Background: an optimization exercise with open tools, aiming at small area, a short achievable clock period and few clock cycles. Do not read the settings as production practice. Function was checked by simulation only, so behaviour that the tests miss may differ from the original. Not every run is shown, and edits may drop behaviour that the tests do not exercise. No activity file was given, so power comes from the tool's default toggle rates.

File: flow/run.sh
#!/bin/bash
# synth_recipe.tcl (not shown) runs the flow's synth.tcl, then flattens the netlist and writes it again
# the make line also repeats each setting of config.mk as NAME=value (left out here)
make -C /OpenROAD-flow-scripts/flow DESIGN_CONFIG=/design/flow/config.mk WORK_HOME=/design/flow/orfs CLKGATE_MAP_FILE= SYNTH_SCRIPT=/design/flow/synth_recipe.tcl finish
File: flow/config.mk
export PLATFORM = sky130hd
export DESIGN_NAME = top_top_module
export DESIGN_NICKNAME = top_top_module
export VERILOG_FILES = /design/flow/design.v
export SDC_FILE = /design/flow/constraint.sdc
export NUM_CORES = 4
export LEC_CHECK = 0
export CAP_MARGIN = 20
export CORE_MARGIN = 2
export CORE_UTILIZATION = 40
export SLEW_MARGIN = 20
File: flow/constraint.sdc
create_clock -name core_clock -period 15.0 [get_ports {clk}]
set_input_delay 3.0000 -clock core_clock [delete_from_list [all_inputs] [get_ports {clk}]]
set_output_delay 3.0000 -clock core_clock [all_outputs]
set_load 0.01 [all_outputs]
File: flow/design.v
module mont_mul (
    input  logic        clk,
    input  logic [12:0] X,
    input  logic [12:0] Y,
    input  logic        sub,
    input  logic [12:0] B,
    output logic [12:0] res
);
  localparam logic [14:0] Q = 15'd7681;
  logic [13:0] a_c, a_r;
  logic [12:0] b_r;
  logic [26:0] p_r;
  assign a_c = sub ? ({1'b0, X} + 14'd7681 - {1'b0, Y}) : ({1'b0, X} + {1'b0, Y});
  always_ff @(posedge clk) begin
    a_r <= a_c;
    b_r <= B;
    p_r <= a_r * b_r;
  end
  logic [13:0] h;
  logic [12:0] l, n;
  logic [4:0]  s4;
  logic [14:0] t, t1, t2;
  assign h  = p_r[26:13];
  assign l  = p_r[12:0];
  assign s4 = {1'b0, l[12:9]} + {1'b0, l[3:0]};
  assign n  = {s4[3:0], l[8:0]};
  assign t  = {1'b0, h} + Q - {2'b0, n} + {6'b0, n[12:4]} + {14'b0, s4[4]};
  assign t1 = t - Q;
  assign t2 = t - 15'd15362;
  assign res = !t2[14] ? t2[12:0] : (!t1[14] ? t1[12:0] : t[12:0]);
endmodule
module top_top_module #(parameter W = 32, radix = 16, NUM_stages = $clog2(radix) - 1)
(
    input  logic clk,
    input  logic rst,
    input  logic start,
    input  logic [W-1:0] incoming_data,
    input  logic [NUM_stages:0] write_en_array,
    input  logic [(NUM_stages+1)*W-1:0] write_data_array,
    input  logic [(NUM_stages+1)*$clog2(radix/2)-1:0] write_addr_array,
    output logic [W-1:0] final_result,
    output logic done,
    output logic valid,
    output logic [NUM_stages:0] full_ram
);
  localparam logic [12:0] KCONST = 13'd4470;    
  logic [12:0] tw0 [0:7];
  logic [12:0] tw1 [0:3];
  logic [12:0] tw2 [0:1];
  logic [12:0] tw3;
  logic [7:0]  wf0;
  logic [3:0]  wf1;
  logic [1:0]  wf2;
  logic        wf3;
  logic [7:0]  dec0;
  logic [3:0]  dec1;
  logic [1:0]  dec2;
  always_comb begin
    for (int i = 0; i < 8; i++) dec0[i] = write_en_array[0] && write_addr_array[2:0] == i;
    for (int i = 0; i < 4; i++) dec1[i] = write_en_array[1] && write_addr_array[4:3] == i;
    for (int i = 0; i < 2; i++) dec2[i] = write_en_array[2] && write_addr_array[6] == i;
  end
  always_ff @(posedge clk) begin
    for (int i = 0; i < 8; i++) if (dec0[i]) tw0[i] <= write_data_array[12:0];
    for (int i = 0; i < 4; i++) if (dec1[i]) tw1[i] <= write_data_array[44:32];
    for (int i = 0; i < 2; i++) if (dec2[i]) tw2[i] <= write_data_array[76:64];
    if (write_en_array[3]) tw3 <= write_data_array[108:96];
  end
  always_ff @(posedge clk) begin
    if (rst) begin
      wf0 <= '0; wf1 <= '0; wf2 <= '0; wf3 <= 1'b0;
      full_ram <= '0;
    end else begin
      wf0 <= wf0 | dec0;
      wf1 <= wf1 | dec1;
      wf2 <= wf2 | dec2;
      wf3 <= wf3 | write_en_array[3];
      full_ram <= {wf3 | write_en_array[3], &(wf2 | dec2), &(wf1 | dec1), &(wf0 | dec0)};
    end
  end
  logic [5:0] cnt;
  always_ff @(posedge clk) begin
    if (rst) cnt <= '0;
    else if (start && cnt != 6'd40) cnt <= cnt + 6'd1;
  end
  always_ff @(posedge clk) begin
    if (rst) begin
      valid <= 1'b0;
      done  <= 1'b0;
    end else begin
      valid <= cnt >= 6'd19 && cnt <= 6'd34;
      done  <= cnt >= 6'd35;
    end
  end
  function automatic logic [12:0] addq(input logic [12:0] a, input logic [12:0] b);
    logic [13:0] s, s2;
    s  = {1'b0, a} + {1'b0, b};
    s2 = s - 14'd7681;
    addq = s2[13] ? s[12:0] : s2[12:0];
  endfunction
  function automatic logic [12:0] subq(input logic [12:0] a, input logic [12:0] b);
    logic [13:0] d;
    d = {1'b0, a} - {1'b0, b};
    subq = d[13] ? (d[12:0] + 13'd7681) : d[12:0];
  endfunction
  logic [12:0] xr;              
  logic [12:0] dl [0:7];        
  always_ff @(posedge clk) begin
    xr <= incoming_data[12:0];
    dl[0] <= xr;
    for (int k = 1; k < 8; k++) dl[k] <= dl[k-1];
  end
  logic        xin_en;
  logic [12:0] xin;
  logic [3:0]  nidx;
  assign xin_en = cnt >= 6'd1 && cnt <= 6'd16;
  assign xin    = xin_en ? xr : 13'd0;
  assign nidx   = 4'(cnt - 6'd1);
  logic [12:0] eo0, eo1;
  logic [12:0] uv0, uv1;
  logic [12:0] ep [0:3];
  logic first2, first4;
  assign first2 = cnt <= 6'd2;
  assign first4 = cnt <= 6'd4;
  always_ff @(posedge clk) begin
    eo0 <= addq(first2 ? 13'd0 : eo1, xin);
    eo1 <= eo0;
    uv0 <= nidx[1] ? subq(first2 ? 13'd0 : uv1, xin) : addq(first2 ? 13'd0 : uv1, xin);
    uv1 <= uv0;
    ep[0] <= nidx[2] ? subq(first4 ? 13'd0 : ep[3], xin) : addq(first4 ? 13'd0 : ep[3], xin);
    for (int k = 1; k < 4; k++) ep[k] <= ep[k-1];
  end
  logic [12:0] x1, y1, b1, x2, y2, b2;
  logic        s1, s2;
  logic [12:0] m1, m2;          
  logic [12:0] r1, r2;          
  mont_mul mm1 (.clk(clk), .X(x1), .Y(y1), .sub(s1), .B(b1), .res(m1));
  mont_mul mm2 (.clk(clk), .X(x2), .Y(y2), .sub(s2), .B(b2), .res(m2));
  logic [12:0] dd [0:6];        
  logic [12:0] ee [0:5];        
  logic [12:0] g0, g1, g2, g3;  
  logic [12:0] p0, p1, p2, p3, p4, p5, p6, p7;  
  logic [12:0] fe0, fe1, fu0, fu1;              
  always_ff @(posedge clk) begin
    r1 <= m1;
    r2 <= m2;
    dd[0] <= r1;
    for (int k = 1; k < 7; k++) dd[k] <= dd[k-1];
    ee[0] <= r2;
    for (int k = 1; k < 6; k++) ee[k] <= ee[k-1];
  end
  logic        din_en;
  logic [12:0] din;
  logic [2:0]  jidx;
  logic        firstd;
  assign din_en = cnt >= 6'd12 && cnt <= 6'd19;
  assign din    = din_en ? r1 : 13'd0;
  assign jidx   = 3'(cnt - 6'd12);
  assign firstd = cnt <= 6'd13;
  always_ff @(posedge clk) begin
    fe0 <= addq(firstd ? 13'd0 : fe1, din);
    fe1 <= fe0;
    fu0 <= jidx[1] ? subq(firstd ? 13'd0 : fu1, din) : addq(firstd ? 13'd0 : fu1, din);
    fu1 <= fu0;
  end
  always_ff @(posedge clk) begin
    case (cnt)
      6'd3:  g0 <= m1;           
      6'd6:  g2 <= m1;           
      6'd9:  g0 <= m1;           
      6'd21: g0 <= m1;           
      6'd23: g2 <= m1;           
      default: ;
    endcase
    case (cnt)
      6'd6:  g1 <= m2;           
      6'd21: g1 <= m2;           
      6'd23: g3 <= m2;           
      default: ;
    endcase
    if (cnt == 6'd7)  p6 <= m1;   
    if (cnt == 6'd10) p2 <= m1;   
    if (cnt == 6'd7)  p7 <= m2;   
    if (cnt == 6'd9)  p3 <= m2;   
    if (cnt == 6'd10) p4 <= m2;   
    if (cnt == 6'd11) p5 <= m2;   
    if (cnt == 6'd12) p0 <= m2;   
    if (cnt == 6'd13) p1 <= m2;   
  end
  always_comb begin
    x1 = '0; y1 = '0; s1 = 1'b0; b1 = '0;
    x2 = '0; y2 = '0; s2 = 1'b0; b2 = '0;
    case (cnt)
      6'd1:  begin x1 = KCONST; b1 = tw3; end
      6'd4:  begin x1 = g0; b1 = tw0[0]; end
      6'd5:  begin x1 = g0; b1 = tw2[0]; end
      6'd7:  begin x1 = g2; b1 = tw1[0]; end
      6'd8:  begin x1 = g2; b1 = tw2[0]; end
      6'd9, 6'd10, 6'd11, 6'd12, 6'd13, 6'd14, 6'd15, 6'd16:
             begin x1 = dl[7]; y1 = xr; s1 = 1'b1; b1 = tw0[3'(cnt - 6'd9)]; end
      6'd17: begin x1 = eo1; y1 = eo0; b1 = p0; end
      6'd18: begin x1 = uv0; b1 = p0; end
      6'd19: begin x1 = dd[6]; y1 = dd[2]; s1 = 1'b1; b1 = tw1[0]; end
      6'd20: begin x1 = ee[3]; y1 = ee[1]; b1 = p2; end
      6'd21: begin x1 = dd[6]; y1 = dd[2]; s1 = 1'b1; b1 = tw1[2]; end
      6'd22: begin x1 = ee[5]; y1 = ee[3]; s1 = 1'b1; b1 = p2; end
      6'd24: begin x1 = fe1; b1 = p4; end
      6'd26: begin x1 = fu1; b1 = p4; end
      6'd28: begin x1 = g0; y1 = g2; b1 = p6; end
      6'd30: begin x1 = g0; y1 = g2; s1 = 1'b1; b1 = p6; end
      default: ;
    endcase
    case (cnt)
      6'd4:  begin x2 = g0; b2 = tw1[0]; end
      6'd5:  begin x2 = g0; b2 = tw2[1]; end
      6'd7:  begin x2 = g2; b2 = tw2[1]; end
      6'd8:  begin x2 = g1; b2 = tw2[0]; end
      6'd9:  begin x2 = g1; b2 = tw2[1]; end
      6'd10: begin x2 = g0; b2 = tw2[0]; end
      6'd11: begin x2 = g0; b2 = tw2[1]; end
      6'd13, 6'd14, 6'd15, 6'd16:
             begin x2 = ep[3]; y2 = xr; s2 = 1'b1; b2 = tw1[2'(cnt - 6'd13)]; end
      6'd17: begin x2 = eo1; y2 = eo0; s2 = 1'b1; b2 = p0; end
      6'd18: begin x2 = uv1; b2 = p1; end
      6'd19: begin x2 = dd[5]; y2 = dd[1]; s2 = 1'b1; b2 = tw1[1]; end
      6'd20: begin x2 = ee[2]; y2 = ee[0]; b2 = p2; end
      6'd21: begin x2 = dd[5]; y2 = dd[1]; s2 = 1'b1; b2 = tw1[3]; end
      6'd22: begin x2 = ee[4]; y2 = ee[2]; s2 = 1'b1; b2 = p3; end
      6'd24: begin x2 = fe0; b2 = p4; end
      6'd26: begin x2 = fu0; b2 = p5; end
      6'd28: begin x2 = g1; y2 = g3; b2 = p6; end
      6'd30: begin x2 = g1; y2 = g3; s2 = 1'b1; b2 = p7; end
      default: ;
    endcase
  end
  logic [12:0] yout, hold;
  always_ff @(posedge clk) begin
    if (cnt == 6'd19)      yout <= m1;                 
    else if (cnt == 6'd20) yout <= r2;                 
    else if (cnt[0])       yout <= addq(r1, r2);       
    else                   yout <= hold;               
    hold <= subq(r1, r2);
  end
  assign final_result = {19'd0, yout};
endmodule
run_1/clock_wires.png
Scale: 1.5 px per µm.
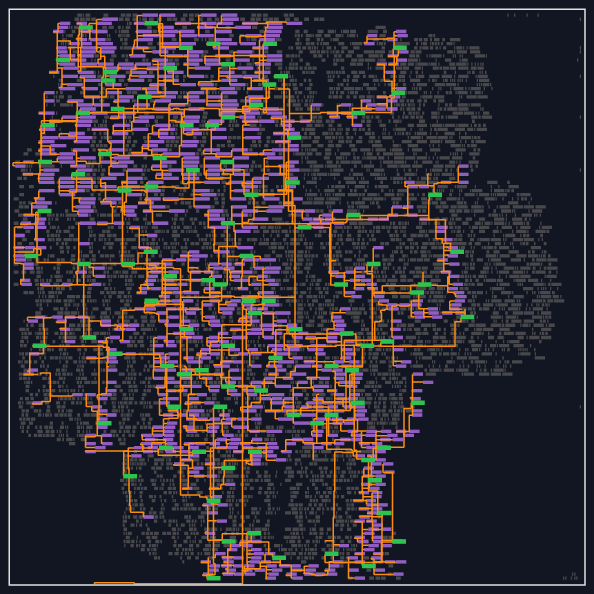
[purple] flip-flops | count: 979
[orange] clock wires | length: 12000 µm
[green] clock-net drivers | count: 99
routed clock nets	100

run_1/m1.png
Scale: 1 px per µm. Supply wires on this layer in gray.
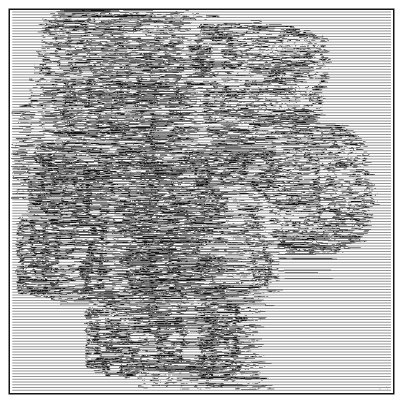
nets with wire on the layer	6152
longest straight run	121 µm
share of all routed wire	44%

run_1/ff_map.png
Scale: 1 px per µm.
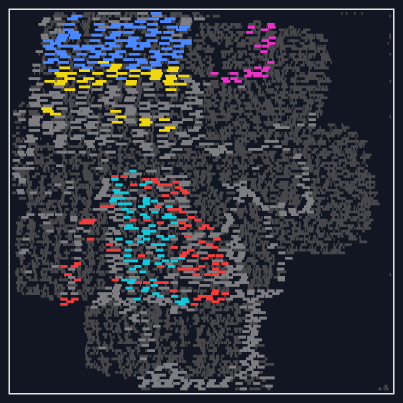
color	name in the netlist	sequential cells
red	dd	91
blue	tw0	104
yellow	tw1	52
magenta	mm2.p_r	27
cyan	ee	78

==> impl_metrics.py, run 1 <==
metrics = {
    "run_status": {
        "status": "complete, no violations",
    },
    "global_route": {
        "grt_usage_pct": 23.46,
        "grt_pass1_wl_um": 261800,
        "grt_pass1_vias": 42399,
        "grt_max_degree": 67,
        "overflow": 0,
        "antenna_found_initial": 13,
    },
    "die": {
        "fp.dieArea_um2": 146600,
        "coreArea_um2": 143100,
        "floorplan.die.width_um": 382.9,
        "num_rows": 139,
        "initial_core_util_pct": 40.12,
        "die_h_um": 382.9,
        "num_io_pins": 217,
    },
    "yosys": {
        "synth_most_common_cell": "dfxtp_1",
        "synth_seq_cells": 979,
        "ys_warn_count": 9,
        "synth_top_area_share_pct": 21.89,
        "synth_common_cells": "dfxtp_1 (628), inv_1 (612), nand2_1 (547)",
        "synthCells": 5698,
        "yosysTopAreaCell": "dfxtp_1",
        "ys.flop_type": "dfxtp_1",
        "ys_async_sr_fraction_pct": 0,
        "synthesis.area_um2": 57420,
        "synth-edff-count": 351,
        "avgSynthCellArea_um2": 10.08,
        "netlist_top_cells_area": "dfxtp_1 (22%), edfxtp_1 (18%), fa_1 (10%)",
        "ys_seq_area_share_pct": 40.25,
        "ys_types": 104,
    },
    "final_layout": {
        "seq_area_um2": 23110,
        "syn_to_final_growth_pct": 11.50,
        "fillCellCount": 13418,
        "fin_util_pct": 44.73,
        "drive_gt1_share_pct": 6.162,
        "multiInputGateArea_um2": 31220,
        "fin_nets": 6649,
    },
    "sta": {
        "fin_crit_sh_pct": 47.77,
        "rsz0062_at_grt": "no",
        "timing.fmax_ghz": 0.1396,
        "slew_violations": 0,
        "whs_ps": 314.8,
        "tightest_slew_ps": 1252,
        "fin_worst_skew_ps": 51.04,
        "fin_ws_ps": 7835,
        "relSlewSlack_pct": 16.15,
        "setup_viol": 0,
        "setup-tns-final_ps": 0,
        "layout_min_cycle_time_ps": 7165,
        "hold_viol": 0,
    },
    "clock_tree": {
        "cts_resized": 0,
        "cts_root_buffer": "clkbuf_16",
        "htreeDepth": 3,
        "tritoncts.num_buffers": 99,
        "clk_pin_slew_ps": 60,
        "cts_hold_buf": 0,
        "cts_num_sinks": 979,
        "cts_setup_buffers": 0,
        "cts_tree": "built",
        "clock_latency_ps": 740,
        "cts_buffer_depth": 3,
    },
    "setup_path": {
        "r2r_cells": 22,
        "critPathLaunchType": "register",
        "slowest_stage": "a211oi_1",
        "arrival_ps": 7770,
        "r2r-end": "mm1.a_r[13]",
        "path_cells": "inv_1, ha_1, buf_4, and3_1, a21oi_1, nand3_1, buf_4, a211oi_1, ha_1, ha_1, inv_1, fa_1, nor2b_1, o21ai_0, a21boi_0, o21ai_0, a21boi_0, o21ai_0, a21oi_1, o211ai_1, and4b_1, nor3_1",
        "timing.critical_path.to_type": "register",
        "worst-r2r-setup-slack_ps": 7830,
        "cpLargestDelayFamily": "compound AO/OA/AOI/OAI gates",
        "path_buf_inv": 4,
        "cp.required_ps": 15600,
        "cp_max_fo": 26,
        "rr_startpoint": "cnt[0]",
        "max_stage_delay_ps": 770,
        "crit_type": "register to register",
    },
    "min_path": {
        "hold_class": "register to register",
        "hold_path_startpoint": "dd[4][8]",
        "hold_depth": 0,
        "whs_endpoint": "dd[5][8]",
    },
    "route": {
        "postRouteWirelength_um": 173700,
        "drc_errors": 0,
        "drt_iter0_markers": 4625,
        "ant_nets": 0,
        "vias_per_cell": 5.590,
        "vias": 43158,
        "first_pass_iters": 11,
        "wl_per_cell_um": 22.50,
    },
    "placement": {
        "pre_cts_ws_ps": 8026,
        "finalWeightedCongestion": 0.9306,
        "place_hpwl_um": 129600,
        "port_buffers": 96,
    },
    "power": {
        "total_power_mw": 9.152,
        "p_leak_nw": 27.08,
        "pwr_density_cell_nw_per_um2": 142.9,
        "max-vdd-ir-drop_mv": 0.4205,
    },
    "job": {
        "drv_cap": 0,
    },
}
Testbench counts for the RTL of run 1, summed over its fixed seeds: cycles 6,912.
run 1: layout make-up:
| cell class | count | area share, % |
|---|---|---|
| antenna | 7 | 0.02736 |
| clock buffer | 138 | 4.577 |
| clock inverter | 50 | 0.9732 |
| inverter | 615 | 3.606 |
| multi-input combinational | 3869 | 48.76 |
| sequential | 979 | 36.10 |
| tap | 1903 | 3.719 |
| timing repair buffer | 159 | 2.240 |
run 1: worst max-delay path by stage:
stage,startpoint,to,slack (ps),depth (start not counted)
2_1_floorplan,mm1.b_r[1],mm1.p_r[26],9210,20
5_1_grt,mm2.p_r[0],g1[4],7530,18
3_5_place_dp,cnt[0],mm1.a_r[13],8030,22
3_3_place_gp,mm2.p_r[0],g1[4],8150,18
4_1_cts,cnt[0],mm1.a_r[13],7990,22
6_report,cnt[0],mm1.a_r[13],7830,22
run 1: stage by stage:
stage          cell area [µm²]  std cells
2_1_floorplan            57490       5716
3_5_place_dp             60450       7525
6_report                 64030       7720
5_1_grt                  64010       7714
4_1_cts                  64000       7713
3_3_place_gp             60430       7525
run 1: state kept, by name (all words and copies together), names as in the netlist, 14 cells and up:
signal   flops
mm1.a_r     14
mm1.p_r     27
dl         104
ep          52
ee          78
tw0        104
mm2.p_r     27
dd          91
mm2.a_r     14
tw1         52
tw2         26
run 1: cells in the final DEF, fill, tap and decap left out, drive strengths merged, types with 19 or more instances in the layout:
| master | count |
|---|---|
| or3 | 44 |
| or2 | 22 |
| nor2 | 244 |
| ha | 447 |
| a221oi | 45 |
| fa | 300 |
| o31ai | 29 |
| and2 | 222 |
| a211oi | 39 |
| nand4 | 47 |
| clkdlybuf4s50 | 96 |
| inv | 625 |
| o2111ai | 22 |
| xor2 | 93 |
| nand3 | 107 |
| and3 | 56 |
| nand2 | 547 |
| o21a | 29 |
| nand2b | 47 |
| edfxtp | 351 |
| dfxtp | 628 |
| mux2 | 22 |
| clkbuf | 138 |
| nor3 | 108 |
| o21ai | 170 |
| a31oi | 32 |
| a222oi | 90 |
| conb | 19 |
| a21oi | 229 |
| xnor2 | 206 |
| a22o | 31 |
| nor4 | 38 |
| a21o | 62 |
| a22oi | 159 |
| buf | 63 |
| nor2b | 61 |
| clkinv | 23 |
| o21bai | 33 |
| o211ai | 27 |
run 1: power by group:
| group | internal [mW] | switching, mW | leakage [nW] |
|---|---|---|---|
| logic | 0.873 | 2.01 | 16.9 |
| registers | 3.31 | 0.300 | 8.42 |
| clock network | 1.54 | 1.12 | 1.74 |
run 1: worst register-to-register path: cells and delay by family (launching register included):
kind,cells,cell delay [ps]
simple gates,5,1470
flops,1,640
compound gates,9,2470
buf+inv,4,1180
fa+ha+maj,4,1270
run 1: routing by layer:
metal	share of wire [%]	track usage (%)	wire (µm)
met3	8.4	3.942	14570
met2	44	35.91	75940
met5	0.033	0	57
met1	44	33.08	76520
met4	3.8	9.004	6583
run 1: cells by family (layout without fill, tap and decap cells):
| logic type | count (synthesis) | count (layout) | share of synthesized area [%] |
|---|---|---|---|
| and+or+nand+nor | 1609 | 1609 | 13.92 |
| AOI/OAI and AO/OA | 1160 | 1160 | 14.51 |
| DFF | 979 | 979 | 40.25 |
| buffers and inverters | 868 | 962 | 5.859 |
| adders and majority gates | 747 | 747 | 20.20 |
| xor gates and xnor gates | 300 | 300 | 4.613 |
| muxes | 34 | 34 | 0.6406 |
| other | 1 | 26 | 0.006531 |
--- run 2 (diff from run 1) ---
--- a/flow/config.mk
+++ b/flow/config.mk
@@ -5,6 +5,7 @@
 export SDC_FILE = /design/flow/constraint.sdc
 export NUM_CORES = 4
 export LEC_CHECK = 0
+export ABC_CLOCK_PERIOD_IN_PS = 4000
 export CAP_MARGIN = 20
 export CORE_MARGIN = 2
 export CORE_UTILIZATION = 40
run_2/route_heat.png
Scale: 1 px per µm. The die is cut into 38 by 38 equal tiles; black is low, pale yellow is high, scaled to the fullest tile. Values are wire area over tile area, all layers added.
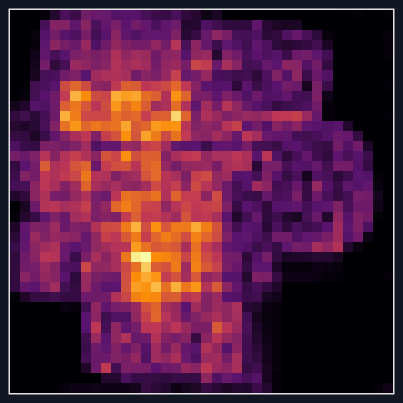
nearly empty tiles	24%
mean over tiles	0.20
densest ninth of the die	center
fullest tile	0.76
emptiest ninth of the die	south-east
tiles over half the peak	14%

==> impl_metrics.py, run 2 <==
metrics = {
    "power": {
        "pwr-share-clk_pct": 29.0,
        "pwr_density_cell_nw_per_um2": 142.9,
        "seq_power_share_pct": 39.4,
        "p_int_mw": 5.719,
        "p_leak_nw": 27.08,
        "max-vdd-ir-drop_mv": 0.4205,
        "total_power_mw": 9.152,
        "swShare_pct": 37.52,
        "switchingPower_mw": 3.434,
        "comb_power_share_pct": 31.5,
    },
    "route": {
        "vias": 43158,
        "drc_errors": 0,
        "first_pass_iters": 11,
        "postRouteWirelength_um": 173700,
        "wl_per_cell_um": 22.50,
        "vias_per_cell": 5.590,
        "ant_nets": 0,
        "drt_iter0_markers": 4625,
    },
    "placement": {
        "port_buffers": 96,
        "pre_cts_ws_ps": 8026,
        "place_hpwl_um": 129600,
        "finalWeightedCongestion": 0.9306,
        "place_area_um2": 60450,
    },
    "clock_tree": {
        "clock_latency_ps": 740,
        "cts_hold_buf": 0,
        "cts_tree": "built",
        "cts_buffer_depth": 3,
        "cts_setup_buffers": 0,
        "clk_pin_slew_ps": 60,
        "cts_resized": 0,
    },
    "sta": {
        "slew_violations": 0,
        "setup-tns-final_ps": 0,
        "relSlewSlack_pct": 16.15,
        "fin_worst_skew_ps": 51.04,
        "fin_ws_ps": 7835,
        "setup_viol": 0,
        "hold_viol": 0,
        "timing.fmax_ghz": 0.1396,
        "tightest_slew_ps": 1252,
        "fin_crit_sh_pct": 47.77,
        "whs_ps": 314.8,
        "layout_min_cycle_time_ps": 7165,
        "rsz0062_at_grt": "no",
    },
    "run_status": {
        "status": "complete, no violations",
    },
    "setup_path": {
        "slowest_stage": "a211oi_1",
        "cpLargestDelayFamily": "compound AO/OA/AOI/OAI gates",
        "cp_max_fo": 26,
        "max_stage_delay_ps": 770,
        "critPathLaunchType": "register",
        "rr_startpoint": "cnt[0]",
        "critical_path_depth": 22,
        "path_cells": "inv_1, ha_1, buf_4, and3_1, a21oi_1, nand3_1, buf_4, a211oi_1, ha_1, ha_1, inv_1, fa_1, nor2b_1, o21ai_0, a21boi_0, o21ai_0, a21boi_0, o21ai_0, a21oi_1, o211ai_1, and4b_1, nor3_1",
        "r2r_cells": 22,
        "r2r-end": "mm1.a_r[13]",
        "arrival_ps": 7770,
        "path_buf_inv": 4,
        "worst-r2r-setup-slack_ps": 7830,
        "cp.required_ps": 15600,
        "timing.critical_path.to_type": "register",
        "crit_type": "register to register",
    },
    "yosys": {
        "yosysTopAreaCell": "dfxtp_1",
        "ys_types": 104,
        "ys_seq_area_share_pct": 40.25,
        "synth_most_common_cell": "dfxtp_1",
        "netlist_top_cells_area": "dfxtp_1 (22%), edfxtp_1 (18%), fa_1 (10%)",
        "avgSynthCellArea_um2": 10.08,
        "synth_common_cells": "dfxtp_1 (628), inv_1 (612), nand2_1 (547)",
        "synth-edff-count": 351,
        "ys_async_sr_fraction_pct": 0,
        "ys.flop_type": "dfxtp_1",
        "synthesis.area_um2": 57420,
        "synthCells": 5698,
        "synth_top_area_share_pct": 21.89,
        "synth_seq_cells": 979,
        "ys_warn_count": 9,
    },
    "global_route": {
        "grt_pass1_vias": 42399,
        "antenna_found_initial": 13,
        "overflow": 0,
        "grt_pass1_wl_um": 261800,
        "grt_max_degree": 67,
        "grt_usage_pct": 23.46,
    },
    "final_layout": {
        "syn_to_final_growth_pct": 11.50,
        "fin_nets": 6649,
        "largestRegisters": "dl (104), tw0 (104), dd (91)",
        "drive_gt1_share_pct": 6.162,
        "final_area_um2": 64030,
        "final_common_cell": "dfxtp_1",
        "mostFrequentLayoutCells": "dfxtp_1 (628), inv_1 (612), nand2_1 (546), ha_1 (446), edfxtp_1 (351)",
        "fillCellCount": 13418,
    },
    "min_path": {
        "whs_endpoint": "dd[5][8]",
        "hold_depth": 0,
        "hold_path_startpoint": "dd[4][8]",
        "hold_class": "register to register",
    },
    "die": {
        "num_rows": 139,
        "num_io_pins": 217,
        "initial_core_util_pct": 40.12,
        "die_h_um": 382.9,
        "coreArea_um2": 143100,
        "floorplan.die.width_um": 382.9,
        "fp.dieArea_um2": 146600,
    },
    "job": {
        "drv_cap": 0,
    },
}
run_2/cts.png
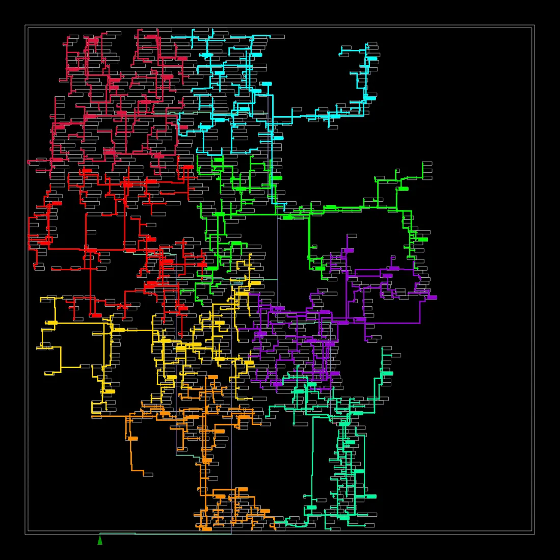
TritonCTS Sinks: 979
CTS Root Cell: clkbuf_16
flip-flop and latch count: 979
CTS H-Tree Depth: 3
Inserted Clock Buffers: 99

run 2: cell counts after synthesis:
Identical to the previous run, type by type.
run 2: metrics by stage:
stage,util [%],cells
floorplan,-,5716
global placement,42.22,7525
detailed placement,42.23,7525
CTS,44.72,7713
global route,44.72,7714
finish,44.73,7720
run 2: worst register-to-register path, cell delays in order, from the launching register on:
cell	delay, ps
dfxtp_1	640
inv_1	470
ha_1	350
buf_4	240
and3_1	580
a21oi_1	420
nand3_1	370
buf_4	410
a211oi_1	770
ha_1	300
ha_1	170
inv_1	60
fa_1	450
nor2b_1	110
o21ai_0	100
a21boi_0	240
o21ai_0	140
a21boi_0	250
o21ai_0	160
a21oi_1	240
o211ai_1	150
and4b_1	210
nor3_1	200
run 2: cells by family after synthesis:
logic type,count (synthesis),synth area share [%]
AOI/OAI and AO/OA,1160,14.51
xor gates and xnor gates,300,4.613
adders and majority gates,747,20.20
buffers and inverters,868,5.859
DFF,979,40.25
muxes,34,0.6406
other,1,0.006531
and+or+nand+nor,1609,13.92
run 2: area by class of cell:
type	count	area [µm²]	area share, %
antenna	7	17.52	0.02736
clock buffer	138	2930	4.577
clock inverter	50	623.1	0.9732
inverter	615	2308	3.606
multi-input combinational	3869	31220	48.76
sequential	979	23110	36.10
tap	1903	2381	3.719
timing repair buffer	159	1434	2.240
run 2: power by group through the flow:
stage / Sequential (mW) / Combinational (mW) / Clock [mW]
2_1_floorplan: 3.47 / 1.57 / 0
3_3_place_gp: 3.65 / 2.73 / 0
3_5_place_dp: 3.65 / 2.76 / 0
4_1_cts: 3.60 / 2.79 / 2.70
5_1_grt: 3.62 / 3.02 / 2.80
6_report: 3.61 / 2.89 / 2.66
run 2: how the worst max path moves through the flow:
stage          startpoint     endpoint
3_5_place_dp       cnt[0]  mm1.a_r[13]
4_1_cts            cnt[0]  mm1.a_r[13]
5_1_grt        mm2.p_r[0]        g1[4]
3_3_place_gp   mm2.p_r[0]        g1[4]
2_1_floorplan  mm1.b_r[1]  mm1.p_r[26]
6_report           cnt[0]  mm1.a_r[13]
run 2: metal layers:
metal	share of wire, %	vias to the layer above	GRT usage, %
met3	8.4	337	3.942
met1	44	21060	33.08
met5	0.033	-	0
met4	3.8	8	9.004
met2	44	1781	35.91
li1	-	19972	-
--- run 3 (changed files replaced; the others as in run 2) ---
==> flow/design.v <==
module fadd15 (
    input  logic [14:0] a,
    input  logic [14:0] b,
    input  logic        ci,
    output logic [14:0] s
);
  logic [15:0] g, p;
  logic [15:0] gg [0:4];
  logic [15:0] pp [0:4];
  assign g = {a & b, ci};
  assign p = {a ^ b, 1'b0};
  always_comb begin
    gg[0] = g;
    pp[0] = p;
    for (int l = 0; l < 4; l++) begin
      gg[l+1] = gg[l];
      pp[l+1] = pp[l];
      for (int i = 0; i < 16; i++) begin
        if ((i >> l) & 1) begin
          gg[l+1][i] = gg[l][i] | (pp[l][i] & gg[l][((i >> l) << l) - 1]);
          pp[l+1][i] = pp[l][i] & pp[l][((i >> l) << l) - 1];
        end
      end
    end
  end
  assign s = p[15:1] ^ gg[4][14:0];
endmodule
module mont_mul (
    input  logic        clk,
    input  logic [12:0] X,
    input  logic [12:0] Y,
    input  logic        sub,
    input  logic [12:0] B,
    output logic [12:0] res
);
  logic [14:0] sum_c, dif_c, dcs, dcc;
  logic [13:0] a_r;
  logic [12:0] b_r;
  logic [26:0] ps_c, pc_c, ps_r, pc_r;
  assign dcs = {2'b0, X} ^ {2'b0, ~Y} ^ 15'd15874;
  assign dcc = {(({2'b0, X} & {2'b0, ~Y}) | ({2'b0, X} & 15'd15874) | ({2'b0, ~Y} & 15'd15874)), 1'b0};
  fadd15 u_sum (.a({2'b0, X}), .b({2'b0, Y}), .ci(1'b0), .s(sum_c));
  fadd15 u_dif (.a(dcs), .b(dcc), .ci(1'b0), .s(dif_c));
  mul_cs u_mul (.a(a_r), .b(b_r), .ps(ps_c), .pc(pc_c));
  always_ff @(posedge clk) begin
    a_r  <= sub ? dif_c[13:0] : sum_c[13:0];
    b_r  <= B;
    ps_r <= ps_c;
    pc_r <= pc_c;
  end
  logic [14:0] lo;
  logic [12:0] l, n;
  logic [4:0]  s4;
  logic        c13, cp;
  fadd15 u_lo (.a({2'b0, ps_r[12:0]}), .b({2'b0, pc_r[12:0]}), .ci(1'b0), .s(lo));
  assign l   = lo[12:0];
  assign c13 = lo[13];
  assign s4  = {1'b0, l[12:9]} + {1'b0, l[3:0]};
  assign n   = {s4[3:0], l[8:0]};
  assign cp  = s4[4];
  logic [14:0] o1, o2, o3, o4, s1, k1, s2, k2, s2_r, k2_r;
  logic        c13_r;
  assign o1 = {1'b0, ps_r[26:13]};
  assign o2 = {1'b0, pc_r[26:13]};
  assign o3 = ~{2'b0, n};
  assign o4 = {6'b0, n[12:4]};
  assign s1 = o1 ^ o2 ^ o3;
  assign k1 = {((o1 & o2) | (o1 & o3) | (o2 & o3)), 1'b0};
  assign s2 = s1 ^ k1 ^ o4;
  assign k2 = {((s1 & k1) | (s1 & o4) | (k1 & o4)), cp};
  always_ff @(posedge clk) begin
    s2_r  <= s2;
    k2_r  <= k2;
    c13_r <= c13;
  end
  logic [14:0] t0, t1, t2;
  logic [14:0] u0, v0, u1, v1, u2, v2;
  assign u0 = s2_r ^ k2_r ^ 15'd7682;
  assign v0 = {((s2_r & k2_r) | (s2_r & 15'd7682) | (k2_r & 15'd7682)), 1'b0};
  assign u1 = s2_r ^ k2_r ^ 15'd1;
  assign v1 = {((s2_r & k2_r) | (s2_r & 15'd1) | (k2_r & 15'd1)), 1'b0};
  assign u2 = s2_r ^ k2_r ^ 15'd25088;
  assign v2 = {((s2_r & k2_r) | (s2_r & 15'd25088) | (k2_r & 15'd25088)), 1'b0};
  fadd15 u_t0 (.a(u0), .b(v0), .ci(c13_r), .s(t0));
  fadd15 u_t1 (.a(u1), .b(v1), .ci(c13_r), .s(t1));
  fadd15 u_t2 (.a(u2), .b(v2), .ci(c13_r), .s(t2));
  assign res = !t2[14] ? t2[12:0] : (!t1[14] ? t1[12:0] : t0[12:0]);
endmodule
module mul_cs (input logic [13:0] a, input logic [12:0] b,
    output logic [26:0] ps, output logic [26:0] pc);
  wire w1 = (a[0] & b[9]) ^ (a[1] & b[8]);
  wire w2 = (a[0] & b[9]) & (a[1] & b[8]);
  wire w3 = (a[0] & b[10]) ^ (a[1] & b[9]) ^ (a[2] & b[8]);
  wire w4 = ((a[0] & b[10]) & (a[1] & b[9])) | ((a[0] & b[10]) & (a[2] & b[8])) | ((a[1] & b[9]) & (a[2] & b[8]));
  wire w5 = (a[3] & b[7]) ^ (a[4] & b[6]);
  wire w6 = (a[3] & b[7]) & (a[4] & b[6]);
  wire w7 = (a[0] & b[11]) ^ (a[1] & b[10]) ^ (a[2] & b[9]);
  wire w8 = ((a[0] & b[11]) & (a[1] & b[10])) | ((a[0] & b[11]) & (a[2] & b[9])) | ((a[1] & b[10]) & (a[2] & b[9]));
  wire w9 = (a[3] & b[8]) ^ (a[4] & b[7]) ^ (a[5] & b[6]);
  wire w10 = ((a[3] & b[8]) & (a[4] & b[7])) | ((a[3] & b[8]) & (a[5] & b[6])) | ((a[4] & b[7]) & (a[5] & b[6]));
  wire w11 = (a[6] & b[5]) ^ (a[7] & b[4]);
  wire w12 = (a[6] & b[5]) & (a[7] & b[4]);
  wire w13 = (a[0] & b[12]) ^ (a[1] & b[11]) ^ (a[2] & b[10]);
  wire w14 = ((a[0] & b[12]) & (a[1] & b[11])) | ((a[0] & b[12]) & (a[2] & b[10])) | ((a[1] & b[11]) & (a[2] & b[10]));
  wire w15 = (a[3] & b[9]) ^ (a[4] & b[8]) ^ (a[5] & b[7]);
  wire w16 = ((a[3] & b[9]) & (a[4] & b[8])) | ((a[3] & b[9]) & (a[5] & b[7])) | ((a[4] & b[8]) & (a[5] & b[7]));
  wire w17 = (a[6] & b[6]) ^ (a[7] & b[5]) ^ (a[8] & b[4]);
  wire w18 = ((a[6] & b[6]) & (a[7] & b[5])) | ((a[6] & b[6]) & (a[8] & b[4])) | ((a[7] & b[5]) & (a[8] & b[4]));
  wire w19 = (a[9] & b[3]) ^ (a[10] & b[2]);
  wire w20 = (a[9] & b[3]) & (a[10] & b[2]);
  wire w21 = (a[1] & b[12]) ^ (a[2] & b[11]) ^ (a[3] & b[10]);
  wire w22 = ((a[1] & b[12]) & (a[2] & b[11])) | ((a[1] & b[12]) & (a[3] & b[10])) | ((a[2] & b[11]) & (a[3] & b[10]));
  wire w23 = (a[4] & b[9]) ^ (a[5] & b[8]) ^ (a[6] & b[7]);
  wire w24 = ((a[4] & b[9]) & (a[5] & b[8])) | ((a[4] & b[9]) & (a[6] & b[7])) | ((a[5] & b[8]) & (a[6] & b[7]));
  wire w25 = (a[7] & b[6]) ^ (a[8] & b[5]) ^ (a[9] & b[4]);
  wire w26 = ((a[7] & b[6]) & (a[8] & b[5])) | ((a[7] & b[6]) & (a[9] & b[4])) | ((a[8] & b[5]) & (a[9] & b[4]));
  wire w27 = (a[10] & b[3]) ^ (a[11] & b[2]) ^ (a[12] & b[1]);
  wire w28 = ((a[10] & b[3]) & (a[11] & b[2])) | ((a[10] & b[3]) & (a[12] & b[1])) | ((a[11] & b[2]) & (a[12] & b[1]));
  wire w29 = (a[2] & b[12]) ^ (a[3] & b[11]) ^ (a[4] & b[10]);
  wire w30 = ((a[2] & b[12]) & (a[3] & b[11])) | ((a[2] & b[12]) & (a[4] & b[10])) | ((a[3] & b[11]) & (a[4] & b[10]));
  wire w31 = (a[5] & b[9]) ^ (a[6] & b[8]) ^ (a[7] & b[7]);
  wire w32 = ((a[5] & b[9]) & (a[6] & b[8])) | ((a[5] & b[9]) & (a[7] & b[7])) | ((a[6] & b[8]) & (a[7] & b[7]));
  wire w33 = (a[8] & b[6]) ^ (a[9] & b[5]) ^ (a[10] & b[4]);
  wire w34 = ((a[8] & b[6]) & (a[9] & b[5])) | ((a[8] & b[6]) & (a[10] & b[4])) | ((a[9] & b[5]) & (a[10] & b[4]));
  wire w35 = (a[11] & b[3]) ^ (a[12] & b[2]);
  wire w36 = (a[11] & b[3]) & (a[12] & b[2]);
  wire w37 = (a[3] & b[12]) ^ (a[4] & b[11]) ^ (a[5] & b[10]);
  wire w38 = ((a[3] & b[12]) & (a[4] & b[11])) | ((a[3] & b[12]) & (a[5] & b[10])) | ((a[4] & b[11]) & (a[5] & b[10]));
  wire w39 = (a[6] & b[9]) ^ (a[7] & b[8]) ^ (a[8] & b[7]);
  wire w40 = ((a[6] & b[9]) & (a[7] & b[8])) | ((a[6] & b[9]) & (a[8] & b[7])) | ((a[7] & b[8]) & (a[8] & b[7]));
  wire w41 = (a[9] & b[6]) ^ (a[10] & b[5]) ^ (a[11] & b[4]);
  wire w42 = ((a[9] & b[6]) & (a[10] & b[5])) | ((a[9] & b[6]) & (a[11] & b[4])) | ((a[10] & b[5]) & (a[11] & b[4]));
  wire w43 = (a[4] & b[12]) ^ (a[5] & b[11]) ^ (a[6] & b[10]);
  wire w44 = ((a[4] & b[12]) & (a[5] & b[11])) | ((a[4] & b[12]) & (a[6] & b[10])) | ((a[5] & b[11]) & (a[6] & b[10]));
  wire w45 = (a[7] & b[9]) ^ (a[8] & b[8]) ^ (a[9] & b[7]);
  wire w46 = ((a[7] & b[9]) & (a[8] & b[8])) | ((a[7] & b[9]) & (a[9] & b[7])) | ((a[8] & b[8]) & (a[9] & b[7]));
  wire w47 = (a[5] & b[12]) ^ (a[6] & b[11]) ^ (a[7] & b[10]);
  wire w48 = ((a[5] & b[12]) & (a[6] & b[11])) | ((a[5] & b[12]) & (a[7] & b[10])) | ((a[6] & b[11]) & (a[7] & b[10]));
  wire w49 = (a[0] & b[6]) ^ (a[1] & b[5]);
  wire w50 = (a[0] & b[6]) & (a[1] & b[5]);
  wire w51 = (a[0] & b[7]) ^ (a[1] & b[6]) ^ (a[2] & b[5]);
  wire w52 = ((a[0] & b[7]) & (a[1] & b[6])) | ((a[0] & b[7]) & (a[2] & b[5])) | ((a[1] & b[6]) & (a[2] & b[5]));
  wire w53 = (a[3] & b[4]) ^ (a[4] & b[3]);
  wire w54 = (a[3] & b[4]) & (a[4] & b[3]);
  wire w55 = (a[0] & b[8]) ^ (a[1] & b[7]) ^ (a[2] & b[6]);
  wire w56 = ((a[0] & b[8]) & (a[1] & b[7])) | ((a[0] & b[8]) & (a[2] & b[6])) | ((a[1] & b[7]) & (a[2] & b[6]));
  wire w57 = (a[3] & b[5]) ^ (a[4] & b[4]) ^ (a[5] & b[3]);
  wire w58 = ((a[3] & b[5]) & (a[4] & b[4])) | ((a[3] & b[5]) & (a[5] & b[3])) | ((a[4] & b[4]) & (a[5] & b[3]));
  wire w59 = (a[6] & b[2]) ^ (a[7] & b[1]);
  wire w60 = (a[6] & b[2]) & (a[7] & b[1]);
  wire w61 = (w1) ^ (a[2] & b[7]) ^ (a[3] & b[6]);
  wire w62 = ((w1) & (a[2] & b[7])) | ((w1) & (a[3] & b[6])) | ((a[2] & b[7]) & (a[3] & b[6]));
  wire w63 = (a[4] & b[5]) ^ (a[5] & b[4]) ^ (a[6] & b[3]);
  wire w64 = ((a[4] & b[5]) & (a[5] & b[4])) | ((a[4] & b[5]) & (a[6] & b[3])) | ((a[5] & b[4]) & (a[6] & b[3]));
  wire w65 = (a[7] & b[2]) ^ (a[8] & b[1]) ^ (a[9] & b[0]);
  wire w66 = ((a[7] & b[2]) & (a[8] & b[1])) | ((a[7] & b[2]) & (a[9] & b[0])) | ((a[8] & b[1]) & (a[9] & b[0]));
  wire w67 = (w3) ^ (w5) ^ (a[5] & b[5]);
  wire w68 = ((w3) & (w5)) | ((w3) & (a[5] & b[5])) | ((w5) & (a[5] & b[5]));
  wire w69 = (a[6] & b[4]) ^ (a[7] & b[3]) ^ (a[8] & b[2]);
  wire w70 = ((a[6] & b[4]) & (a[7] & b[3])) | ((a[6] & b[4]) & (a[8] & b[2])) | ((a[7] & b[3]) & (a[8] & b[2]));
  wire w71 = (a[9] & b[1]) ^ (a[10] & b[0]) ^ (w2);
  wire w72 = ((a[9] & b[1]) & (a[10] & b[0])) | ((a[9] & b[1]) & (w2)) | ((a[10] & b[0]) & (w2));
  wire w73 = (w7) ^ (w9) ^ (w11);
  wire w74 = ((w7) & (w9)) | ((w7) & (w11)) | ((w9) & (w11));
  wire w75 = (a[8] & b[3]) ^ (a[9] & b[2]) ^ (a[10] & b[1]);
  wire w76 = ((a[8] & b[3]) & (a[9] & b[2])) | ((a[8] & b[3]) & (a[10] & b[1])) | ((a[9] & b[2]) & (a[10] & b[1]));
  wire w77 = (a[11] & b[0]) ^ (w4) ^ (w6);
  wire w78 = ((a[11] & b[0]) & (w4)) | ((a[11] & b[0]) & (w6)) | ((w4) & (w6));
  wire w79 = (w13) ^ (w15) ^ (w17);
  wire w80 = ((w13) & (w15)) | ((w13) & (w17)) | ((w15) & (w17));
  wire w81 = (w19) ^ (a[11] & b[1]) ^ (a[12] & b[0]);
  wire w82 = ((w19) & (a[11] & b[1])) | ((w19) & (a[12] & b[0])) | ((a[11] & b[1]) & (a[12] & b[0]));
  wire w83 = (w8) ^ (w10) ^ (w12);
  wire w84 = ((w8) & (w10)) | ((w8) & (w12)) | ((w10) & (w12));
  wire w85 = (w21) ^ (w23) ^ (w25);
  wire w86 = ((w21) & (w23)) | ((w21) & (w25)) | ((w23) & (w25));
  wire w87 = (w27) ^ (a[13] & b[0]) ^ (w14);
  wire w88 = ((w27) & (a[13] & b[0])) | ((w27) & (w14)) | ((a[13] & b[0]) & (w14));
  wire w89 = (w16) ^ (w18) ^ (w20);
  wire w90 = ((w16) & (w18)) | ((w16) & (w20)) | ((w18) & (w20));
  wire w91 = (w29) ^ (w31) ^ (w33);
  wire w92 = ((w29) & (w31)) | ((w29) & (w33)) | ((w31) & (w33));
  wire w93 = (w35) ^ (a[13] & b[1]) ^ (w22);
  wire w94 = ((w35) & (a[13] & b[1])) | ((w35) & (w22)) | ((a[13] & b[1]) & (w22));
  wire w95 = (w24) ^ (w26) ^ (w28);
  wire w96 = ((w24) & (w26)) | ((w24) & (w28)) | ((w26) & (w28));
  wire w97 = (w37) ^ (w39) ^ (w41);
  wire w98 = ((w37) & (w39)) | ((w37) & (w41)) | ((w39) & (w41));
  wire w99 = (a[12] & b[3]) ^ (a[13] & b[2]) ^ (w30);
  wire w100 = ((a[12] & b[3]) & (a[13] & b[2])) | ((a[12] & b[3]) & (w30)) | ((a[13] & b[2]) & (w30));
  wire w101 = (w32) ^ (w34) ^ (w36);
  wire w102 = ((w32) & (w34)) | ((w32) & (w36)) | ((w34) & (w36));
  wire w103 = (w43) ^ (w45) ^ (a[10] & b[6]);
  wire w104 = ((w43) & (w45)) | ((w43) & (a[10] & b[6])) | ((w45) & (a[10] & b[6]));
  wire w105 = (a[11] & b[5]) ^ (a[12] & b[4]) ^ (a[13] & b[3]);
  wire w106 = ((a[11] & b[5]) & (a[12] & b[4])) | ((a[11] & b[5]) & (a[13] & b[3])) | ((a[12] & b[4]) & (a[13] & b[3]));
  wire w107 = (w38) ^ (w40) ^ (w42);
  wire w108 = ((w38) & (w40)) | ((w38) & (w42)) | ((w40) & (w42));
  wire w109 = (w47) ^ (a[8] & b[9]) ^ (a[9] & b[8]);
  wire w110 = ((w47) & (a[8] & b[9])) | ((w47) & (a[9] & b[8])) | ((a[8] & b[9]) & (a[9] & b[8]));
  wire w111 = (a[10] & b[7]) ^ (a[11] & b[6]) ^ (a[12] & b[5]);
  wire w112 = ((a[10] & b[7]) & (a[11] & b[6])) | ((a[10] & b[7]) & (a[12] & b[5])) | ((a[11] & b[6]) & (a[12] & b[5]));
  wire w113 = (a[13] & b[4]) ^ (w44) ^ (w46);
  wire w114 = ((a[13] & b[4]) & (w44)) | ((a[13] & b[4]) & (w46)) | ((w44) & (w46));
  wire w115 = (a[6] & b[12]) ^ (a[7] & b[11]) ^ (a[8] & b[10]);
  wire w116 = ((a[6] & b[12]) & (a[7] & b[11])) | ((a[6] & b[12]) & (a[8] & b[10])) | ((a[7] & b[11]) & (a[8] & b[10]));
  wire w117 = (a[9] & b[9]) ^ (a[10] & b[8]) ^ (a[11] & b[7]);
  wire w118 = ((a[9] & b[9]) & (a[10] & b[8])) | ((a[9] & b[9]) & (a[11] & b[7])) | ((a[10] & b[8]) & (a[11] & b[7]));
  wire w119 = (a[12] & b[6]) ^ (a[13] & b[5]) ^ (w48);
  wire w120 = ((a[12] & b[6]) & (a[13] & b[5])) | ((a[12] & b[6]) & (w48)) | ((a[13] & b[5]) & (w48));
  wire w121 = (a[7] & b[12]) ^ (a[8] & b[11]) ^ (a[9] & b[10]);
  wire w122 = ((a[7] & b[12]) & (a[8] & b[11])) | ((a[7] & b[12]) & (a[9] & b[10])) | ((a[8] & b[11]) & (a[9] & b[10]));
  wire w123 = (a[10] & b[9]) ^ (a[11] & b[8]) ^ (a[12] & b[7]);
  wire w124 = ((a[10] & b[9]) & (a[11] & b[8])) | ((a[10] & b[9]) & (a[12] & b[7])) | ((a[11] & b[8]) & (a[12] & b[7]));
  wire w125 = (a[8] & b[12]) ^ (a[9] & b[11]) ^ (a[10] & b[10]);
  wire w126 = ((a[8] & b[12]) & (a[9] & b[11])) | ((a[8] & b[12]) & (a[10] & b[10])) | ((a[9] & b[11]) & (a[10] & b[10]));
  wire w127 = (a[0] & b[4]) ^ (a[1] & b[3]);
  wire w128 = (a[0] & b[4]) & (a[1] & b[3]);
  wire w129 = (a[0] & b[5]) ^ (a[1] & b[4]) ^ (a[2] & b[3]);
  wire w130 = ((a[0] & b[5]) & (a[1] & b[4])) | ((a[0] & b[5]) & (a[2] & b[3])) | ((a[1] & b[4]) & (a[2] & b[3]));
  wire w131 = (a[3] & b[2]) ^ (a[4] & b[1]);
  wire w132 = (a[3] & b[2]) & (a[4] & b[1]);
  wire w133 = (w49) ^ (a[2] & b[4]) ^ (a[3] & b[3]);
  wire w134 = ((w49) & (a[2] & b[4])) | ((w49) & (a[3] & b[3])) | ((a[2] & b[4]) & (a[3] & b[3]));
  wire w135 = (a[4] & b[2]) ^ (a[5] & b[1]) ^ (a[6] & b[0]);
  wire w136 = ((a[4] & b[2]) & (a[5] & b[1])) | ((a[4] & b[2]) & (a[6] & b[0])) | ((a[5] & b[1]) & (a[6] & b[0]));
  wire w137 = (w51) ^ (w53) ^ (a[5] & b[2]);
  wire w138 = ((w51) & (w53)) | ((w51) & (a[5] & b[2])) | ((w53) & (a[5] & b[2]));
  wire w139 = (a[6] & b[1]) ^ (a[7] & b[0]) ^ (w50);
  wire w140 = ((a[6] & b[1]) & (a[7] & b[0])) | ((a[6] & b[1]) & (w50)) | ((a[7] & b[0]) & (w50));
  wire w141 = (w55) ^ (w57) ^ (w59);
  wire w142 = ((w55) & (w57)) | ((w55) & (w59)) | ((w57) & (w59));
  wire w143 = (a[8] & b[0]) ^ (w52) ^ (w54);
  wire w144 = ((a[8] & b[0]) & (w52)) | ((a[8] & b[0]) & (w54)) | ((w52) & (w54));
  wire w145 = (w61) ^ (w63) ^ (w65);
  wire w146 = ((w61) & (w63)) | ((w61) & (w65)) | ((w63) & (w65));
  wire w147 = (w56) ^ (w58) ^ (w60);
  wire w148 = ((w56) & (w58)) | ((w56) & (w60)) | ((w58) & (w60));
  wire w149 = (w67) ^ (w69) ^ (w71);
  wire w150 = ((w67) & (w69)) | ((w67) & (w71)) | ((w69) & (w71));
  wire w151 = (w62) ^ (w64) ^ (w66);
  wire w152 = ((w62) & (w64)) | ((w62) & (w66)) | ((w64) & (w66));
  wire w153 = (w73) ^ (w75) ^ (w77);
  wire w154 = ((w73) & (w75)) | ((w73) & (w77)) | ((w75) & (w77));
  wire w155 = (w68) ^ (w70) ^ (w72);
  wire w156 = ((w68) & (w70)) | ((w68) & (w72)) | ((w70) & (w72));
  wire w157 = (w79) ^ (w81) ^ (w83);
  wire w158 = ((w79) & (w81)) | ((w79) & (w83)) | ((w81) & (w83));
  wire w159 = (w74) ^ (w76) ^ (w78);
  wire w160 = ((w74) & (w76)) | ((w74) & (w78)) | ((w76) & (w78));
  wire w161 = (w85) ^ (w87) ^ (w89);
  wire w162 = ((w85) & (w87)) | ((w85) & (w89)) | ((w87) & (w89));
  wire w163 = (w80) ^ (w82) ^ (w84);
  wire w164 = ((w80) & (w82)) | ((w80) & (w84)) | ((w82) & (w84));
  wire w165 = (w91) ^ (w93) ^ (w95);
  wire w166 = ((w91) & (w93)) | ((w91) & (w95)) | ((w93) & (w95));
  wire w167 = (w86) ^ (w88) ^ (w90);
  wire w168 = ((w86) & (w88)) | ((w86) & (w90)) | ((w88) & (w90));
  wire w169 = (w97) ^ (w99) ^ (w101);
  wire w170 = ((w97) & (w99)) | ((w97) & (w101)) | ((w99) & (w101));
  wire w171 = (w92) ^ (w94) ^ (w96);
  wire w172 = ((w92) & (w94)) | ((w92) & (w96)) | ((w94) & (w96));
  wire w173 = (w103) ^ (w105) ^ (w107);
  wire w174 = ((w103) & (w105)) | ((w103) & (w107)) | ((w105) & (w107));
  wire w175 = (w98) ^ (w100) ^ (w102);
  wire w176 = ((w98) & (w100)) | ((w98) & (w102)) | ((w100) & (w102));
  wire w177 = (w109) ^ (w111) ^ (w113);
  wire w178 = ((w109) & (w111)) | ((w109) & (w113)) | ((w111) & (w113));
  wire w179 = (w104) ^ (w106) ^ (w108);
  wire w180 = ((w104) & (w106)) | ((w104) & (w108)) | ((w106) & (w108));
  wire w181 = (w115) ^ (w117) ^ (w119);
  wire w182 = ((w115) & (w117)) | ((w115) & (w119)) | ((w117) & (w119));
  wire w183 = (w110) ^ (w112) ^ (w114);
  wire w184 = ((w110) & (w112)) | ((w110) & (w114)) | ((w112) & (w114));
  wire w185 = (w121) ^ (w123) ^ (a[13] & b[6]);
  wire w186 = ((w121) & (w123)) | ((w121) & (a[13] & b[6])) | ((w123) & (a[13] & b[6]));
  wire w187 = (w116) ^ (w118) ^ (w120);
  wire w188 = ((w116) & (w118)) | ((w116) & (w120)) | ((w118) & (w120));
  wire w189 = (w125) ^ (a[11] & b[9]) ^ (a[12] & b[8]);
  wire w190 = ((w125) & (a[11] & b[9])) | ((w125) & (a[12] & b[8])) | ((a[11] & b[9]) & (a[12] & b[8]));
  wire w191 = (a[13] & b[7]) ^ (w122) ^ (w124);
  wire w192 = ((a[13] & b[7]) & (w122)) | ((a[13] & b[7]) & (w124)) | ((w122) & (w124));
  wire w193 = (a[9] & b[12]) ^ (a[10] & b[11]) ^ (a[11] & b[10]);
  wire w194 = ((a[9] & b[12]) & (a[10] & b[11])) | ((a[9] & b[12]) & (a[11] & b[10])) | ((a[10] & b[11]) & (a[11] & b[10]));
  wire w195 = (a[12] & b[9]) ^ (a[13] & b[8]) ^ (w126);
  wire w196 = ((a[12] & b[9]) & (a[13] & b[8])) | ((a[12] & b[9]) & (w126)) | ((a[13] & b[8]) & (w126));
  wire w197 = (a[10] & b[12]) ^ (a[11] & b[11]) ^ (a[12] & b[10]);
  wire w198 = ((a[10] & b[12]) & (a[11] & b[11])) | ((a[10] & b[12]) & (a[12] & b[10])) | ((a[11] & b[11]) & (a[12] & b[10]));
  wire w199 = (a[0] & b[3]) ^ (a[1] & b[2]);
  wire w200 = (a[0] & b[3]) & (a[1] & b[2]);
  wire w201 = (w127) ^ (a[2] & b[2]) ^ (a[3] & b[1]);
  wire w202 = ((w127) & (a[2] & b[2])) | ((w127) & (a[3] & b[1])) | ((a[2] & b[2]) & (a[3] & b[1]));
  wire w203 = (w129) ^ (w131) ^ (a[5] & b[0]);
  wire w204 = ((w129) & (w131)) | ((w129) & (a[5] & b[0])) | ((w131) & (a[5] & b[0]));
  wire w205 = (w133) ^ (w135) ^ (w130);
  wire w206 = ((w133) & (w135)) | ((w133) & (w130)) | ((w135) & (w130));
  wire w207 = (w137) ^ (w139) ^ (w134);
  wire w208 = ((w137) & (w139)) | ((w137) & (w134)) | ((w139) & (w134));
  wire w209 = (w141) ^ (w143) ^ (w138);
  wire w210 = ((w141) & (w143)) | ((w141) & (w138)) | ((w143) & (w138));
  wire w211 = (w145) ^ (w147) ^ (w142);
  wire w212 = ((w145) & (w147)) | ((w145) & (w142)) | ((w147) & (w142));
  wire w213 = (w149) ^ (w151) ^ (w146);
  wire w214 = ((w149) & (w151)) | ((w149) & (w146)) | ((w151) & (w146));
  wire w215 = (w153) ^ (w155) ^ (w150);
  wire w216 = ((w153) & (w155)) | ((w153) & (w150)) | ((w155) & (w150));
  wire w217 = (w157) ^ (w159) ^ (w154);
  wire w218 = ((w157) & (w159)) | ((w157) & (w154)) | ((w159) & (w154));
  wire w219 = (w161) ^ (w163) ^ (w158);
  wire w220 = ((w161) & (w163)) | ((w161) & (w158)) | ((w163) & (w158));
  wire w221 = (w165) ^ (w167) ^ (w162);
  wire w222 = ((w165) & (w167)) | ((w165) & (w162)) | ((w167) & (w162));
  wire w223 = (w169) ^ (w171) ^ (w166);
  wire w224 = ((w169) & (w171)) | ((w169) & (w166)) | ((w171) & (w166));
  wire w225 = (w173) ^ (w175) ^ (w170);
  wire w226 = ((w173) & (w175)) | ((w173) & (w170)) | ((w175) & (w170));
  wire w227 = (w177) ^ (w179) ^ (w174);
  wire w228 = ((w177) & (w179)) | ((w177) & (w174)) | ((w179) & (w174));
  wire w229 = (w181) ^ (w183) ^ (w178);
  wire w230 = ((w181) & (w183)) | ((w181) & (w178)) | ((w183) & (w178));
  wire w231 = (w185) ^ (w187) ^ (w182);
  wire w232 = ((w185) & (w187)) | ((w185) & (w182)) | ((w187) & (w182));
  wire w233 = (w189) ^ (w191) ^ (w186);
  wire w234 = ((w189) & (w191)) | ((w189) & (w186)) | ((w191) & (w186));
  wire w235 = (w193) ^ (w195) ^ (w190);
  wire w236 = ((w193) & (w195)) | ((w193) & (w190)) | ((w195) & (w190));
  wire w237 = (w197) ^ (a[13] & b[9]) ^ (w194);
  wire w238 = ((w197) & (a[13] & b[9])) | ((w197) & (w194)) | ((a[13] & b[9]) & (w194));
  wire w239 = (a[11] & b[12]) ^ (a[12] & b[11]) ^ (a[13] & b[10]);
  wire w240 = ((a[11] & b[12]) & (a[12] & b[11])) | ((a[11] & b[12]) & (a[13] & b[10])) | ((a[12] & b[11]) & (a[13] & b[10]));
  wire w241 = (a[0] & b[2]) ^ (a[1] & b[1]);
  wire w242 = (a[0] & b[2]) & (a[1] & b[1]);
  wire w243 = (w199) ^ (a[2] & b[1]) ^ (a[3] & b[0]);
  wire w244 = ((w199) & (a[2] & b[1])) | ((w199) & (a[3] & b[0])) | ((a[2] & b[1]) & (a[3] & b[0]));
  wire w245 = (w201) ^ (a[4] & b[0]) ^ (w200);
  wire w246 = ((w201) & (a[4] & b[0])) | ((w201) & (w200)) | ((a[4] & b[0]) & (w200));
  wire w247 = (w203) ^ (w128) ^ (w202);
  wire w248 = ((w203) & (w128)) | ((w203) & (w202)) | ((w128) & (w202));
  wire w249 = (w205) ^ (w132) ^ (w204);
  wire w250 = ((w205) & (w132)) | ((w205) & (w204)) | ((w132) & (w204));
  wire w251 = (w207) ^ (w136) ^ (w206);
  wire w252 = ((w207) & (w136)) | ((w207) & (w206)) | ((w136) & (w206));
  wire w253 = (w209) ^ (w140) ^ (w208);
  wire w254 = ((w209) & (w140)) | ((w209) & (w208)) | ((w140) & (w208));
  wire w255 = (w211) ^ (w144) ^ (w210);
  wire w256 = ((w211) & (w144)) | ((w211) & (w210)) | ((w144) & (w210));
  wire w257 = (w213) ^ (w148) ^ (w212);
  wire w258 = ((w213) & (w148)) | ((w213) & (w212)) | ((w148) & (w212));
  wire w259 = (w215) ^ (w152) ^ (w214);
  wire w260 = ((w215) & (w152)) | ((w215) & (w214)) | ((w152) & (w214));
  wire w261 = (w217) ^ (w156) ^ (w216);
  wire w262 = ((w217) & (w156)) | ((w217) & (w216)) | ((w156) & (w216));
  wire w263 = (w219) ^ (w160) ^ (w218);
  wire w264 = ((w219) & (w160)) | ((w219) & (w218)) | ((w160) & (w218));
  wire w265 = (w221) ^ (w164) ^ (w220);
  wire w266 = ((w221) & (w164)) | ((w221) & (w220)) | ((w164) & (w220));
  wire w267 = (w223) ^ (w168) ^ (w222);
  wire w268 = ((w223) & (w168)) | ((w223) & (w222)) | ((w168) & (w222));
  wire w269 = (w225) ^ (w172) ^ (w224);
  wire w270 = ((w225) & (w172)) | ((w225) & (w224)) | ((w172) & (w224));
  wire w271 = (w227) ^ (w176) ^ (w226);
  wire w272 = ((w227) & (w176)) | ((w227) & (w226)) | ((w176) & (w226));
  wire w273 = (w229) ^ (w180) ^ (w228);
  wire w274 = ((w229) & (w180)) | ((w229) & (w228)) | ((w180) & (w228));
  wire w275 = (w231) ^ (w184) ^ (w230);
  wire w276 = ((w231) & (w184)) | ((w231) & (w230)) | ((w184) & (w230));
  wire w277 = (w233) ^ (w188) ^ (w232);
  wire w278 = ((w233) & (w188)) | ((w233) & (w232)) | ((w188) & (w232));
  wire w279 = (w235) ^ (w192) ^ (w234);
  wire w280 = ((w235) & (w192)) | ((w235) & (w234)) | ((w192) & (w234));
  wire w281 = (w237) ^ (w196) ^ (w236);
  wire w282 = ((w237) & (w196)) | ((w237) & (w236)) | ((w196) & (w236));
  wire w283 = (w239) ^ (w198) ^ (w238);
  wire w284 = ((w239) & (w198)) | ((w239) & (w238)) | ((w198) & (w238));
  wire w285 = (a[12] & b[12]) ^ (a[13] & b[11]) ^ (w240);
  wire w286 = ((a[12] & b[12]) & (a[13] & b[11])) | ((a[12] & b[12]) & (w240)) | ((a[13] & b[11]) & (w240));
  assign ps = {1'b0, a[13] & b[12], w285, w283, w281, w279, w277, w275, w273, w271, w269, w267, w265, w263, w261, w259, w257, w255, w253, w251, w249, w247, w245, w243, w241, a[0] & b[1], a[0] & b[0]};
  assign pc = {1'b0, w286, w284, w282, w280, w278, w276, w274, w272, w270, w268, w266, w264, w262, w260, w258, w256, w254, w252, w250, w248, w246, w244, w242, a[2] & b[0], a[1] & b[0], 1'b0};
endmodule
module modas (
    input  logic [12:0] a,
    input  logic [12:0] b,
    input  logic        sub,
    output logic [12:0] r
);
  logic [14:0] aa, bb, k, cs, cc, r1, r2;
  assign aa = {2'b0, a};
  assign bb = {2'b0, b} ^ {15{sub}};
  assign k  = sub ? 15'd7681 : 15'd25087;       
  assign cs = aa ^ bb ^ k;
  assign cc = {((aa & bb) | (aa & k) | (bb & k)), sub};
  fadd15 u_r1 (.a(aa), .b(bb), .ci(sub), .s(r1));
  fadd15 u_r2 (.a(cs), .b({cc[14:1], 1'b0}), .ci(cc[0]), .s(r2));
  assign r = sub ? (r1[14] ? r2[12:0] : r1[12:0]) : (r2[14] ? r1[12:0] : r2[12:0]);
endmodule
module top_top_module #(parameter W = 32, radix = 16, NUM_stages = $clog2(radix) - 1)
(
    input  logic clk,
    input  logic rst,
    input  logic start,
    input  logic [W-1:0] incoming_data,
    input  logic [NUM_stages:0] write_en_array,
    input  logic [(NUM_stages+1)*W-1:0] write_data_array,
    input  logic [(NUM_stages+1)*$clog2(radix/2)-1:0] write_addr_array,
    output logic [W-1:0] final_result,
    output logic done,
    output logic valid,
    output logic [NUM_stages:0] full_ram
);
  localparam logic [12:0] KCONST = 13'd4470;    
  logic [12:0] tw0 [0:7];
  logic [12:0] tw1 [0:3];
  logic [12:0] tw2 [0:1];
  logic [12:0] tw3;
  logic [7:0]  wf0;
  logic [3:0]  wf1;
  logic [1:0]  wf2;
  logic        wf3;
  logic [7:0]  dec0;
  logic [3:0]  dec1;
  logic [1:0]  dec2;
  always_comb begin
    for (int i = 0; i < 8; i++) dec0[i] = write_en_array[0] && write_addr_array[2:0] == i;
    for (int i = 0; i < 4; i++) dec1[i] = write_en_array[1] && write_addr_array[4:3] == i;
    for (int i = 0; i < 2; i++) dec2[i] = write_en_array[2] && write_addr_array[6] == i;
  end
  always_ff @(posedge clk) begin
    for (int i = 0; i < 8; i++) if (dec0[i]) tw0[i] <= write_data_array[12:0];
    for (int i = 0; i < 4; i++) if (dec1[i]) tw1[i] <= write_data_array[44:32];
    for (int i = 0; i < 2; i++) if (dec2[i]) tw2[i] <= write_data_array[76:64];
    if (write_en_array[3]) tw3 <= write_data_array[108:96];
  end
  always_ff @(posedge clk) begin
    if (rst) begin
      wf0 <= '0; wf1 <= '0; wf2 <= '0; wf3 <= 1'b0;
      full_ram <= '0;
    end else begin
      wf0 <= wf0 | dec0;
      wf1 <= wf1 | dec1;
      wf2 <= wf2 | dec2;
      wf3 <= wf3 | write_en_array[3];
      full_ram <= {wf3 | write_en_array[3], &(wf2 | dec2), &(wf1 | dec1), &(wf0 | dec0)};
    end
  end
  logic [5:0] cnt, cn;
  always_ff @(posedge clk) begin
    if (rst) cnt <= '0;
    else if (start && cnt != 6'd40) cnt <= cnt + 6'd1;
  end
  assign cn = cnt + 6'd1;       
  always_ff @(posedge clk) begin
    if (rst) begin
      valid <= 1'b0;
      done  <= 1'b0;
    end else begin
      valid <= cnt >= 6'd20 && cnt <= 6'd35;
      done  <= cnt >= 6'd36;
    end
  end
  logic [12:0] xr;              
  logic [12:0] dl [0:8];        
  always_ff @(posedge clk) begin
    xr <= incoming_data[12:0];
    dl[0] <= xr;
    for (int k = 1; k < 9; k++) dl[k] <= dl[k-1];
  end
  logic        xin_en, first2, first4, uvsub, epsub;
  logic        din_en, firstd, fusub;
  logic [5:0]  nn, jj;
  assign nn = cnt;              
  assign jj = cnt - 6'd12;      
  always_ff @(posedge clk) begin
    xin_en <= cn <= 6'd16;
    first2 <= cn <= 6'd2;
    first4 <= cn <= 6'd4;
    uvsub  <= nn[1];            
    epsub  <= nn[2];            
    din_en <= cn >= 6'd13 && cn <= 6'd20;
    firstd <= cn <= 6'd14;
    fusub  <= jj[1];            
  end
  logic [12:0] xin;
  assign xin = xin_en ? xr : 13'd0;
  logic [12:0] eo0, eo1, uv0, uv1;
  logic [12:0] ep [0:3];
  logic [12:0] eo_n, uv_n, ep_n;
  modas u_eo   (.a(first2 ? 13'd0 : eo1), .b(xin), .sub(1'b0), .r(eo_n));
  modas u_uv   (.a(first2 ? 13'd0 : uv1), .b(xin), .sub(uvsub), .r(uv_n));
  modas u_ep   (.a(first4 ? 13'd0 : ep[3]), .b(xin), .sub(epsub), .r(ep_n));
  always_ff @(posedge clk) begin
    eo0 <= eo_n;
    eo1 <= eo0;
    uv0 <= uv_n;
    uv1 <= uv0;
    ep[0] <= ep_n;
    for (int k = 1; k < 4; k++) ep[k] <= ep[k-1];
  end
  logic [12:0] x1, y1, b1, x2, y2, b2;
  logic        s1, s2;
  logic [12:0] m1, m2;          
  logic [12:0] r1, r2;          
  mont_mul mm1 (.clk(clk), .X(x1), .Y(y1), .sub(s1), .B(b1), .res(m1));
  mont_mul mm2 (.clk(clk), .X(x2), .Y(y2), .sub(s2), .B(b2), .res(m2));
  logic [12:0] dd [0:5];        
  logic [12:0] ee [0:4];        
  logic [12:0] g0, g1, g2, g3;  
  logic [12:0] p0, p1, p2, p3, p4, p5, p6, p7;  
  logic [12:0] fe0, fe1, fu0, fu1;              
  always_ff @(posedge clk) begin
    r1 <= m1;
    r2 <= m2;
    dd[0] <= r1;
    for (int k = 1; k < 6; k++) dd[k] <= dd[k-1];
    ee[0] <= r2;
    for (int k = 1; k < 5; k++) ee[k] <= ee[k-1];
  end
  logic [12:0] din, fe_n, fu_n;
  assign din = din_en ? r1 : 13'd0;
  modas u_fe (.a(firstd ? 13'd0 : fe1), .b(din), .sub(1'b0), .r(fe_n));
  modas u_fu (.a(firstd ? 13'd0 : fu1), .b(din), .sub(fusub), .r(fu_n));
  always_ff @(posedge clk) begin
    fe0 <= fe_n;
    fe1 <= fe0;
    fu0 <= fu_n;
    fu1 <= fu0;
  end
  always_ff @(posedge clk) begin
    case (cnt)
      6'd3:  g0 <= m1;           
      6'd7:  g2 <= m1;           
      6'd8:  g3 <= m1;           
      6'd22: g0 <= m1;           
      6'd24: g2 <= m1;           
      default: ;
    endcase
    case (cnt)
      6'd7:  g1 <= m2;           
      6'd22: g1 <= m2;           
      6'd24: g3 <= m2;           
      default: ;
    endcase
    if (cnt == 6'd9)  p7 <= m1;                   
    if (cnt == 6'd11) p2 <= m1;                   
    if (cnt == 6'd8)  p6 <= m2;                   
    if (cnt == 6'd11) p0 <= m2;                   
    if (cnt == 6'd12) p1 <= m2;                   
    if (cnt == 6'd13) p3 <= m2;                   
    if (cnt == 6'd14) p4 <= m2;                   
    if (cnt == 6'd3 || cnt == 6'd15) p5 <= m2;    
  end
  logic [10:0] x1_sel;
  always_ff @(posedge clk) begin
    x1_sel[0] <= cn == 6'd1;    
    x1_sel[1] <= cn == 6'd4 || cn == 6'd5 || cn == 6'd6 || cn == 6'd28 || cn == 6'd30;    
    x1_sel[2] <= cn == 6'd8;    
    x1_sel[3] <= cn == 6'd9 || cn == 6'd10 || cn == 6'd11 || cn == 6'd12 || cn == 6'd13 || cn == 6'd14 || cn == 6'd15 || cn == 6'd16;    
    x1_sel[4] <= cn == 6'd17;    
    x1_sel[5] <= cn == 6'd18;    
    x1_sel[6] <= cn == 6'd19 || cn == 6'd21;    
    x1_sel[7] <= cn == 6'd20;    
    x1_sel[8] <= cn == 6'd22;    
    x1_sel[9] <= cn == 6'd24;    
    x1_sel[10] <= cn == 6'd26;    
  end
  assign x1 = ({13{x1_sel[0]}} & KCONST) | ({13{x1_sel[1]}} & g0) | ({13{x1_sel[2]}} & g2) | ({13{x1_sel[3]}} & dl[7]) | ({13{x1_sel[4]}} & eo1) | ({13{x1_sel[5]}} & uv0) | ({13{x1_sel[6]}} & dd[5]) | ({13{x1_sel[7]}} & ee[2]) | ({13{x1_sel[8]}} & ee[4]) | ({13{x1_sel[9]}} & fe0) | ({13{x1_sel[10]}} & fu0);
  logic [5:0] y1_sel;
  always_ff @(posedge clk) begin
    y1_sel[0] <= cn == 6'd9 || cn == 6'd10 || cn == 6'd11 || cn == 6'd12 || cn == 6'd13 || cn == 6'd14 || cn == 6'd15 || cn == 6'd16;    
    y1_sel[1] <= cn == 6'd17;    
    y1_sel[2] <= cn == 6'd19 || cn == 6'd21;    
    y1_sel[3] <= cn == 6'd20;    
    y1_sel[4] <= cn == 6'd22;    
    y1_sel[5] <= cn == 6'd28 || cn == 6'd30;    
  end
  assign y1 = ({13{y1_sel[0]}} & xr) | ({13{y1_sel[1]}} & eo0) | ({13{y1_sel[2]}} & dd[1]) | ({13{y1_sel[3]}} & ee[0]) | ({13{y1_sel[4]}} & ee[2]) | ({13{y1_sel[5]}} & g2);
  logic [16:0] b1_sel;
  always_ff @(posedge clk) begin
    b1_sel[0] <= cn == 6'd1;    
    b1_sel[1] <= cn == 6'd4 || cn == 6'd9;    
    b1_sel[2] <= cn == 6'd5 || cn == 6'd19;    
    b1_sel[3] <= cn == 6'd6;    
    b1_sel[4] <= cn == 6'd8;    
    b1_sel[5] <= cn == 6'd10;    
    b1_sel[6] <= cn == 6'd11;    
    b1_sel[7] <= cn == 6'd12;    
    b1_sel[8] <= cn == 6'd13;    
    b1_sel[9] <= cn == 6'd14;    
    b1_sel[10] <= cn == 6'd15;    
    b1_sel[11] <= cn == 6'd16;    
    b1_sel[12] <= cn == 6'd17 || cn == 6'd18;    
    b1_sel[13] <= cn == 6'd20 || cn == 6'd22;    
    b1_sel[14] <= cn == 6'd21;    
    b1_sel[15] <= cn == 6'd24 || cn == 6'd26;    
    b1_sel[16] <= cn == 6'd28 || cn == 6'd30;    
  end
  assign b1 = ({13{b1_sel[0]}} & tw3) | ({13{b1_sel[1]}} & tw0[0]) | ({13{b1_sel[2]}} & tw1[0]) | ({13{b1_sel[3]}} & tw2[1]) | ({13{b1_sel[4]}} & tw2[0]) | ({13{b1_sel[5]}} & tw0[1]) | ({13{b1_sel[6]}} & tw0[2]) | ({13{b1_sel[7]}} & tw0[3]) | ({13{b1_sel[8]}} & tw0[4]) | ({13{b1_sel[9]}} & tw0[5]) | ({13{b1_sel[10]}} & tw0[6]) | ({13{b1_sel[11]}} & tw0[7]) | ({13{b1_sel[12]}} & p0) | ({13{b1_sel[13]}} & p2) | ({13{b1_sel[14]}} & tw1[2]) | ({13{b1_sel[15]}} & p4) | ({13{b1_sel[16]}} & p6);
  always_ff @(posedge clk) s1 <= cn == 6'd9 || cn == 6'd10 || cn == 6'd11 || cn == 6'd12 || cn == 6'd13 || cn == 6'd14 || cn == 6'd15 || cn == 6'd16 || cn == 6'd19 || cn == 6'd21 || cn == 6'd22 || cn == 6'd30;
  logic [12:0] x2_sel;
  always_ff @(posedge clk) begin
    x2_sel[0] <= cn == 6'd1;    
    x2_sel[1] <= cn == 6'd4 || cn == 6'd5;    
    x2_sel[2] <= cn == 6'd8 || cn == 6'd9 || cn == 6'd28 || cn == 6'd30;    
    x2_sel[3] <= cn == 6'd10;    
    x2_sel[4] <= cn == 6'd11 || cn == 6'd12;    
    x2_sel[5] <= cn == 6'd13 || cn == 6'd14 || cn == 6'd15 || cn == 6'd16;    
    x2_sel[6] <= cn == 6'd17;    
    x2_sel[7] <= cn == 6'd18;    
    x2_sel[8] <= cn == 6'd19 || cn == 6'd21;    
    x2_sel[9] <= cn == 6'd20;    
    x2_sel[10] <= cn == 6'd22;    
    x2_sel[11] <= cn == 6'd24;    
    x2_sel[12] <= cn == 6'd26;    
  end
  assign x2 = ({13{x2_sel[0]}} & tw0[0]) | ({13{x2_sel[1]}} & g0) | ({13{x2_sel[2]}} & g1) | ({13{x2_sel[3]}} & g2) | ({13{x2_sel[4]}} & g3) | ({13{x2_sel[5]}} & ep[3]) | ({13{x2_sel[6]}} & eo1) | ({13{x2_sel[7]}} & uv1) | ({13{x2_sel[8]}} & dd[4]) | ({13{x2_sel[9]}} & ee[1]) | ({13{x2_sel[10]}} & ee[3]) | ({13{x2_sel[11]}} & fe1) | ({13{x2_sel[12]}} & fu1);
  logic [5:0] y2_sel;
  always_ff @(posedge clk) begin
    y2_sel[0] <= cn == 6'd13 || cn == 6'd14 || cn == 6'd15 || cn == 6'd16;    
    y2_sel[1] <= cn == 6'd17;    
    y2_sel[2] <= cn == 6'd19 || cn == 6'd21;    
    y2_sel[3] <= cn == 6'd20;    
    y2_sel[4] <= cn == 6'd22;    
    y2_sel[5] <= cn == 6'd28 || cn == 6'd30;    
  end
  assign y2 = ({13{y2_sel[0]}} & xr) | ({13{y2_sel[1]}} & eo0) | ({13{y2_sel[2]}} & dd[0]) | ({13{y2_sel[3]}} & r2) | ({13{y2_sel[4]}} & ee[1]) | ({13{y2_sel[5]}} & g3);
  logic [13:0] b2_sel;
  always_ff @(posedge clk) begin
    b2_sel[0] <= cn == 6'd1 || cn == 6'd13;    
    b2_sel[1] <= cn == 6'd4 || cn == 6'd26;    
    b2_sel[2] <= cn == 6'd5 || cn == 6'd8 || cn == 6'd11;    
    b2_sel[3] <= cn == 6'd9 || cn == 6'd10 || cn == 6'd12;    
    b2_sel[4] <= cn == 6'd14 || cn == 6'd19;    
    b2_sel[5] <= cn == 6'd15;    
    b2_sel[6] <= cn == 6'd16 || cn == 6'd21;    
    b2_sel[7] <= cn == 6'd17;    
    b2_sel[8] <= cn == 6'd18;    
    b2_sel[9] <= cn == 6'd20;    
    b2_sel[10] <= cn == 6'd22;    
    b2_sel[11] <= cn == 6'd24;    
    b2_sel[12] <= cn == 6'd28;    
    b2_sel[13] <= cn == 6'd30;    
  end
  assign b2 = ({13{b2_sel[0]}} & tw1[0]) | ({13{b2_sel[1]}} & p5) | ({13{b2_sel[2]}} & tw2[0]) | ({13{b2_sel[3]}} & tw2[1]) | ({13{b2_sel[4]}} & tw1[1]) | ({13{b2_sel[5]}} & tw1[2]) | ({13{b2_sel[6]}} & tw1[3]) | ({13{b2_sel[7]}} & p0) | ({13{b2_sel[8]}} & p1) | ({13{b2_sel[9]}} & p2) | ({13{b2_sel[10]}} & p3) | ({13{b2_sel[11]}} & p4) | ({13{b2_sel[12]}} & p6) | ({13{b2_sel[13]}} & p7);
  always_ff @(posedge clk) s2 <= cn == 6'd13 || cn == 6'd14 || cn == 6'd15 || cn == 6'd16 || cn == 6'd17 || cn == 6'd19 || cn == 6'd21 || cn == 6'd22 || cn == 6'd30;
  logic [12:0] yout, hold, ysum, ydif;
  modas u_ysum (.a(r1), .b(r2), .sub(1'b0), .r(ysum));
  modas u_ydif (.a(r1), .b(r2), .sub(1'b1), .r(ydif));
  always_ff @(posedge clk) begin
    if (cnt == 6'd20)      yout <= m1;       
    else if (!cnt[0])      yout <= ysum;     
    else                   yout <= hold;     
    hold <= (cnt == 6'd20) ? m2 : ydif;
  end
  assign final_result = {19'd0, yout};
endmodule
==> flow/config.mk <==
export PLATFORM = sky130hd
export DESIGN_NAME = top_top_module
export DESIGN_NICKNAME = top_top_module
export VERILOG_FILES = /design/flow/design.v
export SDC_FILE = /design/flow/constraint.sdc
export NUM_CORES = 4
export LEC_CHECK = 0
export CAP_MARGIN = 50
export CORE_MARGIN = 2
export CORE_UTILIZATION = 50
export SLEW_MARGIN = 80
==> impl_metrics.py, run 3 <==
metrics = {
    "run_status": {
        "status": "complete, no violations",
    },
    "placement": {
        "place_hpwl_um": 129400,
        "port_buffers": 96,
        "finalWeightedCongestion": 0.9590,
        "dpl.cell_count": 6914,
        "place_area_um2": 63820,
        "pre_cts_ws_ps": 9714,
    },
    "global_route": {
        "grt_pass1_wl_um": 259700,
        "grt_pass1_vias": 40966,
        "grt_usage_pct": 29.06,
        "grt_max_degree": 30,
        "antenna_found_initial": 10,
        "overflow": 0,
    },
    "sta": {
        "timing.fmax_ghz": 0.1892,
        "rsz0062_at_grt": "no",
        "slew_violations": 0,
        "layout_min_cycle_time_ps": 5287,
        "fin_ws_ps": 9713,
        "setup-tns-final_ps": 0,
        "whs_ps": 287.1,
        "fin_worst_skew_ps": 64.85,
        "hold_viol": 0,
        "fin_crit_sh_pct": 35.24,
        "setup_viol": 0,
    },
    "setup_path": {
        "cp.required_ps": 15560,
        "r2r-end": "uv0[1]",
        "crit_type": "register to register",
        "r2r_cells": 23,
        "rr_startpoint": "fusub",
        "worst-r2r-setup-slack_ps": 9710,
        "timing.critical_path.to_type": "register",
        "arrival_ps": 5850,
        "critPathLaunchType": "register",
        "cp_max_fo": 25,
    },
    "route": {
        "route.met2.wl_um": 76700,
        "first_pass_iters": 6,
        "drc_errors": 0,
        "wl_met1_um": 73140,
        "vias": 40709,
        "drt_iter0_markers": 4203,
        "postRouteWirelength_um": 173800,
        "vias_per_cell": 5.691,
        "wl_per_cell_um": 24.30,
        "routed.top_layer": "met5",
        "ant_nets": 0,
        "wl_met3_um": 15240,
    },
    "final_layout": {
        "mostFrequentLayoutCells": "dfxtp_1 (642), inv_1 (632), ha_1 (423), fa_1 (391), edfxtp_1 (351)",
        "fin_util_pct": 58.79,
        "multiInputGateArea_um2": 31130,
        "fillCellCount": 9654,
        "largestRegisters": "dl (104), tw0 (104), dd (78)",
        "final_area_um2": 68130,
        "syn_to_final_growth_pct": 16.81,
        "seq_area_um2": 26060,
        "fin_nets": 6532,
        "drive_gt1_share_pct": 14.06,
        "final_common_cell": "dfxtp_1",
        "fin_cells": 7153,
    },
    "min_path": {
        "whs_endpoint": "ep[1][0]",
        "hold_class": "register to register",
        "hold_depth": 0,
        "hold_path_startpoint": "ep[0][0]",
    },
    "power": {
        "total_power_mw": 15.17,
        "p_leak_nw": 29.39,
        "max-vdd-ir-drop_mv": 0.2152,
        "pwr_density_cell_nw_per_um2": 222.7,
    },
    "yosys": {
        "synth_top_area_share_pct": 25.98,
        "ys_types": 81,
        "synthesis.area_um2": 58330,
        "synthCells": 5300,
        "ys_seq_area_share_pct": 44.05,
        "synth-edff-count": 351,
        "netlist_top_cells_area": "dfxtp_1 (26%), edfxtp_1 (18%), fa_1 (13%)",
        "synth_common_cells": "dfxtp_1 (757), inv_1 (650), ha_1 (433)",
        "synth_most_common_cell": "dfxtp_1",
        "ys_warn_count": 12,
        "synth_seq_cells": 1108,
        "avgSynthCellArea_um2": 11.01,
        "yosysTopAreaCell": "dfxtp_1",
        "ys.flop_type": "dfxtp_1",
        "ys_async_sr_fraction_pct": 0,
    },
    "die": {
        "floorplan.die.width_um": 345.6,
        "coreArea_um2": 115900,
        "fp.dieArea_um2": 119400,
        "num_io_pins": 217,
        "num_rows": 125,
        "die_h_um": 345.6,
        "initial_core_util_pct": 50.33,
    },
    "clock_tree": {
        "clk_pin_slew_ps": 60,
        "tritoncts.num_buffers": 112,
        "cts_num_sinks": 1108,
        "cts_setup_buffers": 0,
        "cts_tree": "built",
        "clock_latency_ps": 740,
        "cts_buffer_depth": 3,
        "cts_hold_buf": 0,
        "htreeDepth": 3,
        "cts_resized": 0,
        "cts_root_buffer": "clkbuf_16",
    },
    "job": {
        "drv_cap": 0,
    },
}
Testbench counts for the RTL of run 3, summed over its fixed seeds: cycles 7,104.
-- run 3: critical path: stages, from the launching register on --
cell and delay [ps]:
dfxtp_4 420, buf_6 180, buf_6 200, buf_8 200
buf_12 210, xnor2_1 160, ha_1 290, xnor2_1 210
ha_1 260, a21o_1 180, a21o_1 220, a2111o_1 460
a31o_2 300, a31oi_2 270, o21bai_2 120, and3_1 220
o21ai_1 170, a22oi_2 120, buf_2 170, buf_2 150
buf_2 150, buf_1 150, buf_2 180, mux2i_1 120
-- run 3: cells by family (layout without fill, tap and decap cells) --
family / after synthesis / after routing / share of synthesized area [%]
adder cells (fa/ha/maj): 826 / 826 / 22.74
flip-flops: 1108 / 1108 / 44.05
AO/OA/AOI/OAI: 922 / 922 / 11.21
AND/OR/NAND/NOR: 1209 / 1209 / 10.56
multiplexers: 88 / 88 / 1.555
other: 1 / 21 / 0.006429
XOR/XNOR: 271 / 271 / 4.069
buffers and inverters: 875 / 1184 / 5.798
-- run 3: how the worst max path moves through the flow --
stage | depth (start not counted) | from | end
final | 23 | fusub | uv0[1]
after global routing | 23 | fusub | uv0[1]
after CTS | 23 | fusub | uv0[1]
after detailed placement | 23 | fusub | uv0[2]
after global placement | 19 | x1_sel[4] | mm2.a_r[13]
after floorplan | 6 | write_addr_array[1] | full_ram[0]
-- run 3: cell type report --
cell class | instances | area share, %
tap | 1524 | 2.799
clock inverter | 55 | 0.8760
multi-input combinational | 3335 | 45.69
sequential | 1108 | 38.25
antenna | 2 | 0.007346
clock buffer | 157 | 4.486
timing repair buffer | 321 | 4.310
inverter | 651 | 3.586
-- run 3: routing by layer --
| metal | track usage, % | vias to the layer above |
|---|---|---|
| met5 | 0 | - |
| met4 | 13.24 | 2 |
| met3 | 5.223 | 401 |
| met2 | 44.59 | 1830 |
| met1 | 40.18 | 20062 |
| li1 | - | 18414 |
-- run 3: power breakdown --
part           leakage [nW]  switching, mW  internal [mW]
Clock                  1.76           1.24           1.54
Combinational          18.1           4.76           2.89
Sequential             9.57          0.519           4.22
Total                  29.4           6.52           8.65
run_3/m1.png
Scale: 1 px per µm. Supply wires on this layer in gray.
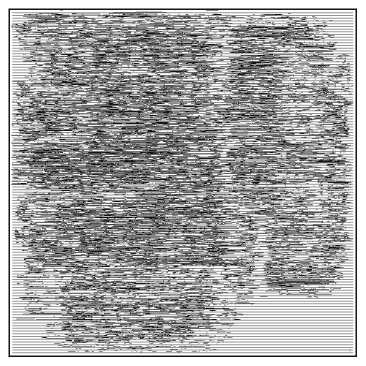
longest straight run	117 µm
wire length on this layer	73.1 mm
main direction	horizontal
nets with wire on the layer	5968
share of all routed wire	42%

run_3/clock_wires.png
Scale: 2 px per µm.
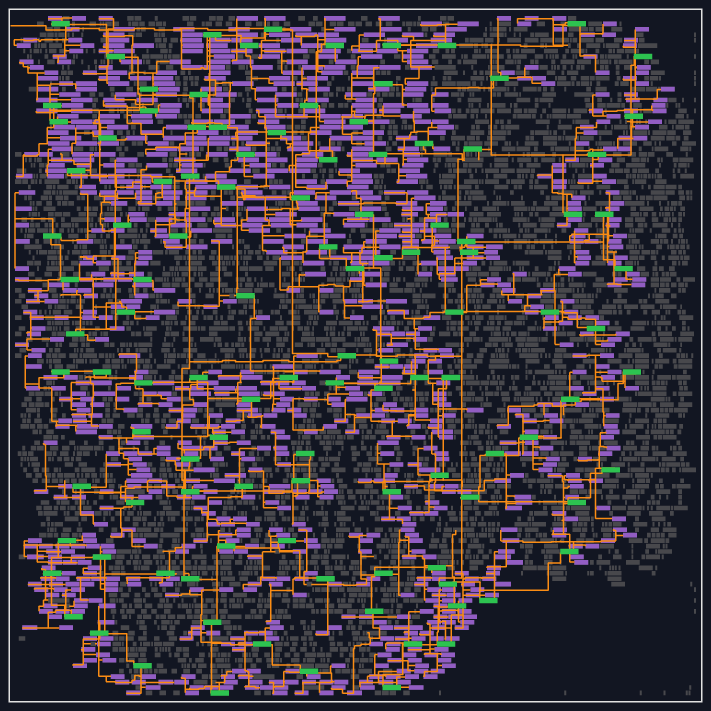
[green] clock-net drivers | count: 112
[purple] flip-flops | count: 1108
[orange] clock wires | length: 13400 µm
routed clock nets	113
flops lie	spread over the die

run_3/route_heat.png
Scale: 1 px per µm. The die is cut into 35 by 35 equal tiles; black is low, pale yellow is high, scaled to the fullest tile. Values are wire area over tile area, all layers added.
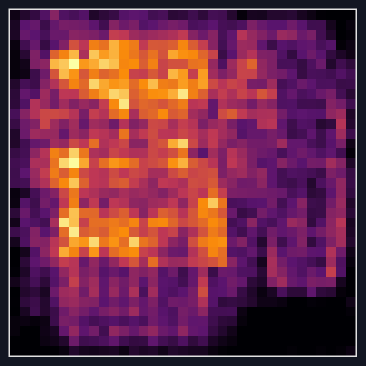

--- run 4 (diff from run 3) ---
--- a/flow/config.mk
+++ b/flow/config.mk
@@ -5,7 +5,7 @@
 export SDC_FILE = /design/flow/constraint.sdc
 export NUM_CORES = 4
 export LEC_CHECK = 0
-export CAP_MARGIN = 50
+export CAP_MARGIN = 20
 export CORE_MARGIN = 2
-export CORE_UTILIZATION = 50
-export SLEW_MARGIN = 80
+export CORE_UTILIZATION = 70
+export SLEW_MARGIN = 20
run_4/route_heat.png
Scale: 1 px per µm. The die is cut into 29 by 29 equal tiles; black is low, pale yellow is high, scaled to the fullest tile. Values are wire area over tile area, all layers added.
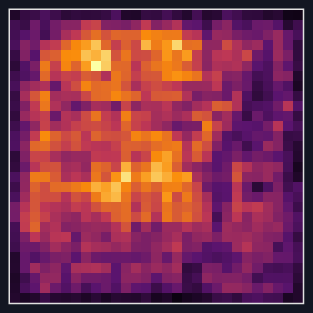
tiles over half the peak	30%
mean over tiles	0.34
fullest tile	0.84
densest ninth of the die	center

==> impl_metrics.py, run 4 <==
metrics = {
    "clock_tree": {
        "cts_root_buffer": "clkbuf_16",
        "cts_resized": 0,
        "cts_num_sinks": 1108,
        "cts_hold_buf": 0,
        "tritoncts.num_buffers": 109,
        "cts_tree": "built",
        "htreeDepth": 3,
        "clk_pin_slew_ps": 70,
        "cts_setup_buffers": 0,
    },
    "yosys": {
        "ys_warn_count": 12,
        "synthesis.area_um2": 58330,
        "ys.flop_type": "dfxtp_1",
        "ys_async_sr_fraction_pct": 0,
        "synthCells": 5300,
        "synth_common_cells": "dfxtp_1 (757), inv_1 (650), ha_1 (433)",
        "ys_types": 81,
        "netlist_top_cells_area": "dfxtp_1 (26%), edfxtp_1 (18%), fa_1 (13%)",
        "yosysTopAreaCell": "dfxtp_1",
        "avgSynthCellArea_um2": 11.01,
        "ys_seq_area_share_pct": 44.05,
    },
    "final_layout": {
        "final_common_cell": "dfxtp_1",
        "drive_gt1_share_pct": 5.742,
        "fin_nets": 6362,
        "largestRegisters": "dl (104), tw0 (104), dd (78)",
        "syn_to_final_growth_pct": 9.844,
        "mostFrequentLayoutCells": "dfxtp_1 (749), inv_1 (650), ha_1 (433), fa_1 (391), edfxtp_1 (351)",
    },
    "power": {
        "p_leak_nw": 28.10,
        "total_power_mw": 14.25,
        "max-vdd-ir-drop_mv": 0.3060,
        "pwr_density_cell_nw_per_um2": 222.5,
    },
    "sta": {
        "setup-tns-final_ps": 0,
        "layout_min_cycle_time_ps": 5095,
        "fin_crit_sh_pct": 33.97,
        "slew_violations": 0,
        "tightest_slew_ps": 1263,
        "relSlewSlack_pct": 15.55,
        "setup_viol": 0,
        "timing.fmax_ghz": 0.1963,
        "fin_worst_skew_ps": 51.94,
        "hold_viol": 0,
    },
    "setup_path": {
        "cpLargestDelayFamily": "compound AO/OA/AOI/OAI gates",
        "timing.critical_path.to_type": "register",
        "slowest_stage": "dfxtp_1",
        "arrival_ps": 5690,
        "cp_max_fo": 13,
        "r2r_cells": 14,
        "worst-r2r-setup-slack_ps": 9900,
        "crit_path_frequent_cell": "a21o_1",
        "max_stage_delay_ps": 780,
        "path_buf_inv": 0,
        "crit_start": "din_en",
        "critPathLaunchType": "register",
        "path_cells": "nand2_1, xnor2_1, ha_1, xnor2_1, ha_1, a21o_1, a21o_1, a21o_1, a31oi_1, o21ai_0, o21a_1, and3_1, o21a_1, mux2_2",
        "cp.required_ps": 15600,
    },
    "min_path": {
        "hold_path_startpoint": "ep[2][1]",
        "hold_class": "register to register",
        "hold_depth": 0,
        "whs_endpoint": "ep[3][1]",
    },
    "die": {
        "fp.dieArea_um2": 85650,
        "num_io_pins": 217,
        "floorplan.die.width_um": 292.7,
        "num_rows": 105,
        "initial_core_util_pct": 70.92,
        "die_h_um": 292.7,
    },
    "placement": {
        "place_hpwl_um": 119000,
        "port_buffers": 96,
        "place_area_um2": 60280,
    },
    "route": {
        "vias_per_cell": 6.269,
        "wl_per_cell_um": 25.28,
        "drc_errors": 0,
        "drt_iter0_markers": 4443,
        "postRouteWirelength_um": 165000,
        "ant_nets": 0,
        "first_pass_iters": 9,
    },
    "run_status": {
        "status": "complete, no violations",
    },
    "global_route": {
        "grt_max_degree": 54,
        "grt_pass1_vias": 40775,
        "grt_usage_pct": 38.58,
        "grt_pass1_wl_um": 245700,
        "overflow": 0,
        "antenna_found_initial": 11,
    },
}
run_4/clock_wires.png
Scale: 2 px per µm.
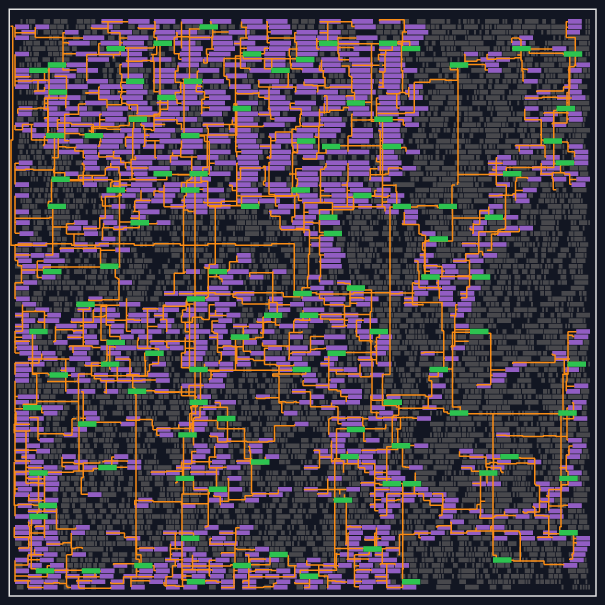
[orange] clock wires | length: 12200 µm
[purple] flip-flops | count: 1108
[green] clock-net drivers | count: 109
routed clock nets	110

## run 4: cell types whose count changed in the layout (fill, tap and decap cells not counted), sizes merged, moves of 2 or more
cell | previous run | this run
clkdlybuf4s50 | 98 | 96
clkinv | 35 | 32
clkbuf | 165 | 147
buf | 205 | 58
clkdlybuf4s18 | 4 | 0
diode | 2 | 4
clkdlybuf4s25 | 6 | 0
inv | 660 | 664
## run 4: routing by layer
metal	track usage [%]	part of all wire, %	vias to the layer above
met5	0	0.045	-
li1	-	-	18065
met3	10.33	12	617
met4	21.74	6.7	12
met2	59.65	44	2391
met1	49.49	37	19819
## run 4: area by class of cell
type | count | area [µm²] | area share (%)
repair buffers | 154 | 1411 | 2.203
clock inverters | 56 | 608.1 | 0.9491
multi-input cells | 3335 | 29420 | 45.92
diodes | 4 | 10.01 | 0.01562
inverters | 651 | 2444 | 3.814
well taps | 1070 | 1339 | 2.090
flip-flops and latches | 1108 | 25710 | 40.12
clock buffers | 147 | 3131 | 4.886
## run 4: metrics by stage
stage                     setup WS, ps  instances  utilization (%)  hold slack [ps]
final                             9905       6525            77.91            321.2
after global routing              9605       6521            77.89            325.1
after CTS                         9971       6519            77.84            319.3
after detailed placement          9622       6316            73.30            312.1
after global placement            9688       6316            73.30            309.7
after floorplan                  10140       5318                -            309.6
## run 4: worst register-to-register path, stage by stage, from the launching register on
cell,delay [ps]
dfxtp_1,780
nand2_1,400
xnor2_1,320
ha_1,300
xnor2_1,160
ha_1,310
a21o_1,110
a21o_1,180
a21o_1,170
a31oi_1,170
o21ai_0,520
o21a_1,260
and3_1,190
o21a_1,720
mux2_2,410
## run 4: kinds of logic (layout without fill, tap and decap cells)
family / Yosys count / in the layout / share of synthesized area (%)
AOI/OAI and AO/OA: 922 / 922 / 11.21
xor gates and xnor gates: 271 / 271 / 4.069
adders and majority gates: 826 / 826 / 22.74
buffers and inverters: 875 / 1008 / 5.798
DFF: 1108 / 1108 / 44.05
muxes: 88 / 88 / 1.555
other: 1 / 23 / 0.006429
and+or+nand+nor: 1209 / 1209 / 10.56
## run 4: how the worst max path moves through the flow
stage / depth (start not counted) / end / slack (ps)
global placement: 7 / full_ram[0] / 9690
detailed placement: 7 / full_ram[0] / 9620
finish: 14 / fu0[12] / 9900
global route: 15 / uv0[11] / 9610
floorplan: 6 / full_ram[0] / 10140
CTS: 15 / uv0[0] / 9970
## run 4: power by group
| part | total [mW] | internal (mW) | switching (mW) | leakage [nW] |
|---|---|---|---|---|
| registers | 4.74 | 4.22 | 0.520 | 9.52 |
| clock network | 2.82 | 1.60 | 1.22 | 1.84 |
| logic | 6.69 | 2.33 | 4.36 | 16.7 |
| total | 14.3 | 8.15 | 6.10 | 28.1 |
--- run 5 (diff from run 4) ---
--- a/flow/config.mk
+++ b/flow/config.mk
@@ -7,5 +7,5 @@
 export LEC_CHECK = 0
 export CAP_MARGIN = 20
 export CORE_MARGIN = 2
-export CORE_UTILIZATION = 70
+export CORE_UTILIZATION = 40
 export SLEW_MARGIN = 20
==> impl_metrics.py, run 5 <==
metrics = {
    "die": {
        "initial_core_util_pct": 40.17,
        "die_h_um": 385.9,
        "fp.dieArea_um2": 148900,
        "num_io_pins": 217,
        "num_rows": 140,
        "floorplan.die.width_um": 385.9,
        "coreArea_um2": 145200,
    },
    "placement": {
        "pre_cts_ws_ps": 9536,
        "place_hpwl_um": 126000,
        "port_buffers": 96,
        "finalWeightedCongestion": 0.8945,
    },
    "global_route": {
        "grt_max_degree": 53,
        "overflow": 0,
        "grt_pass1_vias": 39682,
        "grt_pass1_wl_um": 257400,
        "antenna_found_initial": 14,
        "grt_usage_pct": 23.40,
    },
    "route": {
        "vias": 39930,
        "wl_per_cell_um": 23.51,
        "ant_nets": 0,
        "first_pass_iters": 6,
        "vias_per_cell": 5.398,
        "drc_errors": 0,
        "postRouteWirelength_um": 173900,
        "drt_iter0_markers": 4038,
    },
    "sta": {
        "relSlewSlack_pct": 20.34,
        "layout_min_cycle_time_ps": 5314,
        "timing.fmax_ghz": 0.1882,
        "tightest_slew_ps": 1187,
        "slew_violations": 0,
        "setup_viol": 0,
        "fin_worst_skew_ps": 39.18,
        "whs_ps": 311.3,
        "hold_viol": 0,
        "fin_crit_sh_pct": 35.43,
        "rsz0062_at_grt": "no",
        "fin_ws_ps": 9686,
        "setup-tns-final_ps": 0,
    },
    "setup_path": {
        "worst-r2r-setup-slack_ps": 9690,
        "arrival_ps": 5910,
        "timing.critical_path.to_type": "register",
        "rr_startpoint": "x1_sel[2]",
        "r2r-end": "mm1.a_r[13]",
        "crit_start": "x1_sel[2]",
        "r2r_cells": 18,
        "endpoint": "mm1.a_r[13]",
        "critPathLaunchType": "register",
        "cp.required_ps": 15590,
        "crit_type": "register to register",
        "cp_max_fo": 14,
    },
    "clock_tree": {
        "cts_resized": 0,
        "clock_latency_ps": 760,
        "cts_setup_buffers": 0,
        "htreeDepth": 3,
        "cts_num_sinks": 1108,
        "cts_tree": "built",
        "cts_root_buffer": "clkbuf_16",
        "cts_buffer_depth": 3,
        "clk_pin_slew_ps": 70,
        "cts_hold_buf": 0,
        "tritoncts.num_buffers": 117,
    },
    "yosys": {
        "synth-edff-count": 351,
        "synth_most_common_cell": "dfxtp_1",
        "ys_types": 81,
        "synth_common_cells": "dfxtp_1 (757), inv_1 (650), ha_1 (433)",
        "ys_async_sr_fraction_pct": 0,
        "synth_seq_cells": 1108,
        "ys_seq_area_share_pct": 44.05,
        "yosysTopAreaCell": "dfxtp_1",
        "avgSynthCellArea_um2": 11.01,
        "synthCells": 5300,
        "synth_top_area_share_pct": 25.98,
        "ys_warn_count": 12,
        "synthesis.area_um2": 58330,
        "netlist_top_cells_area": "dfxtp_1 (26%), edfxtp_1 (18%), fa_1 (13%)",
        "ys.flop_type": "dfxtp_1",
    },
    "power": {
        "p_int_mw": 8.356,
        "comb_power_share_pct": 46.2,
        "pwr_density_cell_nw_per_um2": 222.8,
        "p_leak_nw": 28.31,
        "swShare_pct": 42.83,
        "seq_power_share_pct": 32.6,
        "max-vdd-ir-drop_mv": 0.2131,
        "switchingPower_mw": 6.260,
        "pwr-share-clk_pct": 21.2,
    },
    "run_status": {
        "status": "complete, no violations",
    },
    "job": {
        "drv_cap": 0,
    },
    "min_path": {
        "hold_class": "register to register",
    },
    "final_layout": {
        "mostFrequentLayoutCells": "dfxtp_1 (748), inv_1 (650), ha_1 (433), fa_1 (391), edfxtp_1 (351)",
        "syn_to_final_growth_pct": 12.46,
        "drive_gt1_share_pct": 6.152,
        "final_common_cell": "dfxtp_1",
        "largestRegisters": "dl (104), tw0 (104), dd (78)",
        "fin_nets": 6379,
    },
}
run 5: cell types whose count changed in the layout (fill, tap and decap cells not counted), sizes merged:
cell	change
diode	-2
clkinvlp	+5
clkinv	-2
bufinv	+9
clkbuf	+8
buf	+9
inv	-2
run 5: power by group through the flow:
stage | logic [mW] | registers (mW) | clock network, mW
2_1_floorplan | 4.10 | 4.50 | 0
3_3_place_gp | 6.57 | 4.81 | 0
3_5_place_dp | 6.66 | 4.82 | 0
4_1_cts | 6.73 | 4.76 | 3.13
5_1_grt | 7.43 | 4.82 | 3.26
6_report | 6.76 | 4.77 | 3.09
run 5: cell type report:
class	count	area [µm²]
inverter	651	2444
clock buffer	155	3262
tap	1917	2399
sequential	1108	25710
timing repair buffer	163	1490
antenna	2	5.005
multi-input combinational	3335	29420
clock inverter	66	867.1
fill	13283	79620
run 5: through the flow:
stage	instance area [µm²]	util, %	power (mW)	cells
3_3_place_gp	61390	42.28	11.38	7170
6_report	65600	45.17	14.62	7397
3_5_place_dp	61390	42.28	11.48	7170
4_1_cts	65520	45.12	14.63	7391
2_1_floorplan	58400	-	8.602	5318
5_1_grt	65590	45.17	15.51	7395
run 5: metal layers:
metal | routed length, µm | vias up | track usage (%)
li1 | - | 18118 | -
met1 | 71280 | 19753 | 30.79
met2 | 79400 | 1677 | 37.22
met3 | 14170 | 374 | 4.049
met4 | 9010 | 8 | 11.50
met5 | 54 | - | 0
run 5: cells by family (layout without fill, tap and decap cells):
| logic type | Yosys count | count (layout) | share of synthesized area (%) |
|---|---|---|---|
| AO/OA/AOI/OAI | 922 | 922 | 11.21 |
| XOR/XNOR | 271 | 271 | 4.069 |
| adder cells (fa/ha/maj) | 826 | 826 | 22.74 |
| buffers and inverters | 875 | 1035 | 5.798 |
| flip-flops | 1108 | 1108 | 44.05 |
| multiplexers | 88 | 88 | 1.555 |
| other | 1 | 21 | 0.006429 |
| AND/OR/NAND/NOR | 1209 | 1209 | 10.56 |
run 5: critical path, cell delays in order, from the launching register on:
cell and delay (ps):
dfxtp_1 980, buf_4 460, a22oi_1 140, and4_1 210, nand4_1 170, ha_1 280
ha_1 200, inv_1 60, fa_1 220, nor2b_1 60, o21ai_0 250, a21oi_1 140
o21ai_0 300, a21boi_0 150, o21a_1 220, o31a_1 310, o41ai_1 370, xor2_1 120
a211oi_1 470
run 5: worst min path at each step:
stage	depth (start not counted)	startpoint	to	slack [ps]
2_1_floorplan	0	dd[2][0]	dd[3][0]	310
3_3_place_gp	0	dl[5][11]	dl[6][11]	310
3_5_place_dp	0	dl[2][2]	dl[3][2]	310
4_1_cts	0	ep[2][2]	ep[3][2]	310
5_1_grt	0	dl[5][2]	dl[6][2]	320
6_report	0	dd[2][4]	dd[3][4]	310
run_5/route_heat.png
Scale: 1 px per µm. The die is cut into 39 by 39 equal tiles; black is low, pale yellow is high, scaled to the fullest tile. Values are wire area over tile area, all layers added.
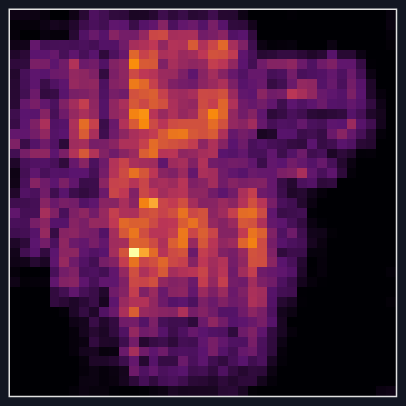
densest ninth of the die	center
mean over tiles	0.20
nearly empty tiles	26%
fullest tile	0.86
tiles over half the peak	10%
emptiest ninth of the die	south-east

run_5/clock_wires.png
Scale: 1.5 px per µm.
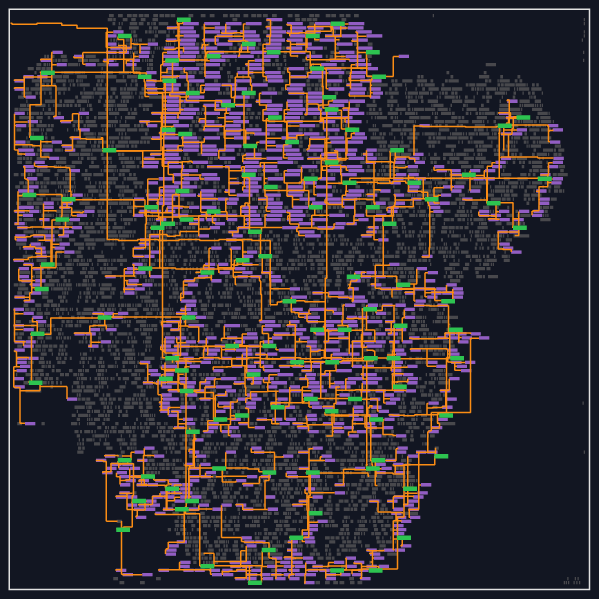
[orange] clock wires | length: 13900 µm
[green] clock-net drivers | count: 117
[purple] flip-flops | count: 1108
routed clock nets	118

-- port drivers added, routing unchanged --
The flow's constraints put no driver on any port. The routed layouts listed below were extracted and timed again, unchanged, in two steps.
Step 1, drivers: a clkbuf_16 drives clk and a buf_2 each remaining input, both assumed.
Step 2 moves the port delays by t, midway between the first and last clock arrival at a register: inputs arrive t later, outputs are due t later. That takes back most of the time a late clock gives input paths.
Slacks: ideal / step 1 / step 2; pairs: ideal / step 1.
run	t (ns)	slack for setup (ns)	slew at the worst register clock pin (ns)
run 1	0.780	7.835 / 7.835 / 7.835	0.07 / 0.07
run 2	0.780	7.835 / 7.835 / 7.835	0.07 / 0.07
run 3	0.790	9.713 / 9.713 / 9.713	0.07 / 0.07
run 4	0.749	9.905 / 9.905 / 9.567	0.07 / 0.07
run 5	0.829	9.686 / 9.686 / 9.686	0.07 / 0.07
After both steps every run listed still meets setup and hold. The setup slack of run 4, which loses most, moves by 0.000 ns with the drivers and by -0.338 ns with both steps.
